What follows belongs to an exercise in optimizing a design on an open flow for a short achievable clock period and few clock cycles; a production flow would make more cautious choices.
In this exercise RTL edits were held to simulation tests only and were not proved equivalent to the original.
Not every run is shown, and edits may drop behaviour that the tests do not exercise.

==> flow/design.v <==
module ControlUnit(
  input [5:0] opcode,
  input [5:0] funct,
  output reg [1:0] RegDst,
  output reg Branch,
  output reg MemRead,
  output reg [1:0] MemtoReg,
  output reg [1:0] ALUOp,
  output reg MemWrite,
  output reg ALUSrc,
  output reg RegWrite, 
  output reg Jump,
  output reg Jal,
  output reg print,
  output reg in, 
  output reg [1:0] bits_16_26,
  output reg pause
);
  always @(*)
    case (opcode)
      6'b000000:  
			begin
				RegDst    <= 2'b01;
				Branch    <= 0;
				MemRead   <= 0;
				MemtoReg  <= 2'b00;
				ALUOp     <= 2'b00;  
				MemWrite  <= 0;
				ALUSrc    <= 0;
				RegWrite  <= 1;
				Jump      <= 0;
				Jal       <= 0;
				print     <= 0;
				in		    <= 0;
				bits_16_26<= 0;
				pause	  <= 0;
			end
		6'b001000:  
			begin
				RegDst    <= 2'b00;
				Branch    <= 0;
				MemRead   <= 0;
				MemtoReg  <= 2'b00;
				ALUOp     <= 2'b00;  
				MemWrite  <= 0;
				ALUSrc    <= 1;
				RegWrite  <= 1;
				Jump      <= 0;
				Jal       <= 0;
				print     <= 0;
			   in		    <= 0;
				bits_16_26<= 2'b11;
				pause	  <= 0;
			end
		6'b000010:  
			begin
				RegDst    <= 2'b00; 
				Branch    <= 0;
				MemRead   <= 0;
				MemtoReg  <= 2'b00; 
				ALUOp     <= 2'b00;  
				MemWrite  <= 0;
				ALUSrc    <= 0;
				RegWrite  <= 0;
				Jump      <= 1;
				Jal       <= 0;
				print     <= 0;
				in		    <= 0;
				bits_16_26<= 2'b00;
				pause	  <= 0;
			end
		6'b000011:  
			begin
				RegDst    <= 2'b00; 
				Branch    <= 0;
				MemRead   <= 0;
				MemtoReg  <= 2'b00; 
				ALUOp     <= 2'b01;  
				MemWrite  <= 0;
				ALUSrc    <= 1;
				RegWrite  <= 0;
				Jump      <= 0;
				Jal       <= 1;
				print     <= 0;
				in		    <= 0;
				bits_16_26<= 2'b00;
				pause	  <= 0;
			end
      6'b100011:
        begin
          RegDst    <= 2'b00;
          Branch    <= 0;
          MemRead   <= 1;
          MemtoReg  <= 2'b01;  
          ALUOp     <= 2'b11;  
          MemWrite  <= 0;
          ALUSrc    <= 1;
          RegWrite  <= 1;
			 Jump      <= 0;
			 Jal       <= 0;
			 print     <= 0;
			 in		  <= 0;
			 bits_16_26<= 2'b11;
			 pause	  <= 0;
        end
      6'b101011:
        begin
          RegDst    <= 2'b00;  
          Branch    <= 0;
          MemRead   <= 0;
          MemtoReg  <= 2'b00;  
          ALUOp     <= 2'b11;
          MemWrite  <= 1;
          ALUSrc    <= 1;
          RegWrite  <= 0;
			 Jump      <= 0;
			 Jal       <= 0;
			 print     <= 0;
			 in		  <= 0;
			 bits_16_26<= 2'b11;
			 pause	  <= 0;
        end
		6'b000100:
		  begin
			 RegDst    <= 2'b00;  
			 Branch    <= 1;
			 MemRead   <= 0;
			 MemtoReg  <= 2'b00;  
			 ALUOp     <= 2'b10;  
			 MemWrite  <= 0;
			 ALUSrc    <= 0;
			 RegWrite  <= 0;
			 Jump      <= 0;
			 Jal       <= 0;
			 print     <= 0;
			 in		  <= 0;
			 bits_16_26<= 2'b11;
			 pause	  <= 0;
		  end
      6'b000101: 
		  begin
			 RegDst    <= 2'b00;  
			 Branch    <= 1;
			 MemRead   <= 0;
			 MemtoReg  <= 2'b00;  
			 ALUOp     <= 2'b00;  
			 MemWrite  <= 0;
			 ALUSrc    <= 0;
			 RegWrite  <= 0;
			 Jump      <= 0;
			 Jal       <= 0;
			 print     <= 0;
			 in        <= 0;
			 bits_16_26<= 2'b11;
			 pause	  <= 0;
		  end
		6'b001111:
		  begin
			  RegDst    <= 2'b00;  
			  Branch    <= 0;	 
			  MemRead   <= 0;	
			  MemtoReg  <= 2'b10;
			  ALUOp     <= 2'b00;
			  MemWrite  <= 0;
			  ALUSrc    <= 0;  
			  RegWrite  <= 1;
			  Jump      <= 0;
			  Jal       <= 0;
			  print     <= 0;
			  in		   <= 0;
			  bits_16_26<= 2'b11;
			  pause	  <= 0;
		  end
		6'b111111:
        begin
          RegDst    <= 2'b00;
          Branch    <= 0;
          MemRead   <= 0;
          MemtoReg  <= 2'b00;
          ALUOp     <= 2'b00;
          MemWrite  <= 0;
          ALUSrc    <= 0;
          RegWrite  <= 0;
			 Jump      <= 0;
			 Jal       <= 0;
			 print     <= 1;
			 in		  <= 0;
			 bits_16_26<= 2'b00;
			 pause	  <= 0;
        end
		6'b111000:
        begin
          RegDst    <= 2'b10;
          Branch    <= 0;
          MemRead   <= 0;
          MemtoReg  <= 2'b10;
          ALUOp     <= 2'b00;
          MemWrite  <= 0;
          ALUSrc    <= 0;
          RegWrite  <= 1;
			 Jump      <= 0;
			 Jal       <= 0;
			 print     <= 0;
			 in		  <= 1;
			 bits_16_26<= 2'b01;
			 pause	  <= 0;
        end
		6'b000111:
		 begin
          RegDst    <= 2'b00;
          Branch    <= 0;
          MemRead   <= 0;
          MemtoReg  <= 2'b00;
          ALUOp     <= 2'b00;
          MemWrite  <= 0;
          ALUSrc    <= 0;
          RegWrite  <= 0;
			 Jump      <= 0;
			 Jal       <= 0;
			 print     <= 0;
			 in		  <= 0;
			 bits_16_26<= 2'b00;
			 pause	  <= 1;
			end
      default:
        begin
          RegDst    <= 2'b00;
          Branch    <= 0;
          MemRead   <= 0;
          MemtoReg  <= 2'b00;
          ALUOp     <= 2'b00;
          MemWrite  <= 0;
          ALUSrc    <= 0;
          RegWrite  <= 0;
			 Jump      <= 0;
			 Jal       <= 0;
			 print     <= 0;
			 in		  <= 0;
			 bits_16_26<= 2'b00;
			 pause	  <= 0;
        end
    endcase
endmodule
module ALUControl(
  input[5:0] opcode,
  input [5:0] funct,
  input [4:0] shamt,
  output reg [3:0] ALUCtrl
);
always @(*) begin
	case (opcode)
		6'b001000:  
			ALUCtrl <= 4'b0010;
		6'b101011, 6'b100011:  
			ALUCtrl <= 4'b1010;
		6'b000011: 	 
			ALUCtrl <= 4'b1110;
		6'b000100:  
			ALUCtrl <= 4'b1100;
		 6'b000101:  
			ALUCtrl <= 4'b0100;
		6'b000000:  
			case (funct)
				6'b100000:  
					ALUCtrl <= 4'b0010;
				6'b100100:  
					ALUCtrl <= 4'b1011;
				6'b100111: 
					ALUCtrl <= 4'b1001;
				6'b000000:  
					ALUCtrl <= 4'b0101;
				6'b000010:  
					ALUCtrl <= 4'b1000;
				6'b100010:  
					ALUCtrl <= 4'b0110;
				6'b100101:  
					ALUCtrl <= 4'b0001;
				6'b101010:  
					ALUCtrl <= 4'b0111;
				6'b011000:  
					ALUCtrl <= 4'b1111;
				6'b011010:  
					ALUCtrl <= 4'b0011;
				6'b001000:  
					ALUCtrl <= 4'b0000;
				default:
					ALUCtrl <= 4'b0000;
			endcase
		default:
			ALUCtrl <= 4'b1111;
	endcase
end
endmodule
module signExtend
( input [1:0] bits_16_26,
  input [26:0] sign_to_extend_1,
  input [3:0] sign_to_extend_2,
  input [4:0] input_register,
  output [31:0] signal_extended
);
	assign signal_extended = (bits_16_26==0) ? {6'b0, sign_to_extend_1[25:0]}: ((bits_16_26 == 1) ? {28'b0, sign_to_extend_2[3:0]} : {16'b0, sign_to_extend_1[15:0]});
endmodule
module Mux_N #(parameter N=31, parameter M=0)
 (input [N:0] input_1, input [N:0] input_2, input [N:0] input_3, input [M:0] flag, output [N:0] mux_output);
	assign mux_output = (flag == 0) ? input_1 : ((flag == 1) ? input_2 : input_3);
endmodule
module Mux_Y #(parameter N=31, parameter M=0)
(input [M:0] flag, input [N:0] input_1, input [N:0] input_2, output [N:0] mux_output);
	  assign mux_output = (flag == 0) ? input_1 : input_2;
endmodule
module BankRegister
(
input clk, input reset, input RegWrite, input Jal,
input [4:0]source, input [4:0] target, input [4:0]target_or_destination,  input [4:0] print_adress,
output [31:0] read_register_1, output [31:0]read_register_2, output [31:0] print_register, input[31:0] write_data, input[31:0] pc
);
	integer i;
	reg [31:0]registers [31:0];
	assign read_register_1 = registers[source];
	assign read_register_2 = registers[target];
	assign print_register = registers[print_adress];
	always @(posedge clk)
	begin
		if (reset == 1)
		begin
			for (i = 0; i < 32; i=i+1)
			begin
				registers[i] <= 32'b0;
			end
		end
		else if (RegWrite) registers[target_or_destination] <= write_data;
		else if (Jal == 1) registers[31] <= pc + 1;
	end
endmodule
module ArithmeticLogicUnit
	(
	input [31:0] read_data_1,
	input [31:0] read_data_2,
	input [3:0] ALUCtrl,
	input [4:0] shamt,
	input [31:0] signal_extended,
	output reg [31:0] ALU_result
);
	always @(*)
	begin
		case (ALUCtrl)
			4'b0010: ALU_result = read_data_1 + read_data_2;
			4'b1010: ALU_result = read_data_1 + read_data_2;
			4'b0110: ALU_result = read_data_1 - read_data_2;
			4'b0001: ALU_result = read_data_1 | read_data_2;
			4'b1011: ALU_result = read_data_1 & read_data_2;
			4'b0111: ALU_result = (read_data_1 < read_data_2) ? 32'd1 : 32'd0;
			4'b0101: ALU_result = read_data_1 << shamt;
			4'b1000: ALU_result = read_data_1 >> shamt;
			4'b1001: ALU_result = ~read_data_1;
			4'b1111: ALU_result = read_data_1 * read_data_2;
			4'b0011:
				begin
					if (read_data_2 != 0)
						ALU_result = read_data_1 / read_data_2;
					else ALU_result = 32'd1;
				end
			4'b1100:  
				begin
					if (read_data_1 == read_data_2)
						ALU_result = signal_extended;
					else ALU_result = 32'hffffffff;
				end
			4'b0100:  
				begin
					if (read_data_1 != read_data_2)
						ALU_result = signal_extended;
					else ALU_result = 32'hffffffff;
				end
			default:
				ALU_result = 32'd0;
		endcase
	end
endmodule
module DataMemory
(
	input [31:0] write_data_ram,
	input [31:0] address,
	input MemWrite, reset, clk,
	output [31:0] read_data
);
	integer i;
	reg [31:0] ram[31:0];
	always @ (posedge clk)
	begin
		if (reset)
		begin
			for (i = 0; i < 32; i=i+1)
				ram[i] <= 32'b0;
		end
		else if (MemWrite)
			ram[address[4:0]] <= write_data_ram;
	end
	assign read_data = ram[address[4:0]];
endmodule
module mips_core
(
	input clk,
	input reset,
	output [31:0] imem_addr,
	input [31:0] imem_data,
	input [3:0] input_register,
	output retire,
	output [31:0] retire_pc,
	output wb_en,
	output [4:0] wb_addr,
	output [31:0] wb_data,
	output mem_we,
	output [4:0] mem_addr,
	output [31:0] mem_wdata,
	output print,
	output [31:0] print_a, print_b, print_c,
	output halted
);
	integer i;
	reg        rst_q;
	reg [31:0] pc_f;
	reg [31:0] regs [0:31];
	reg [31:0] dmem [0:31];
	reg [63:0] bp_v, bp_t;
	reg        x_valid;
	reg [31:0] x_ir, x_pc, x_pnext;
	reg        d_act;
	reg [2:0]  d_cnt;
	reg [31:0] d_rem, d_q;
	reg        h;
	reg        t_retire, t_wb_en, t_mem_we, t_print;
	reg [31:0] t_pc, t_wb_data, t_mem_wdata, t_pa, t_pb, t_pcc;
	reg [4:0]  t_wb_addr, t_mem_addr;
	wire [5:0]  x_op    = x_ir[31:26];
	wire [4:0]  x_rs    = x_ir[25:21];
	wire [4:0]  x_rt    = x_ir[20:16];
	wire [4:0]  x_rd    = x_ir[15:11];
	wire [4:0]  x_sh    = x_ir[10:6];
	wire [5:0]  x_fn    = x_ir[5:0];
	wire [31:0] x_imm   = {16'b0, x_ir[15:0]};
	wire [31:0] x_tgt   = {6'b0, x_ir[25:0]};
	wire x_rtype = x_op == 6'b000000;
	wire x_addi  = x_op == 6'b001000;
	wire x_li    = x_op == 6'b001111;
	wire x_lw    = x_op == 6'b100011;
	wire x_sw    = x_op == 6'b101011;
	wire x_beq   = x_op == 6'b000100;
	wire x_bne   = x_op == 6'b000101;
	wire x_j     = x_op == 6'b000010;
	wire x_jal   = x_op == 6'b000011;
	wire x_prn   = x_op == 6'b111111;
	wire x_in    = x_op == 6'b111000;
	wire x_jr    = x_rtype && x_fn == 6'b001000;
	wire x_div   = x_rtype && x_fn == 6'b011010;
	wire [31:0] a = regs[x_rs];
	wire [31:0] b = regs[x_rt];
	wire [31:0] c = regs[x_rd];
	localparam DK = 4;
	localparam DN = 32 / DK;
	wire [DK-1:0] dv_bits = a >> (32 - DK - DK * d_cnt);
	reg  [31:0]   dv_r;
	reg  [32:0]   dv_t;
	reg  [DK-1:0] dv_q;
	integer k;
	always @(*) begin
		dv_r = d_act ? d_rem : 32'b0;
		for (k = DK - 1; k >= 0; k = k - 1) begin
			dv_t = {dv_r, dv_bits[k]};
			if (dv_t >= {1'b0, b}) begin
				dv_t = dv_t - {1'b0, b};
				dv_q[k] = 1'b1;
			end else
				dv_q[k] = 1'b0;
			dv_r = dv_t[31:0];
		end
	end
	wire        dv_zero  = b == 32'b0;
	wire        dv_fast  = !d_act && (dv_zero || a < b);
	wire        dv_last  = d_act && d_cnt == DN - 1;
	wire        dv_done  = dv_fast || dv_last;
	wire [31:0] dv_res   = dv_fast ? {31'b0, dv_zero} : {d_q[31-DK:0], dv_q};
	reg [31:0] alu;
	always @(*) begin
		case (x_fn)
			6'b100000: alu = a + b;
			6'b100010: alu = a - b;
			6'b100100: alu = a & b;
			6'b100101: alu = a | b;
			6'b100111: alu = ~a;
			6'b000000: alu = a << x_sh;
			6'b000010: alu = a >> x_sh;
			6'b101010: alu = {31'b0, a < b};
			6'b011000: alu = a * b;
			6'b011010: alu = dv_res;
			default:   alu = 32'b0;
		endcase
	end
	wire [4:0]  maddr = a[4:0] + x_ir[4:0];
	wire [31:0] mrd   = dmem[maddr];
	wire        wen   = (x_rtype && !x_jr) || x_addi || x_li || x_lw || x_jal || x_in;
	wire [4:0]  waddr = x_rtype ? x_rd : x_jal ? 5'd31 : x_in ? x_rs : x_rt;
	wire [31:0] pc1   = x_pc + 32'd1;
	wire [31:0] wdata = x_rtype ? alu :
	                    x_addi  ? a + x_imm :
	                    x_li    ? x_imm :
	                    x_lw    ? mrd :
	                    x_jal   ? pc1 :
	                    {28'b0, input_register};
	wire        eq     = a == b;
	wire        taken  = (x_beq && eq) || (x_bne && !eq);
	wire [31:0] x_next = (x_j || x_jal) ? x_tgt : x_jr ? a : taken ? x_imm : pc1;
	wire x_busy = x_valid && !h;
	wire x_go   = x_busy && (!x_div || dv_done);
	wire stall  = x_busy && x_div && !dv_done;
	wire redir  = x_go && (x_next != x_pnext);
	wire x_wr   = x_go && wen;
	wire [5:0]  f_op    = imem_data[31:26];
	wire        f_j     = f_op[5:1] == 5'b00001;
	wire        f_br    = f_op[5:1] == 5'b00010;
	wire        f_jr    = f_op == 6'b000000 && imem_data[5:0] == 6'b001000;
	wire        f_pause = f_op == 6'b000111;
	wire        bpv     = bp_v[pc_f[5:0]] && !rst_q;
	wire        f_bt    = bpv ? bp_t[pc_f[5:0]] : f_op[0];
	wire [31:0] r31     = rst_q ? 32'b0 : (x_wr && waddr == 5'd31) ? wdata : regs[31];
	wire [31:0] f_seq   = pc_f + 32'd1;
	wire [31:0] f_pred  = f_j ? {6'b0, imem_data[25:0]} :
	                      (f_br && f_bt) ? {16'b0, imem_data[15:0]} :
	                      f_jr ? r31 : f_seq;
	wire        f_enter = !redir && !stall && !h;
	always @(posedge clk) begin
		rst_q <= reset;
		if (reset) begin
			pc_f    <= 32'b0;
			x_valid <= 1'b0;
			h       <= 1'b0;
			d_act   <= 1'b0;
			d_cnt   <= 3'b0;
		end else begin
			if (redir) begin
				pc_f    <= x_next;
				x_valid <= 1'b0;
			end else if (f_enter) begin
				pc_f    <= f_pred;
				x_valid <= 1'b1;
				h       <= f_pause;
			end else if (x_go) begin
				x_valid <= 1'b0;
			end
			d_act <= stall;
			d_cnt <= stall ? d_cnt + 3'd1 : 3'd0;
		end
		if (f_enter) begin
			x_ir    <= imem_data;
			x_pc    <= pc_f;
			x_pnext <= f_pred;
		end
		if (stall) begin
			d_rem <= dv_r;
			d_q   <= {d_q[31-DK:0], dv_q};
		end
	end
	always @(posedge clk) begin
		if (rst_q) begin
			for (i = 0; i < 32; i = i + 1)
				regs[i] <= 32'b0;
		end else if (x_wr)
			regs[waddr] <= wdata;
	end
	always @(posedge clk) begin
		if (rst_q) begin
			for (i = 0; i < 32; i = i + 1)
				dmem[i] <= 32'b0;
		end else if (x_go && x_sw)
			dmem[maddr] <= b;
	end
	always @(posedge clk) begin
		if (rst_q) begin
			bp_v <= 64'b0;
			bp_t <= 64'b0;
		end else if (x_go && (x_beq || x_bne)) begin
			bp_v[x_pc[5:0]] <= 1'b1;
			bp_t[x_pc[5:0]] <= taken;
		end
	end
	always @(posedge clk) begin
		t_retire <= !reset && x_go;
		t_wb_en  <= x_go && wen;
		t_mem_we <= x_go && x_sw;
		t_print  <= x_go && x_prn;
		t_pc        <= x_pc;
		t_wb_addr   <= waddr;
		t_wb_data   <= wdata;
		t_mem_addr  <= maddr;
		t_mem_wdata <= b;
		t_pa        <= a;
		t_pb        <= b;
		t_pcc       <= c;
	end
	assign imem_addr = pc_f;
	assign retire    = t_retire;
	assign retire_pc = t_pc;
	assign wb_en     = t_wb_en;
	assign wb_addr   = t_wb_addr;
	assign wb_data   = t_wb_data;
	assign mem_we    = t_mem_we;
	assign mem_addr  = t_mem_addr;
	assign mem_wdata = t_mem_wdata;
	assign print     = t_print;
	assign print_a   = t_pa;
	assign print_b   = t_pb;
	assign print_c   = t_pcc;
	assign halted    = h;
endmodule
==> flow/flow/run.sh <==
#!/bin/bash
set -euo pipefail
MARGIN=$(cat flow/margin.txt)
bash standard.sh SETUP_SLACK_MARGIN=$MARGIN finish > flow_make.log 2>&1
==> flow/flow/margin.txt <==
118.8
==> flow/standard.sh <==
#!/bin/bash
# synth_recipe.tcl (not shown) runs the flow's synth.tcl, then flattens the netlist and writes it again
# the make line also repeats each setting of config.mk as NAME=value (left out here)
make -C /OpenROAD-flow-scripts/flow DESIGN_CONFIG=/design/flow/config.mk WORK_HOME=/design/flow/orfs CLKGATE_MAP_FILE= SYNTH_SCRIPT=/design/flow/synth_recipe.tcl "${@:-finish}"
==> flow/config.mk <==
export PLATFORM = sky130hd
export DESIGN_NAME = mips_core
export DESIGN_NICKNAME = mips_core
export VERILOG_FILES = /design/flow/design.v
export SDC_FILE = /design/flow/constraint.sdc
export NUM_CORES = 4
export LEC_CHECK = 0
export ABC_CLOCK_PERIOD_IN_PS = 28000
export CAP_MARGIN = 20
export CORE_MARGIN = 2
export CORE_UTILIZATION = 40
export PLACE_DENSITY = 0.6
export SLEW_MARGIN = 20
==> flow/constraint.sdc <==
create_clock -name core_clock -period 150.0 [get_ports {clk}]
set_input_delay 30.0000 -clock core_clock [delete_from_list [all_inputs] [get_ports {clk}]]
set_output_delay 30.0000 -clock core_clock [all_outputs]
set_load 0.01 [all_outputs]
==> summary.txt, run 1 <==
Outcome
  – Status: finished clean

Finish
  – Final nets: between 10000 and 15000
  – Final std cells w/o fill: 19100
  – Commonest non-fill, non-tap cell in the layout: nor2_1
  – Most frequent cells in the layout: nor2_1 (2678), edfxtp_1 (2204), mux4_2 (1131)
  – Syn-to-layout area delta: 12.9%
  – Share of layout cells above drive strength 1: 0.216
  – Largest regs: dmem x1024, regs x1024

Route
  – Initial DRC count: 22900
  – Initial DRT Pass Iterations: 9
  – WL met2: a little over 300000 um
  – Vias per inst: 6.70
  – Routed WL per cell: 39.4 um
  – Top Metal Used: met5
  – Wire length on met3: 118000 um
  – Routed Antenna Nets: 0
  – Vias: 128000

CTS
  – Root Buffer: clkbuf_16
  – Hold buffers post-CTS: 0
  – CTS sink count: 2555
  – H-tree Lvls: 5
  – TritonCTS clock tree: done
  – Clock transition at path regs: 0.06 ns
  – Clk buf depth: 4
  – CTS Buf Count: between 200 and 300

Logic synthesis
  – Post-synthesis xor/xnor area fraction: 0.0176
  – Synth top area share: 0.418
  – Dominant synthesized flop cell: edfxtp_1
  – Synth unique cells: 103
  – Post-Syn Nets: about 14000
  – Yosys warns: 1
  – Seq/Total Area, Yosys: 0.463
  – Largest cells by area after synthesis: edfxtp_1 (42%), mux4_2 (16%), nor2_1 (6.4%), fa_1 (5.2%), dfxtp_1 (4.4%)
  – Synth Area in Adders: 0.0818
  – Largest family of logic cells by synthesized area: multiplexers
  – Mux share of post-synthesis cell area: 0.196
  – Cell taking the most area after synthesis: edfxtp_1
  – Post-synth top cells: nor2_1 (2694), edfxtp_1 (2204), mux4_2 (1132)
  – Mapped Cells: 13500
  – Area of the mapped netlist: 0.158 mm^2
  – Synth async-reset ratio: 0
  – Synth Register Bits: roughly 2600
  – EDFF count, synth: 2204
  – Synth Area in Compound Gates: 0.0737
  – Post-Synth Simple-Gate Area: 0.120

Global routing
  – Number of global-route vias before repair: 121000
  – Met1 usage: 0.453
  – First-pass GRT wire length: approximately 1000000 um
  – Initial antenna violation count: 94
  – Pin count of the biggest net entering global routing: 97
  – M3 GR Usage: 0.152
  – GRT met2 Usage: 0.512
  – Global routing's busiest layer: met2

Critical path
  – Worst setup path startpoint: pc_f[1]$_SDFFE_PP0P_
  – Top cell family by delay on the critical path: flip-flops
  – Buf/Inv on CP: 2
  – FF-to-FF End: regs[14][0]$_SDFFCE_PN0P_
  – Startpoint Class: register
  – Crit path largest cell delay: 0.35 ns
  – Critical Path Stages: 2
  – Req. time, crit path: 120.00 ns
  – Kind of critical path: reg -> out
  – R2R setup slack: between 100 and 150 ns
  – Critical Path AT: 1.59 ns
  – Critical Path Sink Type: primary output
  – Slowest-stage cell, CP: dfxtp_4

Floorplanning
  – Full die area: approximately 0.40 mm^2
  – Initial core utilization: 0.401
  – Core area: 0.395 mm^2
  – Chip width: approximately 630 um
  – Num ports: 277

STA
  – Minimum clock period: 31.59 ns
  – Worst-margin pin slew: 1.38 ns
  – Max Slew Vio Count: 0
  – Period utilization: 0.211
  – Relative slew slack: 0.0689
  – Final hold vios: 0
  – Hold_ws: approximately 0.46 ns
  – Final setup violation count: 0
  – Max Clk Rate: around 32 MHz
  – RSZ-0062 raised after global routing: true
  – Final worst setup slack: ~120 ns
  – TNS Setup: 0 ns

Worst hold path
  – WHS Endpoint: d_q[4]$_DFFE_PP_
  – Hold Path Class: reg -> reg
  – Hold Path Origin: d_q[0]$_DFFE_PP_
  – Hold Path Cell Cnt: 0

Flow run
  – Max-cap viol count: 0

Placed design
  – Dpl hpwl: 498000 um
  – Minimum setup slack after placement: 116.91 ns
Testbench counts for the RTL of run 1, summed over its fixed seeds: cycles 37,369.
==> run 1: cell families (layout without fill, tap and decap cells) <==
kind of cell,count (synthesis),count (layout)
simple gates,4574,4575
xor+xnor,310,310
other cells,0,78
buf+inv,1884,2168
mux,1667,1667
flops,2555,2555
compound gates,1725,1727
fa+ha+maj,786,786
==> run 1: layout make-up <==
| type | count | area [um^2] |
|---|---|---|
| diodes | 78 | 195 |
| clock buffers | 376 | 7990 |
| clock inverters | 163 | 1730 |
| fillers | 36300 | 216000 |
| inverters | 745 | 2810 |
| multi-input cells | 9065 | 78600 |
| flip-flops and latches | 2555 | 73500 |
| well taps | 5242 | 6560 |
| repair buffers | 884 | 7370 |
==> run 1: what timing repair did <==
| action | CTS | global route |
|---|---|---|
| resized for setup | 1250 | 119 |
| endpoints found under the setup margin | 399 | 301 |
| pin swaps | 8 | 14 |
| gates cloned | 6 | 1 |
| buffers inserted | 52 | 6 |
run_1/floorplan.png
The bar under the picture is 200 um long. Pins as bars on the die edge.
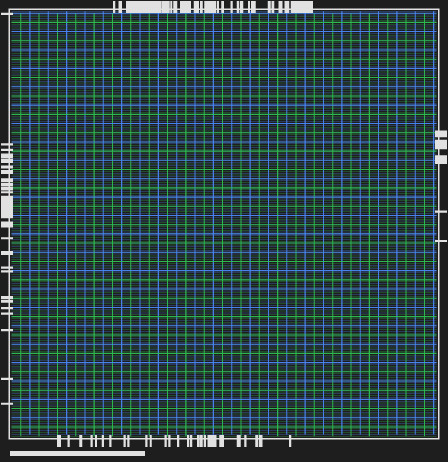
VDD: marked blue. VSS: marked green.
The core has 231 rows. 46 straps on met4. 46 straps on met5.
Die H: 633 um

run_1/class_map.png
Fill, decap, tap and diode cells in gray.
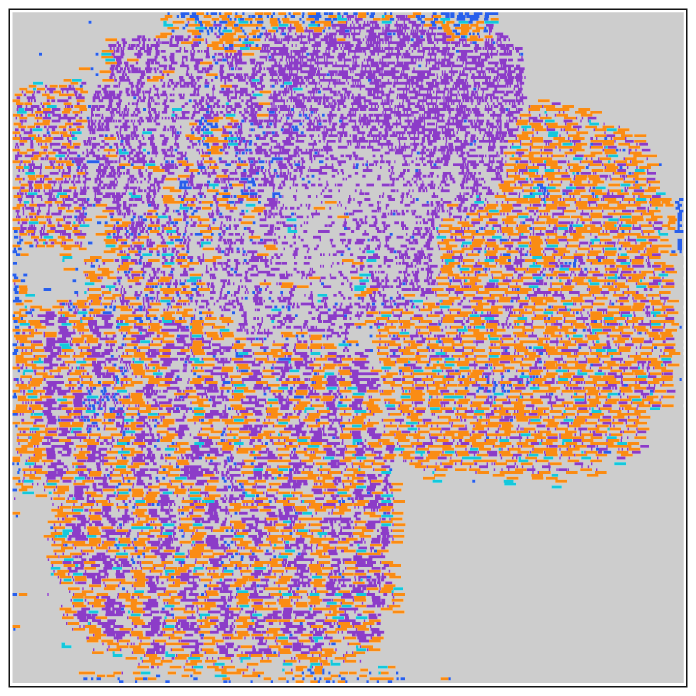
clock drivers and dummy loads: marked cyan, cells 539, share of their area 5.7%. sequential cells: marked orange, cells 2555, share of their area 43%. remaining buffers and delay cells: marked blue, cells 884, share of their area 4.3%. remaining logic cells: marked purple, cells 9810, share of their area 47%.
design area: 0.179 mm^2
Row Count: 231
Core Util, Final: 0.453

run_1/clock_wires.png
The bar under the picture is 200 um long.
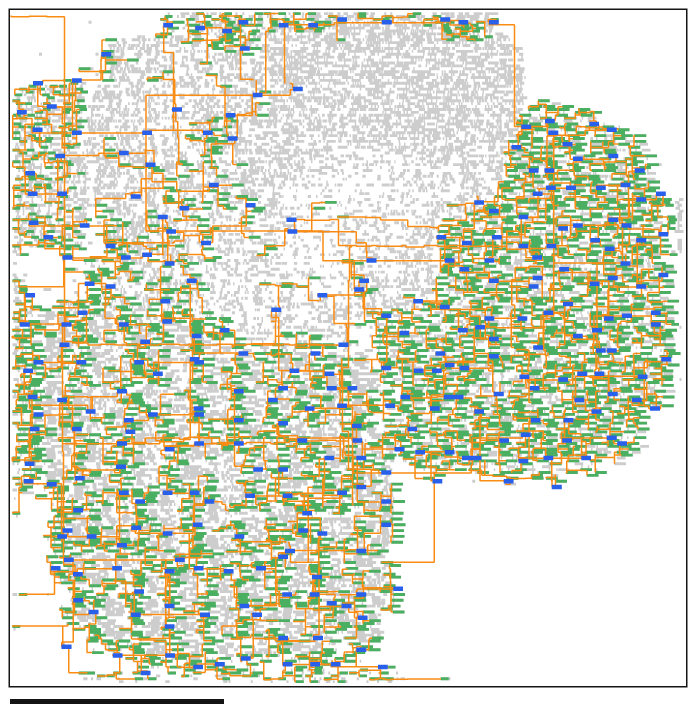
clock wires: marked orange, length 36.3 mm. clock-net drivers: marked blue, count 297. flip-flops: marked green, count 2555.
There are 298 routed clock nets. Position of the flops: widely spread.
clock skew: 0.0788 ns
Skew-Pair Late Insertion Delay: 1.01 ns

run_1/layers.png
The bar under the picture is 200 um long.
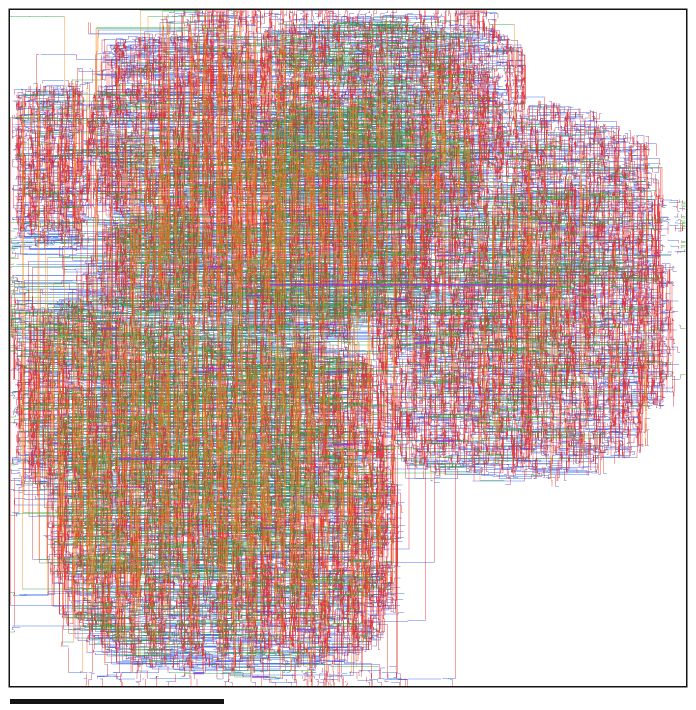
M1: marked blue, wire length 255 mm. M3: marked green, wire length 118 mm. M5: marked purple, wire length 750 um. M2: marked red, wire length 307 mm. M4: marked orange, wire length 72.2 mm.
drt total wl: 752000 um
gr usage total: 0.369

==> run 1 -> run 2 <==
--- a/flow/design.v
+++ b/flow/design.v
@@ -424,7 +424,8 @@
 	reg [31:0] dmem [0:31];
 	reg [63:0] bp_v, bp_t;
 	reg        x_valid;
-	reg [31:0] x_ir, x_pc, x_pnext;
+	reg [31:0] x_ir, x_pc;
+	reg        x_bpv, x_bpt;
 	reg        d_act;
 	reg [2:0]  d_cnt;
 	reg [31:0] d_rem, d_q;
@@ -509,11 +510,13 @@
 	                    {28'b0, input_register};
 	wire        eq     = a == b;
 	wire        taken  = (x_beq && eq) || (x_bne && !eq);
-	wire [31:0] x_next = (x_j || x_jal) ? x_tgt : x_jr ? a : taken ? x_imm : pc1;
+	wire        x_pt   = x_bpv ? x_bpt : x_op[0];    
+	wire [31:0] x_next = x_jr ? a : taken ? x_imm : pc1;
+	wire        x_miss = ((x_beq || x_bne) && taken != x_pt) || (x_jr && a != regs[31]);
 	wire x_busy = x_valid && !h;
 	wire x_go   = x_busy && (!x_div || dv_done);
 	wire stall  = x_busy && x_div && !dv_done;
-	wire redir  = x_go && (x_next != x_pnext);
+	wire redir  = x_go && x_miss;
 	wire x_wr   = x_go && wen;
 	wire [5:0]  f_op    = imem_data[31:26];
 	wire        f_j     = f_op[5:1] == 5'b00001;
@@ -524,10 +527,11 @@
 	wire        f_bt    = bpv ? bp_t[pc_f[5:0]] : f_op[0];
 	wire [31:0] r31     = rst_q ? 32'b0 : (x_wr && waddr == 5'd31) ? wdata : regs[31];
 	wire [31:0] f_seq   = pc_f + 32'd1;
-	wire [31:0] f_pred  = f_j ? {6'b0, imem_data[25:0]} :
-	                      (f_br && f_bt) ? {16'b0, imem_data[15:0]} :
-	                      f_jr ? r31 : f_seq;
 	wire        f_enter = !redir && !stall && !h;
+	wire [31:0] f_early = redir ? x_next : f_enter ? f_seq : pc_f;
+	wire        f_tk    = f_enter && (f_j || (f_br && f_bt));
+	wire        f_rt    = f_enter && f_jr;
+	wire [31:0] f_tgt   = {6'b0, imem_data[25:16] & {10{!f_op[2]}}, imem_data[15:0]};
 	always @(posedge clk) begin
 		rst_q <= reset;
 		if (reset) begin
@@ -537,11 +541,10 @@
 			d_act   <= 1'b0;
 			d_cnt   <= 3'b0;
 		end else begin
+			pc_f <= f_tk ? f_tgt : f_rt ? r31 : f_early;
 			if (redir) begin
-				pc_f    <= x_next;
 				x_valid <= 1'b0;
 			end else if (f_enter) begin
-				pc_f    <= f_pred;
 				x_valid <= 1'b1;
 				h       <= f_pause;
 			end else if (x_go) begin
@@ -553,7 +556,8 @@
 		if (f_enter) begin
 			x_ir    <= imem_data;
 			x_pc    <= pc_f;
-			x_pnext <= f_pred;
+			x_bpv   <= bpv;
+			x_bpt   <= bp_t[pc_f[5:0]];
 		end
 		if (stall) begin
 			d_rem <= dv_r;
==> flow/flow/run.sh (replaced) <==
#!/bin/bash
# Standard ORFS layout (standard.sh, unchanged synthesis) with these
# changes to how the layout is made:
#  - port buffers are buf_4 cells rather than the default delay-type buffer;
#  - repair may resize cells to other footprints.
# The whole make output goes to flow_make.log here; ORFS keeps each step's own
# log under orfs/logs/.
set -euo pipefail
bash standard.sh \
  SETUP_SLACK_MARGIN=118.8 \
  "BUFFER_PORTS_ARGS=-buffer_cell sky130_fd_sc_hd__buf_4" \
  MATCH_CELL_FOOTPRINT=0 \
  finish > flow_make.log 2>&1
removed: flow/flow/margin.txt
run_2/floorplan.png
The bar under the picture is 200 um long. Pins as bars on the die edge.
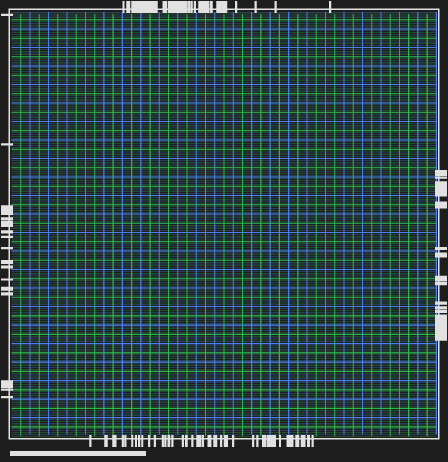
VDD: marked blue. VSS: marked green.
277 signal pins sit on the boundary. 230 met1 rails follow the rows. 46 straps on met4.
Die H: 629 um
core area: 0.389 mm^2
chip width: 629 um

run_2/class_map.png
Fill, decap, tap and diode cells in gray.
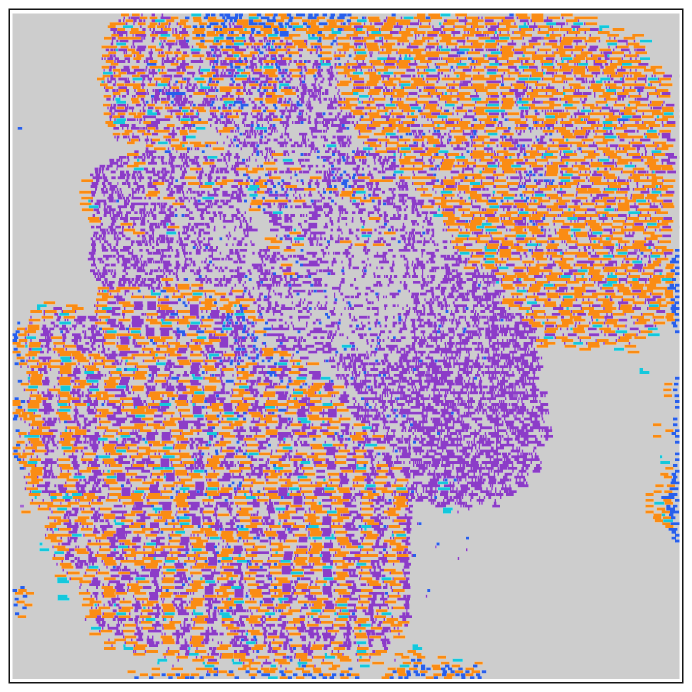
remaining buffers and delay cells: marked blue, cells 807, share of their area 4.2%. clock drivers and dummy loads: marked cyan, cells 531, share of their area 5.5%. sequential cells: marked orange, cells 2525, share of their area 43%. remaining logic cells: marked purple, cells 9946, share of their area 47%.
design area: 0.176 mm^2
Core Util, Final: 0.452
Row Count: 229
Seq/total area: 0.413

==> run 2 against run 1 <==
Critical path type unchanged. Utilization barely moved. Non-clock buffer count decreased by 77. Register-to-register slack better by 1.4 ns. Synthesized cell count is 1.4% higher. Maximum frequency increased by 0.20%. Die area fell by 1.3%. Highest routed layer unchanged. Worst setup slack better by 0.063 ns.
==> summary.txt, run 2 <==
Outcome
  – Status: finished clean

Critical path
  – Critical Path AT: 1.53 ns (-0.06 ns)
  – Critical Path Sink Type: primary output
  – Critical Path Stages: 2 (unchanged)
  – Slowest-stage cell, CP: dfxtp_4
  – Crit path largest cell delay: 0.35 ns (about the same)
  – Crit-path cells: buf_12 -> buf_6
  – Max Fanout on Critical Path: 2
  – Kind of critical path: reg -> out
  – Startpoint Class: register
  – Req. time, crit path: 120.00 ns (about the same)
  – Top cell family by delay on the critical path: flip-flops
  – Buf/Inv on CP: 2 (unchanged)

CTS
  – Clk buf depth: 4 (unchanged)
  – Root Buffer: clkbuf_16
  – Skew-Pair Late Insertion Delay: 0.99 ns (-0.02 ns)
  – TritonCTS clock tree: done
  – H-tree Lvls: 5 (unchanged)
  – Clock transition at path regs: 0.07 ns (about the same)
  – CTS sink count: 2525 (-1.2%)
  – CTS Buf Count: 294 (-1.0%)

STA
  – Relative slew slack: 0.0800 (+0.0111)
  – RSZ-0062 raised after global routing: true
  – Final hold vios: 0 (unchanged)
  – TNS Setup: 0 ns (unchanged)
  – Worst-margin pin slew: 1.37 ns (-0.0184 ns)
  – Minimum clock period: 31.53 ns (-0.0630 ns)
  – Hold_ws: 0.439 ns (-0.0156 ns)
  – Final worst setup slack: 118.47 ns (+0.0630 ns)
  – Final setup violation count: 0 (unchanged)
  – Clock skew: 0.0774 ns (-0.00132 ns)
  – Max Clk Rate: 31.7 MHz (+0.20%)
  – Max Slew Vio Count: 0 (unchanged)
  – Period utilization: 0.210 (-0.000420)

Placed design
  – Gpl congestion: 1.04
  – Dpl hpwl: 450000 um (-9.7%)
  – Minimum setup slack after placement: 117.11 ns (+0.196 ns)

Flow run
  – Max-cap viol count: 0 (unchanged)

Finish
  – Non-clk bufs: 807 (-8.7%)
  – Largest regs: dmem x1024, regs x1024
  – ANT cells: 57 (-27%)
  – Most frequent cells in the layout: nor2_1 (2741), edfxtp_1 (2174), nand2_1 (995)
  – Layout non-clock buf frac: 0.0409 (-0.000358)
  – Count of multi-input combinational gates: 9224 (+1.8%)
  – Final nets: 14400 (+0.18%)
  – Fraction of area in multi-input gates: 0.439 (about the same)
  – Biggest area consumer among cell classes: multi-input combinational cells
  – Share of layout cells above drive strength 1: 0.202 (-0.0136)
  – Clock Network Area Fraction: 0.0533 (-0.00105)
  – Syn-to-layout area delta: 12.5%
  – Commonest non-fill, non-tap cell in the layout: nor2_1
  – Area of the multi-input gates: 0.0772 mm^2 (-1.7%)
  – Inverter count of the layout excluding clock inverters: 722 (-3.1%)
  – Register area: 0.0727 mm^2 (-1.1%)
  – Clock buf count: 389 (+3.5%)

Route
  – DRC viols: 0
  – Initial DRC count: 19600 (-14%)
  – Vias per inst: 6.53 (-2.6%)
  – Initial DRT Pass Iterations: 7 (-2)
  – Drt total wl: 695000 um (-7.6%)
  – Routed Antenna Nets: 0 (unchanged)

Floorplanning
  – Num ports: 277 (unchanged)
  – Full die area: 0.396 mm^2 (-1.3%)
  – Initial core utilization: 0.402 (+0.000880)

Logic synthesis
  – Yosys warns: 1 (unchanged)
  – Post-Syn Nets: 14500 (+1.3%)
  – Largest cells by area after synthesis: edfxtp_1 (42%), mux4_2 (14%), nor2_1 (6.6%), fa_1 (5.3%), dfxtp_1 (4.5%)
  – Mapped Cells: 13700 (+1.4%)
  – Synth top area share: 0.418 (about the same)
  – Seq/Total Area, Yosys: 0.463 (about the same)
  – Synth unique cells: 109 (+5.8%)
  – Post-synth top cells: nor2_1 (2751), edfxtp_1 (2174), nand2_1 (1026)
  – Dominant synthesized flop cell: edfxtp_1
  – Synth Register Bits: 2525 (-1.2%)
  – Cell taking the most area after synthesis: edfxtp_1
  – Top-count cell post-synth: nor2_1
  – Avg Cell Area, Syn: 11.4 um^2
  – Synth async-reset ratio: 0 (unchanged)
  – EDFF count, synth: 2174 (-1.4%)
  – Area of the mapped netlist: 0.156 mm^2 (-1.3%)

Global routing
  – Pin count of the biggest net entering global routing: 128 (+32%)
  – Initial antenna violation count: 83 (-12%)
  – First-pass GRT wire length: 956000 um (-6.1%)
  – Number of global-route vias before repair: 119000 (-1.7%)
  – Total grt overflow: 0

Worst hold path
  – Hold Path Cell Cnt: 0 (unchanged)
  – Hold Path Class: reg -> reg
Testbench counts for the RTL of run 2, summed over its fixed seeds: cycles 37,371.
run_2/layers.png
The bar under the picture is 200 um long.
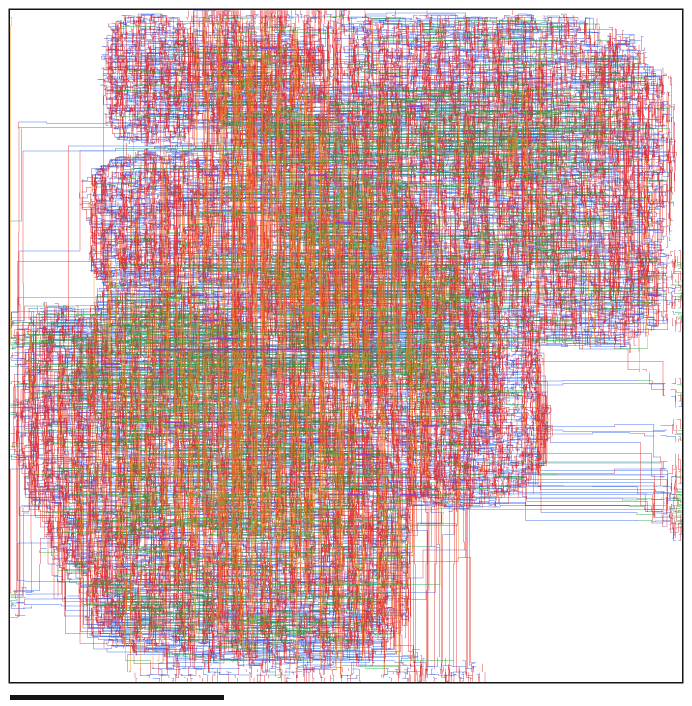
M2: marked red, wire length 300 mm. M4: marked orange, wire length 60.7 mm. M1: marked blue, wire length 241 mm. M3: marked green, wire length 93.0 mm. M5: marked purple, wire length 566 um.
Routed WL per cell: 36.5 um
gr usage total: 0.344
vias: 124000

run_2/placed.png
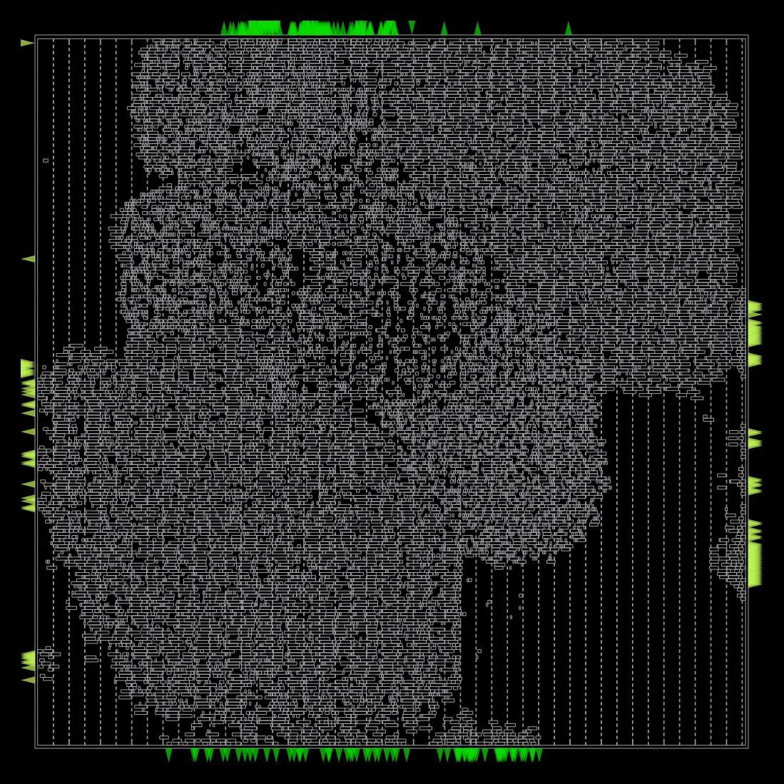
sequential cell count: 2525
fill count: 35700
tap cell count: 5197
final std cells w/o fill: 19100

## run 2: cell families after synthesis
logic type / share of synthesized area
compound gates: 0.0802
simple gates: 0.125
flops: 0.463
buf+inv: 0.0496
fa+ha+maj: 0.0829
mux: 0.182
xor+xnor: 0.0176
## run 2: repair_timing
action,4_1_cts,5_1_grt
pin swaps,3,8
endpoints found under the setup margin,265,292
buffers inserted,47,2
hold buffers,0,0
resized for setup,439,58
cloned,4,0
## run 2: final timing paths
path,from,to,slack (ns)
worst max-delay path,pc_f[1]$_SDFFE_PP0P_,imem_addr[1],118.47
worst max register to register,register,regs[18][0]$_SDFFCE_PN0P_,128.94
worst min register to register,d_q[12]$_DFFE_PP_,d_q[16]$_DFFE_PP_,0.44
worst min-delay path,d_q[12]$_DFFE_PP_,d_q[16]$_DFFE_PP_,0.44
## run 2: layer usage
metal	up-vias	GRT usage	wire length, um
met5	-	0.00362	566
met4	56	0.244	60700
met3	2412	0.112	93000
met2	9742	0.512	300000
met1	62800	0.421	241000
li1	49500	-	-
==> run 2 -> run 3 <==
--- a/flow/design.v
+++ b/flow/design.v
@@ -419,6 +419,7 @@
 );
 	integer i;
 	reg        rst_q;
+	reg [3:0]  in_q;    
 	reg [31:0] pc_f;
 	reg [31:0] regs [0:31];
 	reg [31:0] dmem [0:31];
@@ -459,13 +460,23 @@
 	wire [31:0] c = regs[x_rd];
 	localparam DK = 4;
 	localparam DN = 32 / DK;
-	wire [DK-1:0] dv_bits = a >> (32 - DK - DK * d_cnt);
+	reg  [2:0]    dv_c0;
+	integer ci;
+	always @(*) begin
+		dv_c0 = DN - 1;
+		for (ci = DN - 1; ci >= 0; ci = ci - 1)
+			if ((a >> (32 - DK - DK * ci)) >= b)
+				dv_c0 = ci;
+	end
+	wire [2:0]    dv_cur  = d_act ? d_cnt : dv_c0;
+	wire [DK-1:0] dv_bits = a >> (32 - DK - DK * dv_cur);
+	wire [31:0]   dv_qin  = d_act ? d_q : 32'b0;
 	reg  [31:0]   dv_r;
 	reg  [32:0]   dv_t;
 	reg  [DK-1:0] dv_q;
 	integer k;
 	always @(*) begin
-		dv_r = d_act ? d_rem : 32'b0;
+		dv_r = d_act ? d_rem : (a >> (32 - DK * dv_c0));
 		for (k = DK - 1; k >= 0; k = k - 1) begin
 			dv_t = {dv_r, dv_bits[k]};
 			if (dv_t >= {1'b0, b}) begin
@@ -478,9 +489,8 @@
 	end
 	wire        dv_zero  = b == 32'b0;
 	wire        dv_fast  = !d_act && (dv_zero || a < b);
-	wire        dv_last  = d_act && d_cnt == DN - 1;
-	wire        dv_done  = dv_fast || dv_last;
-	wire [31:0] dv_res   = dv_fast ? {31'b0, dv_zero} : {d_q[31-DK:0], dv_q};
+	wire        dv_done  = dv_fast || dv_cur == DN - 1;
+	wire [31:0] dv_res   = dv_fast ? {31'b0, dv_zero} : {dv_qin[31-DK:0], dv_q};
 	reg [31:0] alu;
 	always @(*) begin
 		case (x_fn)
@@ -507,7 +517,7 @@
 	                    x_li    ? x_imm :
 	                    x_lw    ? mrd :
 	                    x_jal   ? pc1 :
-	                    {28'b0, input_register};
+	                    {28'b0, in_q};
 	wire        eq     = a == b;
 	wire        taken  = (x_beq && eq) || (x_bne && !eq);
 	wire        x_pt   = x_bpv ? x_bpt : x_op[0];    
@@ -534,6 +544,7 @@
 	wire [31:0] f_tgt   = {6'b0, imem_data[25:16] & {10{!f_op[2]}}, imem_data[15:0]};
 	always @(posedge clk) begin
 		rst_q <= reset;
+		in_q  <= input_register;
 		if (reset) begin
 			pc_f    <= 32'b0;
 			x_valid <= 1'b0;
@@ -551,7 +562,7 @@
 				x_valid <= 1'b0;
 			end
 			d_act <= stall;
-			d_cnt <= stall ? d_cnt + 3'd1 : 3'd0;
+			d_cnt <= stall ? dv_cur + 3'd1 : 3'd0;
 		end
 		if (f_enter) begin
 			x_ir    <= imem_data;
@@ -561,7 +572,7 @@
 		end
 		if (stall) begin
 			d_rem <= dv_r;
-			d_q   <= {d_q[31-DK:0], dv_q};
+			d_q   <= {dv_qin[31-DK:0], dv_q};
 		end
 	end
 	always @(posedge clk) begin
run_3/floorplan.png
The bar under the picture is 200 um long. Pins as bars on the die edge.
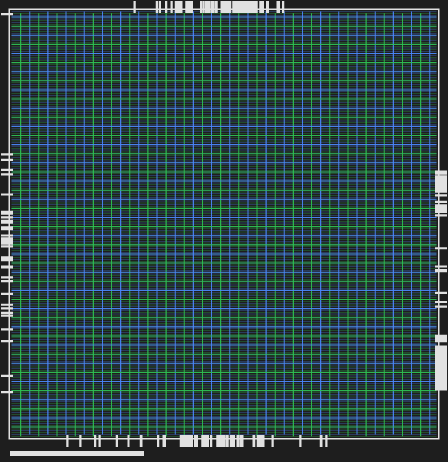
VDD: marked blue. VSS: marked green.
234 met1 rails follow the rows. 46 straps on met4. 277 signal pins sit on the boundary. The core has 233 rows.
core area: 0.402 mm^2
chip width: 639 um
Die H: 639 um

run_3/clock_wires.png
The bar under the picture is 200 um long.
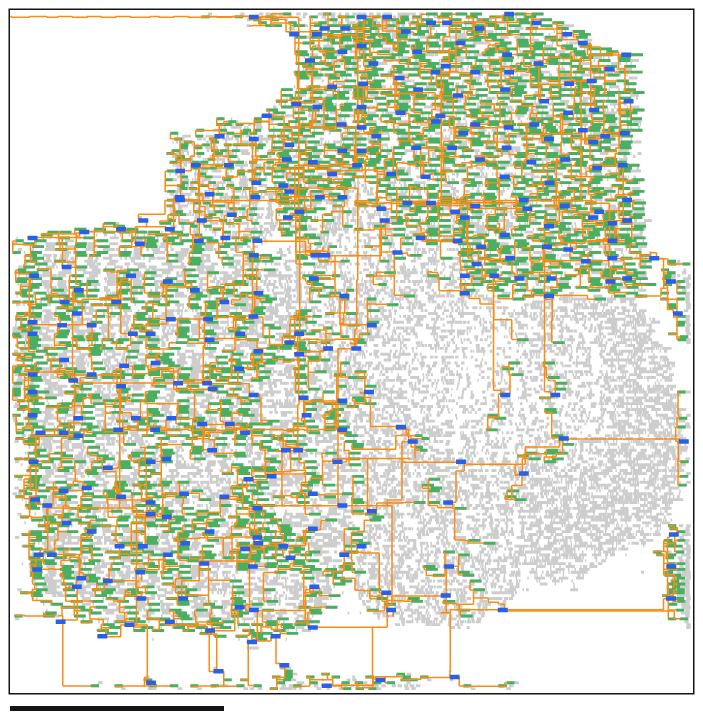
clock-net drivers: marked blue, count 293. flip-flops: marked green, count 2529. clock wires: marked orange, length 35.9 mm.
Position of the flops: widely spread. There are 294 routed clock nets.

==> run 3 against run 2 <==
Cell area is 3.3% higher. Clock skew increased by 0.037 ns. Via count up 3.1%. Final cell count grew 2.3%. Die area up 3.2%. Global-route usage fell by 0.26 points. Worst hold slack better by 0.0091 ns. Critical path type unchanged.
==> summary.txt, run 3 <==
Outcome
  – Status: finished clean

Critical path
  – Slowest-stage cell, CP: dfxtp_2
  – Buf/Inv on CP: 2 (unchanged)
  – Req. time, crit path: 120.00 ns (about the same)
  – Critical Path AT: 1.59 ns (+0.06 ns)
  – Max Fanout on Critical Path: 2 (unchanged)
  – FF-to-FF End: d_rem[6]$_DFFE_PP_
  – Worst setup path startpoint: pc_f[19]$_SDFFE_PP0P_
  – Top cell family by delay on the critical path: flip-flops
  – Startpoint Class: register
  – R2R setup slack: 120.88 ns (-8.06 ns)
  – Reg2reg path depth: 84
  – Critical Path Stages: 2 (unchanged)
  – Crit path largest cell delay: 0.35 ns (about the same)
  – Crit path to: imem_addr[19]
  – Crit-path cells: buf_8 -> buf_6
  – Critical Path Sink Type: primary output
  – Kind of critical path: reg -> out

Route
  – Vias per inst: 6.58 (+0.78%)
  – Initial DRC count: 21200 (+7.9%)
  – DRC viols: 0 (unchanged)
  – Wire length on met3: 101000 um (+8.4%)
  – WL met2: 298000 um (-0.59%)
  – WL met1: 247000 um (+2.6%)
  – Routed Antenna Nets: 0 (unchanged)
  – Initial DRT Pass Iterations: 7 (unchanged)
  – Top Metal Used: met5

Logic synthesis
  – Seq/Total Area, Yosys: 0.449 (-0.0139)
  – Top-count cell post-synth: nor2_1
  – EDFF count, synth: 2174 (unchanged)
  – Area of the mapped netlist: 0.161 mm^2 (+3.2%)
  – Synth unique cells: 111 (+1.8%)
  – Largest cells by area after synthesis: edfxtp_1 (40%), mux4_2 (15%), nor2_1 (6.3%), fa_1 (5.2%), dfxtp_1 (4.4%)
  – Yosys warns: 1 (unchanged)
  – Synth Register Bits: 2529 (+0.16%)
  – Synth async-reset ratio: 0 (unchanged)
  – Synth top area share: 0.405 (-0.0130)
  – Post-synth top cells: nor2_1 (2710), edfxtp_1 (2174), mux4_2 (1095)
  – Post-Syn Nets: 15000 (+3.4%)
  – Avg Cell Area, Syn: 11.5 um^2 (+0.81%)
  – Dominant synthesized flop cell: edfxtp_1
  – Mapped Cells: 14000 (+2.4%)
  – Cell taking the most area after synthesis: edfxtp_1

CTS
  – H-tree Lvls: 5 (unchanged)
  – Clk buf depth: 4 (unchanged)
  – TritonCTS clock tree: done
  – Hold buffers post-CTS: 0 (unchanged)
  – CTS sink count: 2529 (+0.16%)
  – Skew-Pair Late Insertion Delay: 1.00 ns (about the same)
  – Root Buffer: clkbuf_16
  – Clock transition at path regs: 0.06 ns (about the same)
  – CTS Buf Count: 293 (-0.34%)

STA
  – TNS Setup: 0 ns (unchanged)
  – Max Slew Vio Count: 0 (unchanged)
  – Hold_ws: 0.449 ns (+0.00910 ns)
  – Worst-margin pin slew: 1.29 ns (-0.0712 ns)
  – Final hold vios: 0 (unchanged)
  – Period utilization: 0.211 (+0.000407)
  – Relative slew slack: 0.137 (+0.0571)
  – Clock skew: 0.115 ns (+0.0372 ns)
  – Minimum clock period: 31.59 ns (+0.0610 ns)
  – Max Clk Rate: 31.7 MHz (-0.19%)
  – Final worst setup slack: 118.41 ns (-0.0610 ns)
  – Final setup violation count: 0 (unchanged)
  – RSZ-0062 raised after global routing: true

Worst hold path
  – Hold Path Class: reg -> reg
  – Hold Path Origin: bp_v[14]$_SDFFE_PP0P_
  – Hold Path Cell Cnt: 2 (+2)
  – WHS Endpoint: bp_v[14]$_SDFFE_PP0P_

Finish
  – Clock buf count: 356 (-8.5%)
  – Biggest area consumer among cell classes: multi-input combinational cells
  – Final nets: 14900 (+3.6%)
  – Most frequent cells in the layout: nor2_1 (2702), edfxtp_1 (2174), mux4_2 (1089)
  – ANT cells: 52 (-8.8%)
  – Count of multi-input combinational gates: 9513 (+3.1%)
  – Commonest non-fill, non-tap cell in the layout: nor2_1
  – Inverter count of the layout excluding clock inverters: 788 (+9.1%)
  – Layout non-clock buf frac: 0.0399 (-0.000956)
  – Fill count: 36600 (+2.3%)
  – Sequential cell count: 2529 (+0.16%)
  – Largest regs: dmem x1024, regs x1024
  – Non-clk bufs: 793 (-1.7%)
  – Area of the multi-input gates: 0.0822 mm^2 (+6.5%)
  – Clock Network Area Fraction: 0.0536 (+0.000248)
  – Syn-to-layout area delta: 12.7%
  – Share of layout cells above drive strength 1: 0.208 (+0.00593)
  – Final std cells w/o fill: 19500 (+2.3%)
  – Fraction of area in multi-input gates: 0.453 (+0.0134)
  – Register area: 0.0727 mm^2 (about the same)

Global routing
  – Global routing's busiest layer: met2
  – M3 GR Usage: 0.116 (+0.00424)
  – Initial antenna violation count: 68 (-18%)
  – First-pass GRT wire length: 976000 um (+2.1%)
  – Met1 usage: 0.425 (+0.00350)
  – Total grt overflow: 0 (unchanged)
  – Number of global-route vias before repair: 122000 (+2.5%)
  – Pin count of the biggest net entering global routing: 157 (+23%)
  – GRT met2 Usage: 0.489 (-0.0232)

Floorplanning
  – Tap cell count: 5287 (+1.7%)
  – Num ports: 277 (unchanged)
  – Initial core utilization: 0.401 (-0.000757)
  – Full die area: 0.408 mm^2 (+3.2%)

Placed design
  – Gpl congestion: 1.02 (-2.0%)
  – Placed Area: roughly 0.17 mm^2
  – Minimum setup slack after placement: 116.63 ns (-0.475 ns)
  – I/O Buffers: 276
  – Dpl hpwl: 455000 um (+1.2%)
  – Placed cells: 18800

Flow run
  – Max-cap viol count: 0 (unchanged)
Testbench counts for the RTL of run 3, summed over its fixed seeds: cycles 37,245.
run_3/layers.png
The bar under the picture is 200 um long.
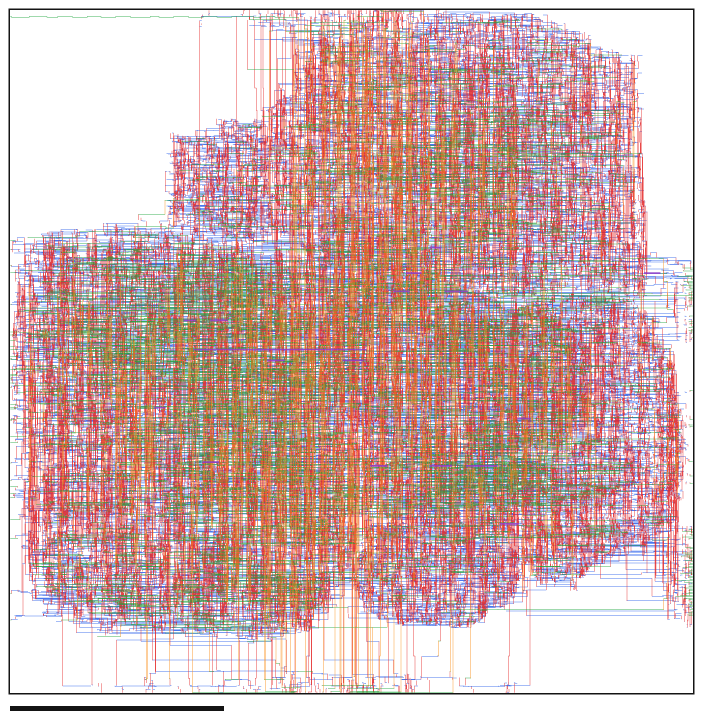
M4: marked orange, wire length 65.7 mm. M1: marked blue, wire length 247 mm. M2: marked red, wire length 298 mm. M3: marked green, wire length 101 mm. M5: marked purple, wire length 412 um.
Routed WL per cell: 36.5 um
drt total wl: 712000 um
vias: 128000
gr usage total: 0.341

run_3/class_map.png
Fill, decap, tap and diode cells in gray.
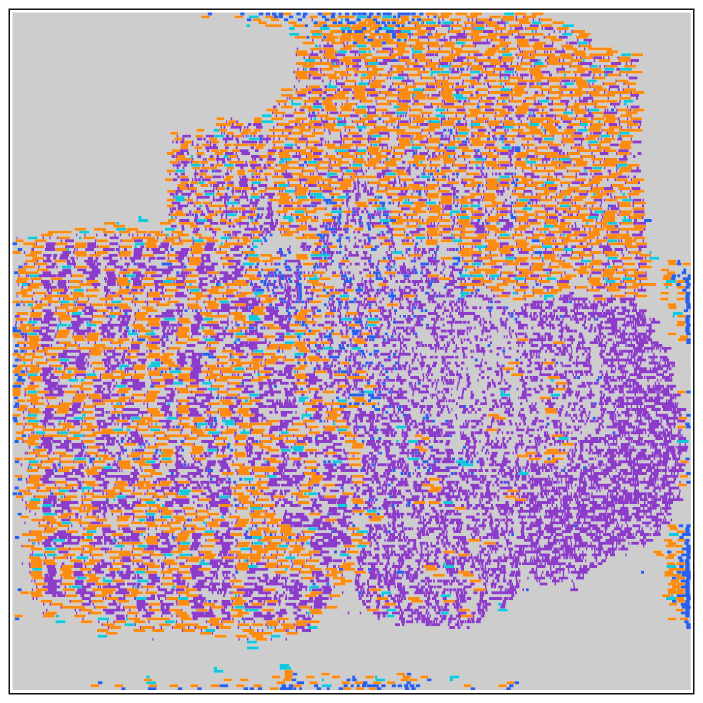
sequential cells: marked orange, cells 2529, share of their area 42%. clock drivers and dummy loads: marked cyan, cells 533, share of their area 5.6%. remaining buffers and delay cells: marked blue, cells 793, share of their area 4.1%. remaining logic cells: marked purple, cells 10301, share of their area 49%.
Core Util, Final: 0.452
design area: 0.182 mm^2
Seq/total area: 0.400
Row Count: 233

==> run 3: cell types whose count changed after synthesis, moves of 34 or more <==
cell	delta
a22oi_1	-174
ha_1	+169
mux4_2	+142
mux2i_1	-111
a21oi_1	+94
inv_1	+87
nor2b_1	+50
and4_1	-41
nor2_1	-41
nand2_1	-39
o21ai_0	+37
a21o_1	+34
==> run 3: repair_timing <==
item                                    4_1_cts  5_1_grt
pin swaps                                     1        6
endpoints found under the setup margin      271      259
cloned                                        1        0
gates resized for setup                     461       81
setup buffers                                35       28
==> run 3: logic make-up (layout without fill, tap and decap cells) <==
logic type | count (synthesis) | count (layout) | share of synthesized area
xor gates and xnor gates | 313 | 313 | 0.0172
buffers and inverters | 1971 | 2114 | 0.0487
DFF | 2529 | 2529 | 0.449
muxes | 1699 | 1699 | 0.192
other | 0 | 52 | 0
adders and majority gates | 955 | 955 | 0.0934
and+or+nand+nor | 4621 | 4622 | 0.121
AOI/OAI and AO/OA | 1924 | 1924 | 0.0789
==> run 3: metrics by stage <==
step | util
6_report | 0.452
5_1_grt | 0.452
4_1_cts | 0.450
3_5_place_dp | 0.422
3_3_place_gp | 0.422
2_1_floorplan | -
==> run 3 -> run 4 <==
--- a/flow/design.v
+++ b/flow/design.v
@@ -420,7 +420,9 @@
 	integer i;
 	reg        rst_q;
 	reg [3:0]  in_q;    
-	reg [31:0] pc_f;
+	reg [31:0] fa;        
+	reg [31:0] pr_e;
+	reg        pr_tk, pr_rt;
 	reg [31:0] regs [0:31];
 	reg [31:0] dmem [0:31];
 	reg [63:0] bp_v, bp_t;
@@ -523,7 +525,8 @@
 	wire        x_pt   = x_bpv ? x_bpt : x_op[0];    
 	wire [31:0] x_next = x_jr ? a : taken ? x_imm : pc1;
 	wire        x_miss = ((x_beq || x_bne) && taken != x_pt) || (x_jr && a != regs[31]);
-	wire x_busy = x_valid && !h;
+	wire x_halt = x_valid && x_op == 6'b000111;    
+	wire x_busy = x_valid && !x_halt;
 	wire x_go   = x_busy && (!x_div || dv_done);
 	wire stall  = x_busy && x_div && !dv_done;
 	wire redir  = x_go && x_miss;
@@ -533,26 +536,33 @@
 	wire        f_br    = f_op[5:1] == 5'b00010;
 	wire        f_jr    = f_op == 6'b000000 && imem_data[5:0] == 6'b001000;
 	wire        f_pause = f_op == 6'b000111;
+	wire [31:0] pc_f    = rst_q ? 32'b0 :
+	                      pr_tk ? {6'b0, x_ir[25:16] & {10{!x_ir[28]}}, x_ir[15:0]} :
+	                      pr_rt ? regs[31] : pr_e;
 	wire        bpv     = bp_v[pc_f[5:0]] && !rst_q;
 	wire        f_bt    = bpv ? bp_t[pc_f[5:0]] : f_op[0];
 	wire [31:0] r31     = rst_q ? 32'b0 : (x_wr && waddr == 5'd31) ? wdata : regs[31];
 	wire [31:0] f_seq   = pc_f + 32'd1;
-	wire        f_enter = !redir && !stall && !h;
+	wire        f_enter = !redir && !stall && !x_halt;
 	wire [31:0] f_early = redir ? x_next : f_enter ? f_seq : pc_f;
 	wire        f_tk    = f_enter && (f_j || (f_br && f_bt));
 	wire        f_rt    = f_enter && f_jr;
 	wire [31:0] f_tgt   = {6'b0, imem_data[25:16] & {10{!f_op[2]}}, imem_data[15:0]};
+	wire [31:0] f_next  = f_tk ? f_tgt : f_rt ? r31 : f_early;
 	always @(posedge clk) begin
 		rst_q <= reset;
 		in_q  <= input_register;
+		pr_e  <= f_early;
+		pr_tk <= f_tk;
+		pr_rt <= f_rt;
 		if (reset) begin
-			pc_f    <= 32'b0;
+			fa      <= 32'b0;
 			x_valid <= 1'b0;
 			h       <= 1'b0;
 			d_act   <= 1'b0;
 			d_cnt   <= 3'b0;
 		end else begin
-			pc_f <= f_tk ? f_tgt : f_rt ? r31 : f_early;
+			fa <= f_next;
 			if (redir) begin
 				x_valid <= 1'b0;
 			end else if (f_enter) begin
@@ -612,7 +622,7 @@
 		t_pb        <= b;
 		t_pcc       <= c;
 	end
-	assign imem_addr = pc_f;
+	assign imem_addr = fa;
 	assign retire    = t_retire;
 	assign retire_pc = t_pc;
 	assign wb_en     = t_wb_en;
--- a/flow/config.mk
+++ b/flow/config.mk
@@ -8,6 +8,6 @@
 export ABC_CLOCK_PERIOD_IN_PS = 28000
 export CAP_MARGIN = 20
 export CORE_MARGIN = 2
-export CORE_UTILIZATION = 40
-export PLACE_DENSITY = 0.6
+export CORE_UTILIZATION = 60
+export PLACE_DENSITY = 0.72
 export SLEW_MARGIN = 20
run_4/placed.png
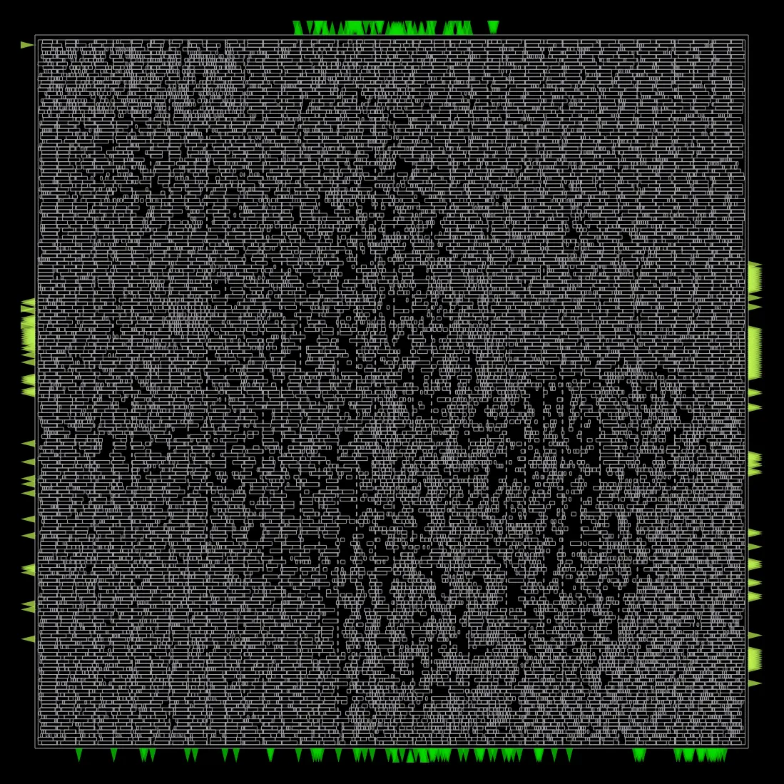
fill count: 19500
tap cell count: 3570
core area: 0.271 mm^2
Row Count: 191
sequential cell count: 2563

run_4/floorplan.png
The bar under the picture is 200 um long. Pins as bars on the die edge.
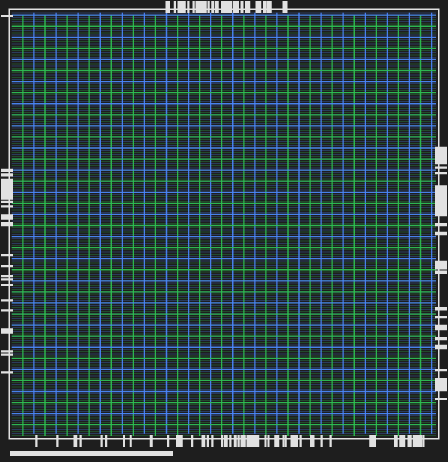
VDD: marked blue. VSS: marked green.
277 signal pins sit on the boundary. 38 straps on met4.
Die H: 526 um
chip width: 526 um

==> run 4 against run 3 <==
Flip-flop and latch count increased by 34. Maximum frequency about the same. Non-clock buffer count increased by 19.
==> summary.txt, run 4 <==
Finish
  – Most frequent cells in the layout: nor2_1 (2840), edfxtp_1 (2174), mux4_2 (1059)
  – Commonest non-fill, non-tap cell in the layout: nor2_1
  – Inverter count of the layout excluding clock inverters: 811 (+2.9%)
  – Layout non-clock buf frac: 0.0399 (-0.0000575)
  – Largest regs: dmem x1024, regs x1024
  – Fraction of area in multi-input gates: 0.461 (+0.00815)
  – Share of layout cells above drive strength 1: 0.206 (-0.00174)
  – Biggest area consumer among cell classes: multi-input combinational cells
  – Area of the multi-input gates: 0.0838 mm^2 (+1.8%)
  – ANT cells: 99 (+90%)
  – Final nets: 15300 (+2.9%)
  – Clock Network Area Fraction: 0.0527 (-0.000910)
  – Final std cells w/o fill: 18200 (-6.4%)
  – Non-clk bufs: 812 (+2.4%)

STA
  – Hold_ws: 0.468 ns (+0.0190 ns)
  – Final setup violation count: 0 (unchanged)
  – Max Clk Rate: 31.7 MHz (about the same)
  – Worst-margin pin slew: 1.35 ns (+0.0531 ns)
  – Relative slew slack: 0.0984 (-0.0387)
  – RSZ-0062 raised after global routing: true
  – Max Slew Vio Count: 0 (unchanged)
  – Period utilization: 0.211 (about the same)
  – Minimum clock period: 31.58 ns (-0.0100 ns)
  – TNS Setup: 0 ns (unchanged)

CTS
  – CTS sink count: 2563 (+1.3%)
  – Clk buf depth: 4 (unchanged)
  – Clock transition at path regs: 0.06 ns (about the same)
  – Hold buffers post-CTS: 0 (unchanged)
  – Buffer count from post-CTS setup fixing: 5 (-86%)
  – Root Buffer: clkbuf_16
  – H-tree Lvls: 5 (unchanged)

Route
  – DRC viols: 0 (unchanged)
  – Vias: 140000 (+8.8%)
  – Routed WL per cell: 42.3 um (+16%)
  – Initial DRC count: 26400 (+25%)
  – Routed Antenna Nets: 0 (unchanged)
  – Drt total wl: 772000 um (+8.4%)

Global routing
  – Pin count of the biggest net entering global routing: 145 (-7.6%)
  – Number of global-route vias before repair: 133000 (+9.3%)
  – Initial antenna violation count: 106 (+56%)
  – Gr usage total: 0.550 (+0.209)

Placed design
  – Dpl hpwl: 508000 um (+12%)
  – Placed Area: 0.170 mm^2 (+0.45%)
  – Gpl congestion: 1.08 (+5.7%)
  – Placed cells: 17600 (-6.5%)
  – Minimum setup slack after placement: 117.42 ns (+0.788 ns)

Critical path
  – Buf/Inv on CP: 1 (-1)
  – Slowest-stage cell, CP: dfxtp_4
  – Crit path largest cell delay: 0.49 ns (+0.14 ns)
  – Max Fanout on Critical Path: 1 (-1)
  – Top cell family by delay on the critical path: flip-flops
  – Critical Path Stages: 1 (-1)
  – Crit-path cells: buf_6
  – Worst setup path startpoint: fa[0]$_SDFF_PP0_
  – Reg2reg path depth: 79 (-6.0%)
  – Startpoint Class: register
  – Critical Path Sink Type: primary output
  – FF-to-FF End: d_rem[11]$_DFFE_PP_

Floorplanning
  – Full die area: 0.277 mm^2 (-32%)
  – Num ports: 277 (unchanged)
  – Initial core utilization: 0.604 (+0.203)

Worst hold path
  – WHS Endpoint: bp_v[29]$_SDFFE_PP0P_
  – Hold Path Cell Cnt: 2 (unchanged)
  – Hold Path Class: reg -> reg
  – Hold Path Origin: bp_v[29]$_SDFFE_PP0P_

Logic synthesis
  – Synth unique cells: 109 (-1.8%)
  – Top-count cell post-synth: nor2_1
  – Cell taking the most area after synthesis: edfxtp_1
  – Avg Cell Area, Syn: 11.3 um^2 (-1.5%)
  – EDFF count, synth: 2174 (unchanged)
  – Dominant synthesized flop cell: edfxtp_1
  – Seq/Total Area, Yosys: 0.447 (-0.00189)
  – Synth async-reset ratio: 0 (unchanged)
  – Largest cells by area after synthesis: edfxtp_1 (40%), mux4_2 (15%), nor2_1 (6.5%), fa_1 (5.1%), dfxtp_1 (4.8%)

Flow run
  – Max-cap viol count: 0 (unchanged)

Outcome
  – Status: finished clean
Testbench counts for the RTL of run 4, summed over its fixed seeds: cycles 37,245.
run_4/clock_wires.png
The bar under the picture is 200 um long.
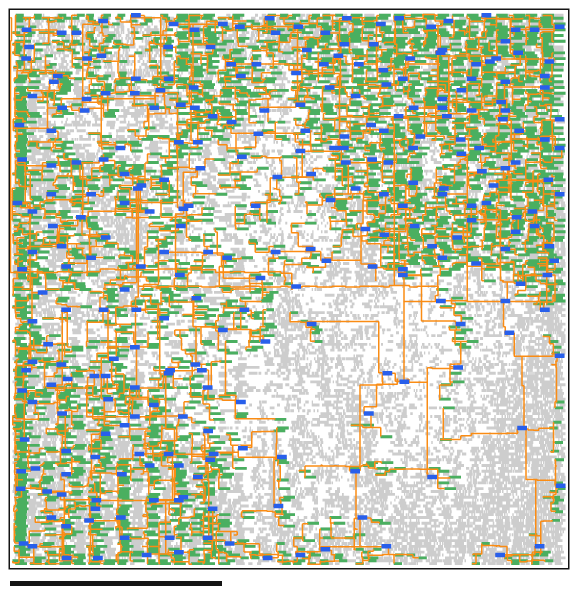
clock-net drivers: marked blue, count 285. flip-flops: marked green, count 2563. clock wires: marked orange, length 33.2 mm.
There are 286 routed clock nets.
Skew-Pair Late Insertion Delay: 0.96 ns
clock skew: 0.0855 ns

run_4/class_map.png
Fill, decap, tap and diode cells in gray.
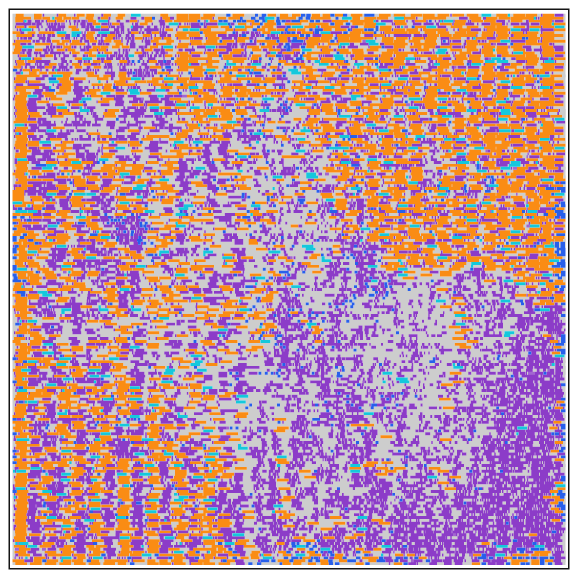
remaining buffers and delay cells: marked blue, cells 812, share of their area 4.1%. clock drivers and dummy loads: marked cyan, cells 519, share of their area 5.4%. sequential cells: marked orange, cells 2563, share of their area 41%. remaining logic cells: marked purple, cells 10682, share of their area 49%.
Seq/total area: 0.404
design area: 0.182 mm^2
Core Util, Final: 0.671

-- run 4: cell count changes after synthesis, moves of 54 or more --
cell | before | now
a22oi_1 | 190 | 110
mux2i_1 | 479 | 404
mux2_2 | 99 | 188
o21ai_0 | 297 | 369
nand2_1 | 987 | 1108
a211oi_1 | 78 | 178
nor2_1 | 2710 | 2851
nor3_1 | 137 | 191
a21oi_1 | 534 | 468
-- run 4: cells by family after synthesis --
kind of cell | count (synthesis) | share of synthesized area
adder cells (fa/ha/maj) | 955 | 0.0922
AND/OR/NAND/NOR | 4851 | 0.124
flip-flops | 2563 | 0.447
buffers and inverters | 1981 | 0.0488
multiplexers | 1668 | 0.185
AO/OA/AOI/OAI | 2083 | 0.0857
XOR/XNOR | 314 | 0.0171
-- run 4: per-layer routing --
layer  wire length (um)  up-vias  track usage  share of wire
li1                   -    52500            -              -
met1             233000    67700        0.641           0.30
met2             310000    15200        0.747           0.40
met3             140000     4183        0.266           0.18
met4              88200       92        0.492           0.11
met5                864        -      0.00329         0.0011
==> run 4 -> run 5 <==
==> flow/flow/run.sh (replaced) <==
#!/bin/bash
# Standard ORFS layout (standard.sh, unchanged synthesis) with these
# changes to how the layout is made:
#  - port buffers are buf_4 cells rather than the default delay-type buffer;
#  - repair may resize cells to other footprints;
#  - the program-memory pins are kept together on one edge (io_pins.tcl);
#  - before detailed placement, flip-flops that drive only output buffers are
#    moved next to those buffers (pull_out_flops.tcl).
# The whole make output goes to flow_make.log here; ORFS keeps each step's own
# log under orfs/logs/.
set -euo pipefail
export PRE_IO_PLACEMENT_TCL="$(pwd)/flow/io_pins.tcl"
export PRE_DETAIL_PLACE_TCL="$(pwd)/flow/pull_out_flops.tcl"
bash standard.sh \
  SETUP_SLACK_MARGIN=118.8 \
  "BUFFER_PORTS_ARGS=-buffer_cell sky130_fd_sc_hd__buf_4" \
  MATCH_CELL_FOOTPRINT=0 \
  finish > flow_make.log 2>&1
==> flow/flow/io_pins.tcl (new file) <==
# Keep the program-memory interface (imem_addr, imem_data) and reset together
# on the top edge: the fetch address register sits between the returning
# instruction word and the address it drives.
set names {reset}
for {set i 0} {$i < 32} {incr i} {
  lappend names "imem_addr\[$i\]" "imem_data\[$i\]"
}
set_io_pin_constraint -pin_names $names -region top:*
==> flow/flow/pull_out_flops.tcl (new file) <==
# Output paths: move each flip-flop whose output feeds nothing but output-port
# buffers onto the middle of those buffers; the detailed placement that
# follows makes the placement legal again.
set block [ord::get_db_block]
set moved 0
foreach bterm [$block getBTerms] {
  if {[$bterm getIoType] != "OUTPUT"} { continue }
  set net [$bterm getNet]
  if {$net == "NULL"} { continue }
  set drv ""
  foreach it [$net getITerms] { if {[$it isOutputSignal]} { set drv $it } }
  if {$drv == ""} { continue }
  set buf [$drv getInst]
  set n2 ""
  foreach it [$buf getITerms] { if {[$it isInputSignal]} { set n2 [$it getNet] } }
  if {$n2 == "" || $n2 == "NULL"} { continue }
  set fdrv ""
  set only_bufs 1
  set xs 0
  set ys 0
  set nb 0
  foreach it [$n2 getITerms] {
    if {[$it isOutputSignal]} { set fdrv $it; continue }
    set ld [$it getInst]
    # a load that is not an output-port buffer: leave this flip-flop alone
    set onet ""
    foreach o [$ld getITerms] { if {[$o isOutputSignal]} { set onet [$o getNet] } }
    if {$onet == "" || $onet == "NULL" || [llength [$onet getBTerms]] == 0} { set only_bufs 0; break }
    set l [$ld getLocation]
    set xs [expr {$xs + [lindex $l 0]}]
    set ys [expr {$ys + [lindex $l 1]}]
    incr nb
  }
  if {$fdrv == "" || !$only_bufs || $nb == 0} { continue }
  if {[llength [$n2 getBTerms]] != 0} { continue }
  set ff [$fdrv getInst]
  if {![[$ff getMaster] isSequential]} { continue }
  if {[info exists done([$ff getName])]} { continue }
  set done([$ff getName]) 1
  $ff setLocation [expr {$xs / $nb}] [expr {$ys / $nb}]
  incr moved
}
puts "pull_out_flops: moved $moved flip-flops next to their output buffers"
run_5/layers.png
The bar under the picture is 200 um long.
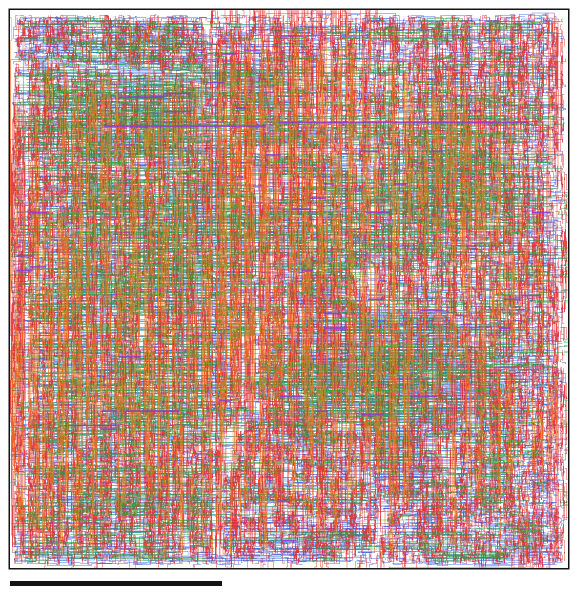
M5: marked purple, wire length 1120 um. M2: marked red, wire length 304 mm. M1: marked blue, wire length 229 mm. M4: marked orange, wire length 83.3 mm. M3: marked green, wire length 129 mm.

run_5/class_map.png
Fill, decap, tap and diode cells in gray.
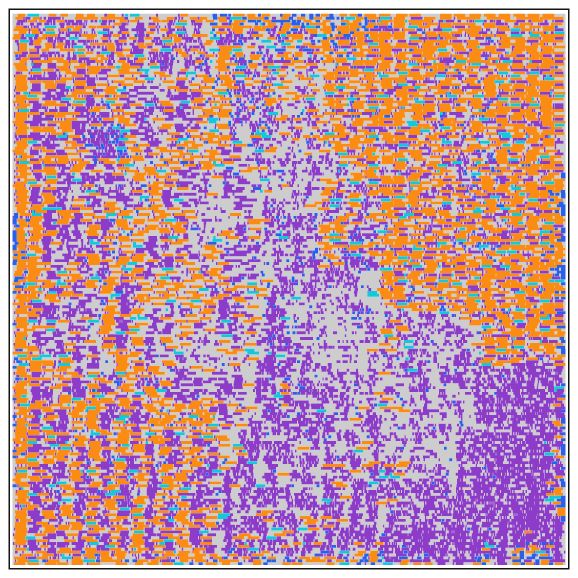
remaining logic cells: marked purple, cells 10682, share of their area 49%. remaining buffers and delay cells: marked blue, cells 779, share of their area 3.9%. clock drivers and dummy loads: marked cyan, cells 511, share of their area 5.2%. sequential cells: marked orange, cells 2563, share of their area 42%.

==> run 5 against run 4 <==
Cell area decreased by 0.44%. Critical path depth unchanged. Register-to-register slack improved by 0.24 ns. Worst hold slack lost 0.0073 ns. Synthesized cell count unchanged. Critical endpoint is now halted.
==> summary.txt, run 5 <==
Finish
  – Largest regs: dmem x1024, regs x1024
  – Fill count: 19800 (+1.7%)
  – Most frequent cells in the layout: nor2_1 (2842), edfxtp_1 (2174), mux4_2 (1058)
  – Final nets: 15300 (-0.24%)
  – Share of layout cells above drive strength 1: 0.203 (-0.00313)
  – Commonest non-fill, non-tap cell in the layout: nor2_1

STA
  – Max Clk Rate: 31.7 MHz (+0.16%)
  – RSZ-0062 raised after global routing: true
  – Period utilization: 0.210 (-0.000333)
  – Final setup violation count: 0 (unchanged)
  – Relative slew slack: 0.108 (+0.00973)
  – Max Slew Vio Count: 0 (unchanged)
  – TNS Setup: 0 ns (unchanged)

Outcome
  – Status: finished clean

Critical path
  – Critical Path Sink Type: primary output
  – Crit-path cells: buf_8
  – Startpoint Class: register
  – Slowest-stage cell, CP: dfxtp_4
  – Buf/Inv on CP: 1 (unchanged)

CTS
  – Root Buffer: clkbuf_16
  – Hold buffers post-CTS: 0 (unchanged)
  – Clk buf depth: 4 (unchanged)
  – Buffer count from post-CTS setup fixing: 4 (-1)
  – Skew-Pair Late Insertion Delay: 1.00 ns (+0.04 ns)
  – H-tree Lvls: 5 (unchanged)
  – Clock transition at path regs: 0.06 ns (about the same)

Route
  – Initial DRC count: 25000 (-5.4%)
  – Vias: 137000 (-2.0%)
  – Routed WL per cell: 41.0 um (-3.1%)
  – DRC viols: 0 (unchanged)
  – Drt total wl: 746000 um (-3.3%)

Floorplanning
  – Full die area: 0.277 mm^2 (unchanged)
  – Num ports: 277 (unchanged)
  – Row Count: 191 (unchanged)
  – Initial core utilization: 0.604 (unchanged)
  – Core area: 0.271 mm^2 (unchanged)

Worst hold path
  – Hold Path Origin: bp_v[14]$_SDFFE_PP0P_
  – Hold Path Class: reg -> reg

Logic synthesis
  – Synth unique cells: 109 (unchanged)
  – EDFF count, synth: 2174 (unchanged)
  – Largest cells by area after synthesis: edfxtp_1 (40%), mux4_2 (15%), nor2_1 (6.5%), fa_1 (5.1%), dfxtp_1 (4.8%)
  – Largest family of logic cells by synthesized area: multiplexers
  – Avg Cell Area, Syn: 11.3 um^2 (unchanged)
  – Post-synthesis xor/xnor area fraction: 0.0171 (unchanged)
  – Mux share of post-synthesis cell area: 0.185 (unchanged)

Global routing
  – Gr usage total: 0.532 (-0.0176)
  – Initial antenna violation count: 98 (-7.5%)
  – Pin count of the biggest net entering global routing: 140 (-3.4%)

Placed design
  – Dpl hpwl: 487000 um (-4.1%)
  – Minimum setup slack after placement: 117.21 ns (-0.208 ns)

Flow run
  – Max-cap viol count: 0 (unchanged)
run_5/placed.png
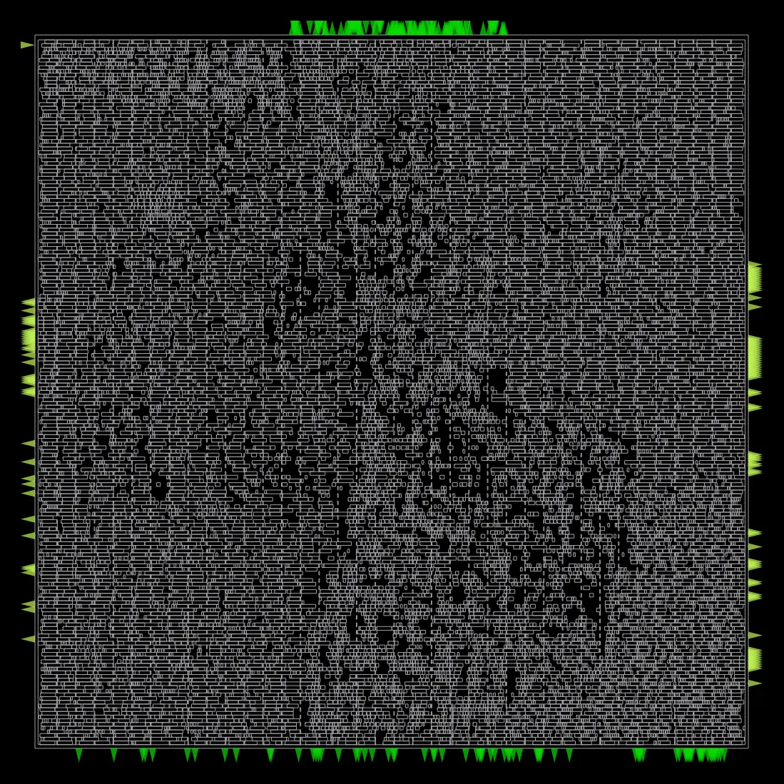
final std cells w/o fill: 18200
Core Util, Final: 0.668

run_5/clock_wires.png
The bar under the picture is 200 um long.
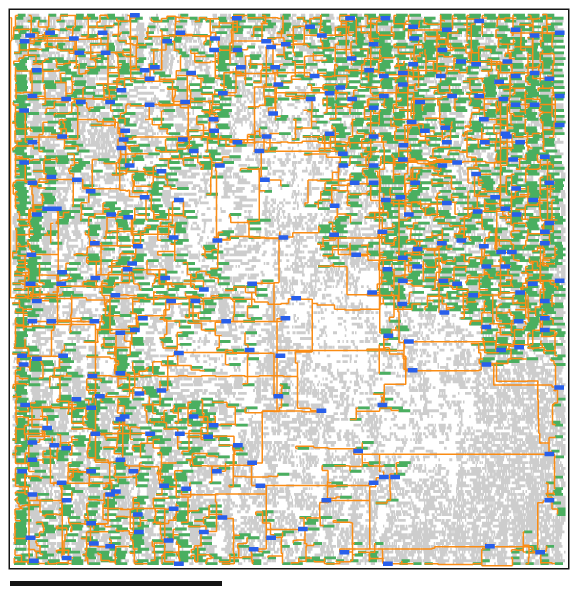
clock-net drivers: marked blue, count 281. clock wires: marked orange, length 33.4 mm. flip-flops: marked green, count 2563.
Position of the flops: widely spread. There are 282 routed clock nets.

run 5: final timing paths:
check                               end  cells after the start
setup reg to reg    d_rem[28]$_DFFE_PP_                     79
hold / removal    bp_v[14]$_SDFFE_PP0P_                      2
setup / recovery                 halted                      1
hold reg to reg   bp_v[14]$_SDFFE_PP0P_                      2
run 5: stage by stage:
step	instances	hold WS, ns	cell area [um^2]
2_1_floorplan	14400	0.360	163000
3_3_place_gp	17600	0.443	170000
3_5_place_dp	17600	0.447	170000
4_1_cts	18100	0.463	181000
5_1_grt	18100	0.485	181000
6_report	18200	0.460	181000
run 5: layout make-up:
type,instances,area share
well taps,3570,0.0247
clock buffers,367,0.0428
clock inverters,144,0.00834
inverters,811,0.0168
flip-flops and latches,2563,0.405
diodes,92,0.00127
repair buffers,779,0.0379
multi-input cells,9871,0.463
run 5: tightest hold or removal path: stages (launching register included):
cell     delay (ns)
dfxtp_1        0.32
a31oi_1        0.04
nor2_1         0.07
run 5: per-layer routing:
metal  GRT usage  part of all wire  vias to the layer above
li1            -                 -                    52400
met1       0.623              0.31                    66500
met2       0.733              0.41                    13900
met3       0.244              0.17                     3955
met4       0.469              0.11                       91
met5     0.00641            0.0015                        -
==> run 5 -> run 6 <==
--- a/flow/design.v
+++ b/flow/design.v
@@ -567,10 +567,10 @@
 				x_valid <= 1'b0;
 			end else if (f_enter) begin
 				x_valid <= 1'b1;
-				h       <= f_pause;
 			end else if (x_go) begin
 				x_valid <= 1'b0;
 			end
+			h     <= f_enter ? f_pause : x_halt;
 			d_act <= stall;
 			d_cnt <= stall ? dv_cur + 3'd1 : 3'd0;
 		end
==> flow/flow/io_pins.tcl (replaced) <==
# Keep the program-memory interface (imem_addr, imem_data), reset and halted
# together on the top edge: the fetch address register and the halted register
# sit between the returning instruction word and the pins they drive.
set names {reset halted}
for {set i 0} {$i < 32} {incr i} {
  lappend names "imem_addr\[$i\]" "imem_data\[$i\]"
}
set_io_pin_constraint -pin_names $names -region top:*
# print_b and mem_wdata carry the same register value: keep each pair together.
for {set i 0} {$i < 32} {incr i} {
  set_io_pin_constraint -group -order -pin_names [list "mem_wdata\[$i\]" "print_b\[$i\]"]
}
--- a/flow/config.mk
+++ b/flow/config.mk
@@ -8,6 +8,6 @@
 export ABC_CLOCK_PERIOD_IN_PS = 28000
 export CAP_MARGIN = 20
 export CORE_MARGIN = 2
-export CORE_UTILIZATION = 60
-export PLACE_DENSITY = 0.72
+export CORE_UTILIZATION = 45
+export PLACE_DENSITY = 0.62
 export SLEW_MARGIN = 20
run_6/class_map.png
Fill, decap, tap and diode cells in gray.
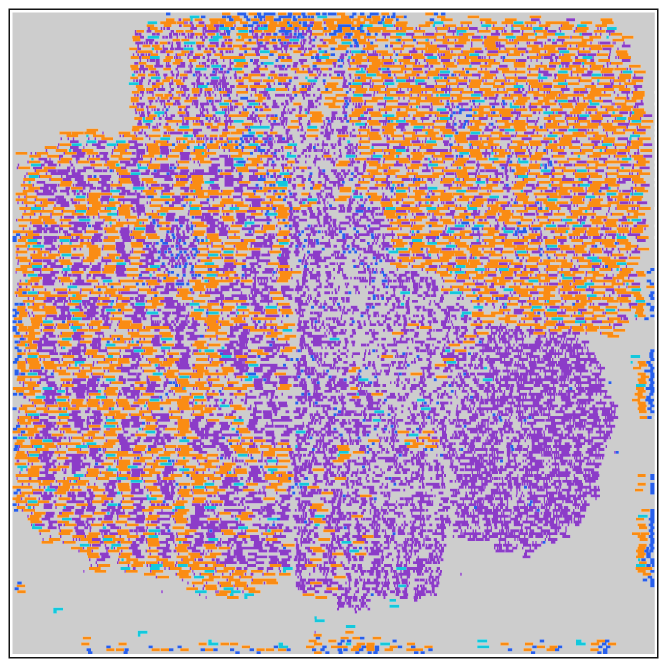
clock drivers and dummy loads: marked cyan, cells 530, share of their area 5.4%. remaining buffers and delay cells: marked blue, cells 750, share of their area 3.8%. remaining logic cells: marked purple, cells 10493, share of their area 49%. sequential cells: marked orange, cells 2563, share of their area 42%.
Seq/total area: 0.403
design area: 0.182 mm^2
Row Count: 221
core area: 0.362 mm^2
Core Util, Final: 0.503

run_6/placed.png
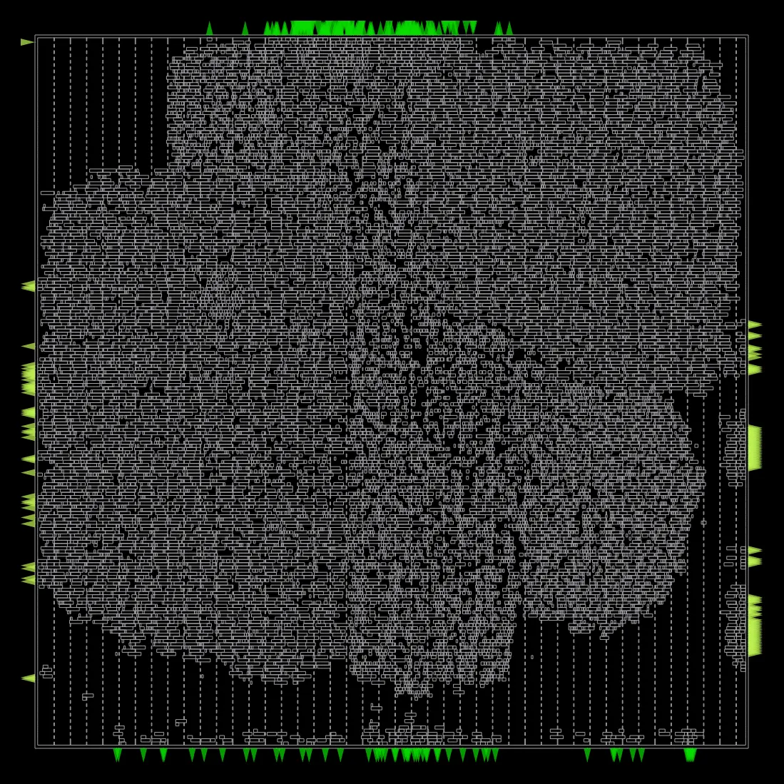
final std cells w/o fill: 19200
fill count: 31700
tap cell count: 4794

==> run 6 against run 5 <==
Still clean. Via count decreased by 4.7%. Worst setup slack improved by 0.12 ns. Clock skew decreased by 0.022 ns. Die area increased by 33%. Register-to-register slack improved by 2.2 ns. Final cell count increased by 5.4%. Sequential share of layout area decreased by 0.22 points. Utilization decreased by 17 points. Worst hold slack got worse by 0.0088 ns. Maximum frequency increased by 0.39%.
==> summary.txt, run 6 <==
CTS
  – Post-CTS Resized: 390
  – CTS Buf Count: 292
  – Clk buf depth: 4 (unchanged)
  – Skew-Pair Late Insertion Delay: 0.98 ns (-0.02 ns)
  – CTS sink count: 2563
  – Buffer count from post-CTS setup fixing: 3 (-1)
  – Root Buffer: clkbuf_16
  – Hold buffers post-CTS: 0 (unchanged)
  – Clock transition at path regs: 0.06 ns (about the same)
  – H-tree Lvls: 5 (unchanged)
  – TritonCTS clock tree: done

Finish
  – Non-clk bufs: 750 (-3.7%)
  – ANT cells: 58 (-37%)
  – Register area: 0.0734 mm^2
  – Area of the multi-input gates: 0.0831 mm^2
  – Most frequent cells in the layout: nor2_1 (2798), edfxtp_1 (2174), mux4_2 (1093)
  – Final nets: 15100 (-1.4%)
  – Biggest area consumer among cell classes: multi-input combinational cells
  – Clock Network Area Fraction: 0.0525 (+0.00141)
  – Largest regs: dmem x1024, regs x1024
  – Fraction of area in multi-input gates: 0.457 (-0.00561)
  – Count of multi-input combinational gates: 9685 (-1.9%)
  – Commonest non-fill, non-tap cell in the layout: nor2_1
  – Share of layout cells above drive strength 1: 0.203 (+0.000308)
  – Clock buf count: 377 (+2.7%)
  – Sequential cell count: 2563 (unchanged)
  – Layout non-clock buf frac: 0.0366 (-0.00131)
  – Syn-to-layout area delta: 11.4%
  – Inverter count of the layout excluding clock inverters: 808 (-0.37%)

Route
  – Routed WL per cell: 36.8 um (-10%)
  – WL met2: 300000 um (-1.2%)
  – Routed Antenna Nets: 0
  – Initial DRT Pass Iterations: 14
  – Vias per inst: between 6 and 7
  – Top Metal Used: met5
  – DRC viols: 0 (unchanged)
  – WL met1: 238000 um (+4.0%)
  – Drt total wl: 707000 um (-5.3%)
  – Initial DRC count: 20800 (-17%)
  – Wire length on met3: 100000 um (-22%)
  – Vias: 130000 (-4.7%)

STA
  – Relative slew slack: 0.130 (+0.0217)
  – Minimum clock period: 31.41 ns
  – Max Clk Rate: 31.8 MHz (+0.39%)
  – Worst-margin pin slew: around 1.3 ns
  – RSZ-0062 raised after global routing: true
  – Final worst setup slack: ~120 ns
  – Max Slew Vio Count: 0 (unchanged)
  – Final hold vios: 0
  – Final setup violation count: 0 (unchanged)
  – Hold_ws: 0.451 ns (-0.00875 ns)
  – Period utilization: 0.209 (-0.000807)
  – Clock skew: ~0.073 ns
  – TNS Setup: 0 ns (unchanged)

Logic synthesis
  – Largest cells by area after synthesis: edfxtp_1 (40%), mux4_2 (15%), nor2_1 (6.5%), fa_1 (5.1%), dfxtp_1 (4.8%)
  – Seq/Total Area, Yosys: 0.448
  – Yosys warns: 1
  – Top-count cell post-synth: nor2_1
  – Synth top area share: 0.400
  – Cell taking the most area after synthesis: edfxtp_1
  – EDFF count, synth: 2174 (unchanged)
  – Dominant synthesized flop cell: edfxtp_1
  – Synth async-reset ratio: 0
  – Post-Syn Nets: 15200
  – Synth Register Bits: around 2600
  – Avg Cell Area, Syn: 11.5 um^2 (+1.1%)
  – Synth unique cells: 112 (+2.8%)
  – Post-synth top cells: nor2_1 (2810), edfxtp_1 (2174), mux4_2 (1096)
  – Area of the mapped netlist: 0.163 mm^2
  – Mapped Cells: ~14000

Global routing
  – Initial antenna violation count: 86 (-12%)
  – GRT met2 Usage: 0.552 (-0.181)
  – Pin count of the biggest net entering global routing: 130 (-7.1%)
  – M3 GR Usage: 0.134 (-0.110)
  – First-pass GRT wire length: 980000 um
  – Total grt overflow: 0
  – Number of global-route vias before repair: 125000
  – Global routing's busiest layer: met2
  – Met1 usage: 0.460 (-0.163)
  – Gr usage total: 0.380 (-0.153)

Flow run
  – Max-cap viol count: 0 (unchanged)

Critical path
  – Startpoint Class: register
  – Req. time, crit path: 120.00 ns
  – Max Fanout on Critical Path: 2
  – Critical Path Sink Type: primary output
  – Critical Path AT: between 1 and 1.5 ns
  – Slowest-stage cell, CP: dfxtp_2
  – Top cell family by delay on the critical path: flip-flops
  – Kind of critical path: reg -> out
  – Crit path largest cell delay: 0.34 ns
  – Crit-path cells: buf_6
  – Buf/Inv on CP: 1 (unchanged)

Floorplanning
  – Num ports: 277 (unchanged)
  – Initial core utilization: 0.451 (-0.152)
  – Full die area: 0.368 mm^2 (+33%)

Placed design
  – I/O Buffers: 276
  – Gpl congestion: 1.02
  – Dpl hpwl: 463000 um (-5.0%)
  – Placed Area: 0.171 mm^2 (+0.48%)
  – Placed cells: 18600 (+5.7%)
  – Minimum setup slack after placement: 117.39 ns (+0.182 ns)

Worst hold path
  – Hold Path Class: reg -> reg

Outcome
  – Status: finished clean
Testbench counts for the RTL of run 6, summed over its fixed seeds: cycles 37,245.
run_6/layers.png
The bar under the picture is 200 um long.
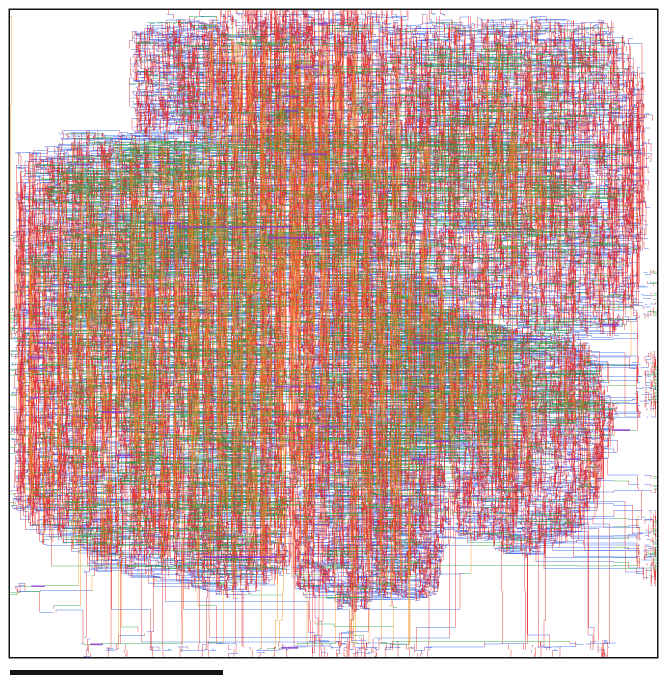
M5: marked purple, wire length 735 um. M2: marked red, wire length 300 mm. M1: marked blue, wire length 238 mm. M3: marked green, wire length 100 mm. M4: marked orange, wire length 67.7 mm.

run_6/floorplan.png
The bar under the picture is 200 um long. Pins as bars on the die edge.
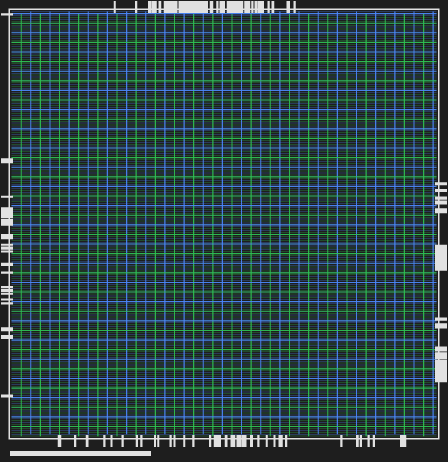
VSS: marked green. VDD: marked blue.
277 signal pins sit on the boundary. 44 straps on met5. 222 met1 rails follow the rows.
chip width: 606 um
Die H: 606 um

## run 6: cell types whose count changed in the layout (fill, tap and decap cells not counted), sizes merged, moves of 32 or more
cell,before,now
nor3,197,165
a22oi,110,191
mux2,203,143
o22ai,110,65
nor2,2852,2814
mux2i,405,442
a211oi,180,133
nand2b,76,141
nand2,1109,1004
nand3,143,189
mux4,1060,1096
o21ai,374,324
diode,92,58
## run 6: path summary, 6_finish.rpt
path | start | endpoint | slack [ns] | depth (start not counted)
hold reg to reg | bp_t[36]$_SDFFE_PP0P_ | bp_t[36]$_SDFFE_PP0P_ | 0.45 | 2
hold / removal | bp_t[36]$_SDFFE_PP0P_ | bp_t[36]$_SDFFE_PP0P_ | 0.45 | 2
setup / recovery | t_pb[27]$_DFF_P_ | print_b[27] | 118.59 | 1
setup reg to reg | register | d_rem[19]$_DFFE_PP_ | 123.71 | 80
## run 6: kinds of logic after synthesis
logic type               count (synthesis)  synth area share
AND/OR/NAND/NOR                       4812             0.125
flip-flops                            2563             0.448
buffers and inverters                 1991            0.0495
AO/OA/AOI/OAI                         1915            0.0796
multiplexers                          1681             0.188
adder cells (fa/ha/maj)                955            0.0923
XOR/XNOR                               321            0.0173
==> run 6 -> run 7 <==
--- a/flow/design.v
+++ b/flow/design.v
@@ -471,14 +471,16 @@
 				dv_c0 = ci;
 	end
 	wire [2:0]    dv_cur  = d_act ? d_cnt : dv_c0;
-	wire [DK-1:0] dv_bits = a >> (32 - DK - DK * dv_cur);
 	wire [31:0]   dv_qin  = d_act ? d_q : 32'b0;
+	wire [31:0]   dv_rin  = d_act ? d_rem : (a >> (32 - DK * dv_c0));
+	wire          dv_nar  = b[31:8] == 24'b0;
+	wire [DK-1:0] dv_bits = a >> (32 - DK - DK * dv_cur);
 	reg  [31:0]   dv_r;
 	reg  [32:0]   dv_t;
 	reg  [DK-1:0] dv_q;
 	integer k;
 	always @(*) begin
-		dv_r = d_act ? d_rem : (a >> (32 - DK * dv_c0));
+		dv_r = dv_rin;
 		for (k = DK - 1; k >= 0; k = k - 1) begin
 			dv_t = {dv_r, dv_bits[k]};
 			if (dv_t >= {1'b0, b}) begin
@@ -489,10 +491,32 @@
 			dv_r = dv_t[31:0];
 		end
 	end
+	wire [35:0]     dv_ax   = {a, {DK{1'b0}}};
+	wire [2*DK-1:0] dvn_bits = dv_ax >> (32 - DK - DK * dv_cur);
+	reg  [7:0]      dvn_r;
+	reg  [8:0]      dvn_t;
+	reg  [2*DK-1:0] dvn_q;
+	integer kn;
+	always @(*) begin
+		dvn_r = dv_rin[7:0];
+		for (kn = 2 * DK - 1; kn >= 0; kn = kn - 1) begin
+			dvn_t = {dvn_r, dvn_bits[kn]};
+			if (dvn_t >= {1'b0, b[7:0]}) begin
+				dvn_t = dvn_t - {1'b0, b[7:0]};
+				dvn_q[kn] = 1'b1;
+			end else
+				dvn_q[kn] = 1'b0;
+			dvn_r = dvn_t[7:0];
+		end
+	end
 	wire        dv_zero  = b == 32'b0;
 	wire        dv_fast  = !d_act && (dv_zero || a < b);
-	wire        dv_done  = dv_fast || dv_cur == DN - 1;
-	wire [31:0] dv_res   = dv_fast ? {31'b0, dv_zero} : {dv_qin[31-DK:0], dv_q};
+	wire        dv_done  = dv_fast || dv_cur == DN - 1 || (dv_nar && dv_cur == DN - 2);
+	wire [31:0] dv_rnext = dv_nar ? {24'b0, dvn_r} : dv_r;
+	wire [31:0] dv_qnext = dv_nar ? {dv_qin[31-2*DK:0], dvn_q} : {dv_qin[31-DK:0], dv_q};
+	wire [31:0] dv_res   = dv_fast ? {31'b0, dv_zero} :
+	                       (dv_nar && dv_cur == DN - 1) ? {dv_qin[31-DK:0], dvn_q[2*DK-1:DK]} :
+	                       dv_qnext;
 	reg [31:0] alu;
 	always @(*) begin
 		case (x_fn)
@@ -572,7 +596,7 @@
 			end
 			h     <= f_enter ? f_pause : x_halt;
 			d_act <= stall;
-			d_cnt <= stall ? dv_cur + 3'd1 : 3'd0;
+			d_cnt <= stall ? dv_cur + (dv_nar ? 3'd2 : 3'd1) : 3'd0;
 		end
 		if (f_enter) begin
 			x_ir    <= imem_data;
@@ -581,8 +605,8 @@
 			x_bpt   <= bp_t[pc_f[5:0]];
 		end
 		if (stall) begin
-			d_rem <= dv_r;
-			d_q   <= {dv_qin[31-DK:0], dv_q};
+			d_rem <= dv_rnext;
+			d_q   <= dv_qnext;
 		end
 	end
 	always @(posedge clk) begin
run_7/floorplan.png
The bar under the picture is 200 um long. Pins as bars on the die edge.
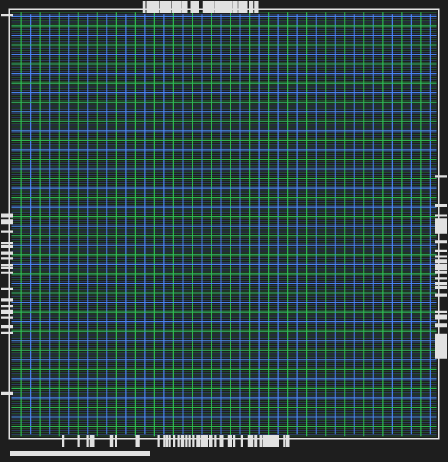
VDD: marked blue. VSS: marked green.
223 met1 rails follow the rows. 44 straps on met5.

run_7/clock_wires.png
The bar under the picture is 200 um long.
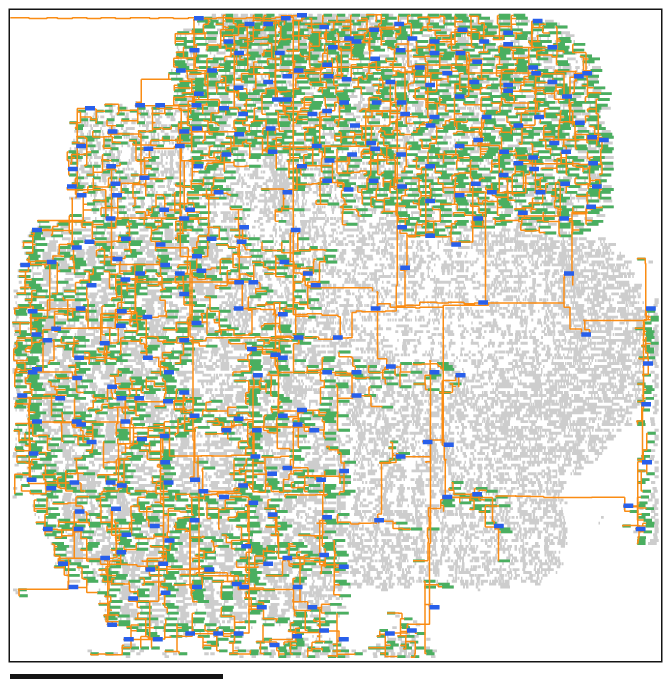
clock-net drivers: marked blue, count 292. flip-flops: marked green, count 2563. clock wires: marked orange, length 34.7 mm.
There are 293 routed clock nets.

==> run 7 against run 6 <==
Global-route usage fell by 0.94 points. Register-to-register slack got worse by 3.2 ns. Clock-buffer cell count rose by 15. Non-clock buffer count rose by 61. Flip-flop and latch count did not move. First-iteration DRC count rose by 5.9%. Via count rose by 1.8%. Sequential share of layout area fell by 0.91 points. Worst setup slack got worse by 0.020 ns. Highest routed layer unchanged.
==> summary.txt, run 7 <==
Global routing
  – First-pass GRT wire length: 971000 um (-0.82%)
  – Pin count of the biggest net entering global routing: 107 (-18%)
  – Met1 usage: 0.466 (+0.00628)
  – Total grt overflow: 0 (unchanged)

Route
  – Wire length on met3: 104000 um (+3.8%)
  – Initial DRT Pass Iterations: 7 (-7)
  – Top Metal Used: met5
  – Initial DRC count: 22100 (+5.9%)

Logic synthesis
  – EDFF count, synth: 2174 (unchanged)
  – Synth unique cells: 112 (unchanged)
  – Mapped Cells: 14700 (+3.0%)
  – Post-Syn Nets: 15700 (+3.2%)
  – Post-synth top cells: nor2_1 (2862), edfxtp_1 (2174), mux4_2 (1115)
  – Largest cells by area after synthesis: edfxtp_1 (39%), mux4_2 (15%), nor2_1 (6.5%), fa_1 (5.1%), dfxtp_1 (4.7%)
  – Avg Cell Area, Syn: 11.3 um^2 (-1.6%)
  – Seq/Total Area, Yosys: 0.442 (-0.00583)
  – Cell taking the most area after synthesis: edfxtp_1
  – Yosys warns: 1 (unchanged)
  – Top-count cell post-synth: nor2_1

Outcome
  – Status: finished clean

Finish
  – Core Util, Final: 0.509 (+0.00578)
  – Sequential cell count: 2563 (unchanged)
  – Final std cells w/o fill: 19700 (+2.7%)
  – Fraction of area in multi-input gates: 0.464 (+0.00656)
  – Register area: 0.0734 mm^2 (about the same)
  – Syn-to-layout area delta: 12.5%
  – Final nets: 15600 (+3.5%)
  – ANT cells: 82 (+41%)
  – Inverter count of the layout excluding clock inverters: 851 (+5.3%)
  – Area of the multi-input gates: 0.0863 mm^2 (+3.8%)
  – Clock Network Area Fraction: 0.0512 (-0.00137)
  – Non-clk bufs: 811 (+8.1%)

Critical path
  – Req. time, crit path: 120.00 ns (about the same)
  – Buf/Inv on CP: 1 (unchanged)
  – Reg2reg path depth: 125 (+56%)
  – Max Fanout on Critical Path: 2 (unchanged)
  – Top cell family by delay on the critical path: flip-flops
  – Critical Path Sink Type: primary output
  – Worst setup path startpoint: t_pb[25]$_DFF_P_
  – Critical Path AT: 1.43 ns (+0.02 ns)

CTS
  – H-tree Lvls: 5 (unchanged)
  – CTS sink count: 2563 (unchanged)
  – Clk buf depth: 4 (unchanged)
  – Skew-Pair Late Insertion Delay: 0.98 ns (about the same)
  – Hold buffers post-CTS: 0 (unchanged)

STA
  – Clock skew: 0.0766 ns (+0.00393 ns)
  – Period utilization: 0.210 (about the same)
  – Worst-margin pin slew: 1.33 ns (+0.0285 ns)
  – Minimum clock period: 31.43 ns (+0.0200 ns)
  – Final setup violation count: 0 (unchanged)
  – Relative slew slack: 0.111 (-0.0190)
  – Max Slew Vio Count: 0 (unchanged)
  – RSZ-0062 raised after global routing: true

Placed design
  – Gpl congestion: 1.03 (+0.94%)
  – I/O Buffers: 276 (unchanged)

Floorplanning
  – Chip width: 610 um (+0.65%)
  – Num ports: 277 (unchanged)
  – Full die area: 0.372 mm^2 (+1.3%)
  – Core area: 0.366 mm^2 (+1.1%)
  – Row Count: 222 (+0.45%)
  – Die H: 610 um (+0.65%)
Testbench counts for the RTL of run 7, summed over its fixed seeds: cycles 37,153.
run_7/class_map.png
Fill, decap, tap and diode cells in gray.
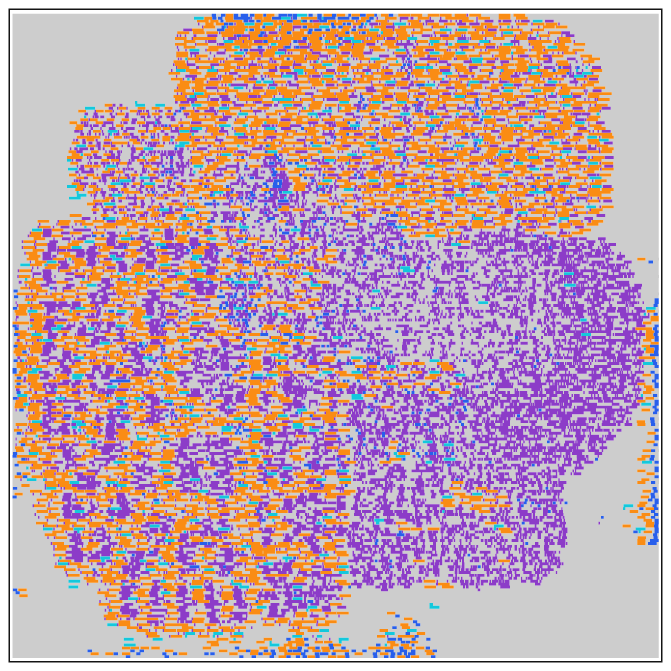
remaining buffers and delay cells: marked blue, cells 811, share of their area 4.2%. sequential cells: marked orange, cells 2563, share of their area 41%. remaining logic cells: marked purple, cells 10903, share of their area 50%. clock drivers and dummy loads: marked cyan, cells 528, share of their area 5.3%.

run_7/layers.png
The bar under the picture is 200 um long.
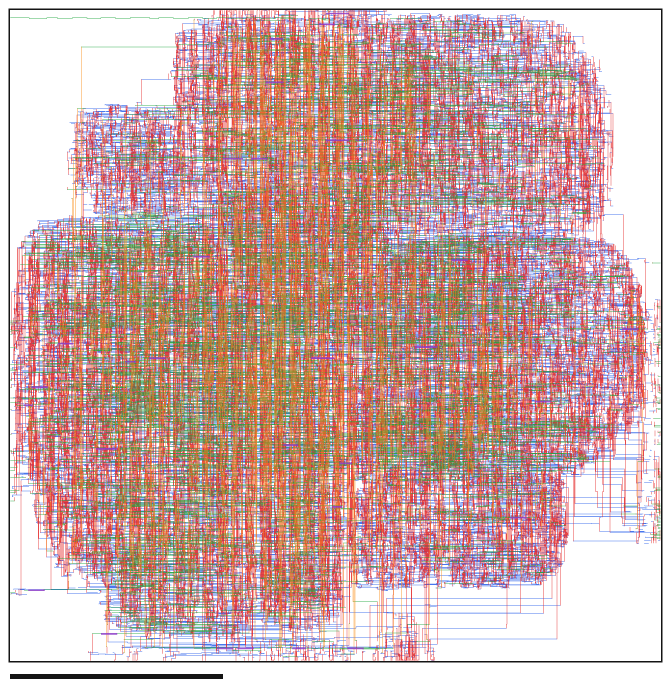
M2: marked red, wire length 299 mm. M1: marked blue, wire length 245 mm. M5: marked purple, wire length 415 um. M3: marked green, wire length 104 mm. M4: marked orange, wire length 67.5 mm.
Routed WL per cell: 36.3 um
drt total wl: 715000 um
vias: 133000

run 7: how the worst min path moves through the flow:
stage	start	end	slack, ns	cells after the start
global placement	bp_v[24]$_SDFFE_PP0P_	bp_v[24]$_SDFFE_PP0P_	0.43	2
floorplan	x_pc[4]$_DFFE_PP_	t_pc[4]$_DFF_P_	0.35	0
global route	bp_t[28]$_SDFFE_PP0P_	bp_t[28]$_SDFFE_PP0P_	0.47	2
finish	bp_v[56]$_SDFFE_PP0P_	bp_v[56]$_SDFFE_PP0P_	0.45	2
detailed placement	bp_v[56]$_SDFFE_PP0P_	bp_v[56]$_SDFFE_PP0P_	0.44	2
CTS	bp_v[56]$_SDFFE_PP0P_	bp_v[56]$_SDFFE_PP0P_	0.45	2
run 7: cells by family after synthesis:
| kind of cell | after synthesis | synth area share |
|---|---|---|
| xor+xnor | 357 | 0.0189 |
| simple gates | 4916 | 0.125 |
| fa+ha+maj | 1015 | 0.0960 |
| buf+inv | 2052 | 0.0491 |
| flops | 2563 | 0.442 |
| compound gates | 2051 | 0.0810 |
| mux | 1705 | 0.188 |
run 7: repair_timing:
action,CTS,global route
gates cloned,3,8
setup endpoints to repair,305,313
setup buffers,22,67
gates resized for setup,497,150
pin swaps,23,49

## re-timing with driven ports
No port has a modelled driver above. Below, the same layouts with a new extraction and two added sets of constraints. Step 1 sets driving cells, clkbuf_16 on the clock port and buf_2 on the other inputs (assumed; they add their load-dependent delay and slew). Step 2 moves the port delays by t, midway between the first and last clock arrival at a register: inputs arrive t later, outputs are due t later. That takes back most of the time a late clock gives input paths. a / b / c = ideal / step 1 / step 2; a / b = the first two.
| run | t (ns) | slack for setup (ns) | hold WS [ns] | latest minus earliest clock arrival (ns) | cell pins on the clock port's net |
|---|---|---|---|---|---|
| run 1 | 1.098 | 118.406 / 118.276 / 117.697 | 0.455 / 0.455 / 0.455 | 0.080 / 0.079 | 1 |
| run 2 | 1.067 | 118.469 / 118.353 / 117.837 | 0.439 / 0.439 / 0.439 | 0.082 / 0.082 | 1 |
| run 3 | 1.062 | 118.408 / 118.289 / 117.736 | 0.449 / 0.449 / 0.449 | 0.117 / 0.118 | 1 |
| run 4 | 1.034 | 118.418 / 118.302 / 117.670 | 0.468 / 0.468 / 0.468 | 0.086 / 0.085 | 1 |
| run 5 | 1.071 | 118.468 / 118.345 / 117.822 | 0.460 / 0.460 / 0.460 | 0.094 / 0.095 | 1 |
| run 6 | 1.058 | 118.589 / 118.474 / 117.871 | 0.451 / 0.451 / 0.451 | 0.073 / 0.073 | 1 |
| run 7 | 1.070 | 118.569 / 118.444 / 117.478 | 0.453 / 0.453 / 0.453 | 0.076 / 0.076 | 1 |
After both steps setup and hold are still met in every run listed. For run 7, which loses most, drivers alone change the setup slack by -0.125 ns; drivers and shift together by -1.091 ns.
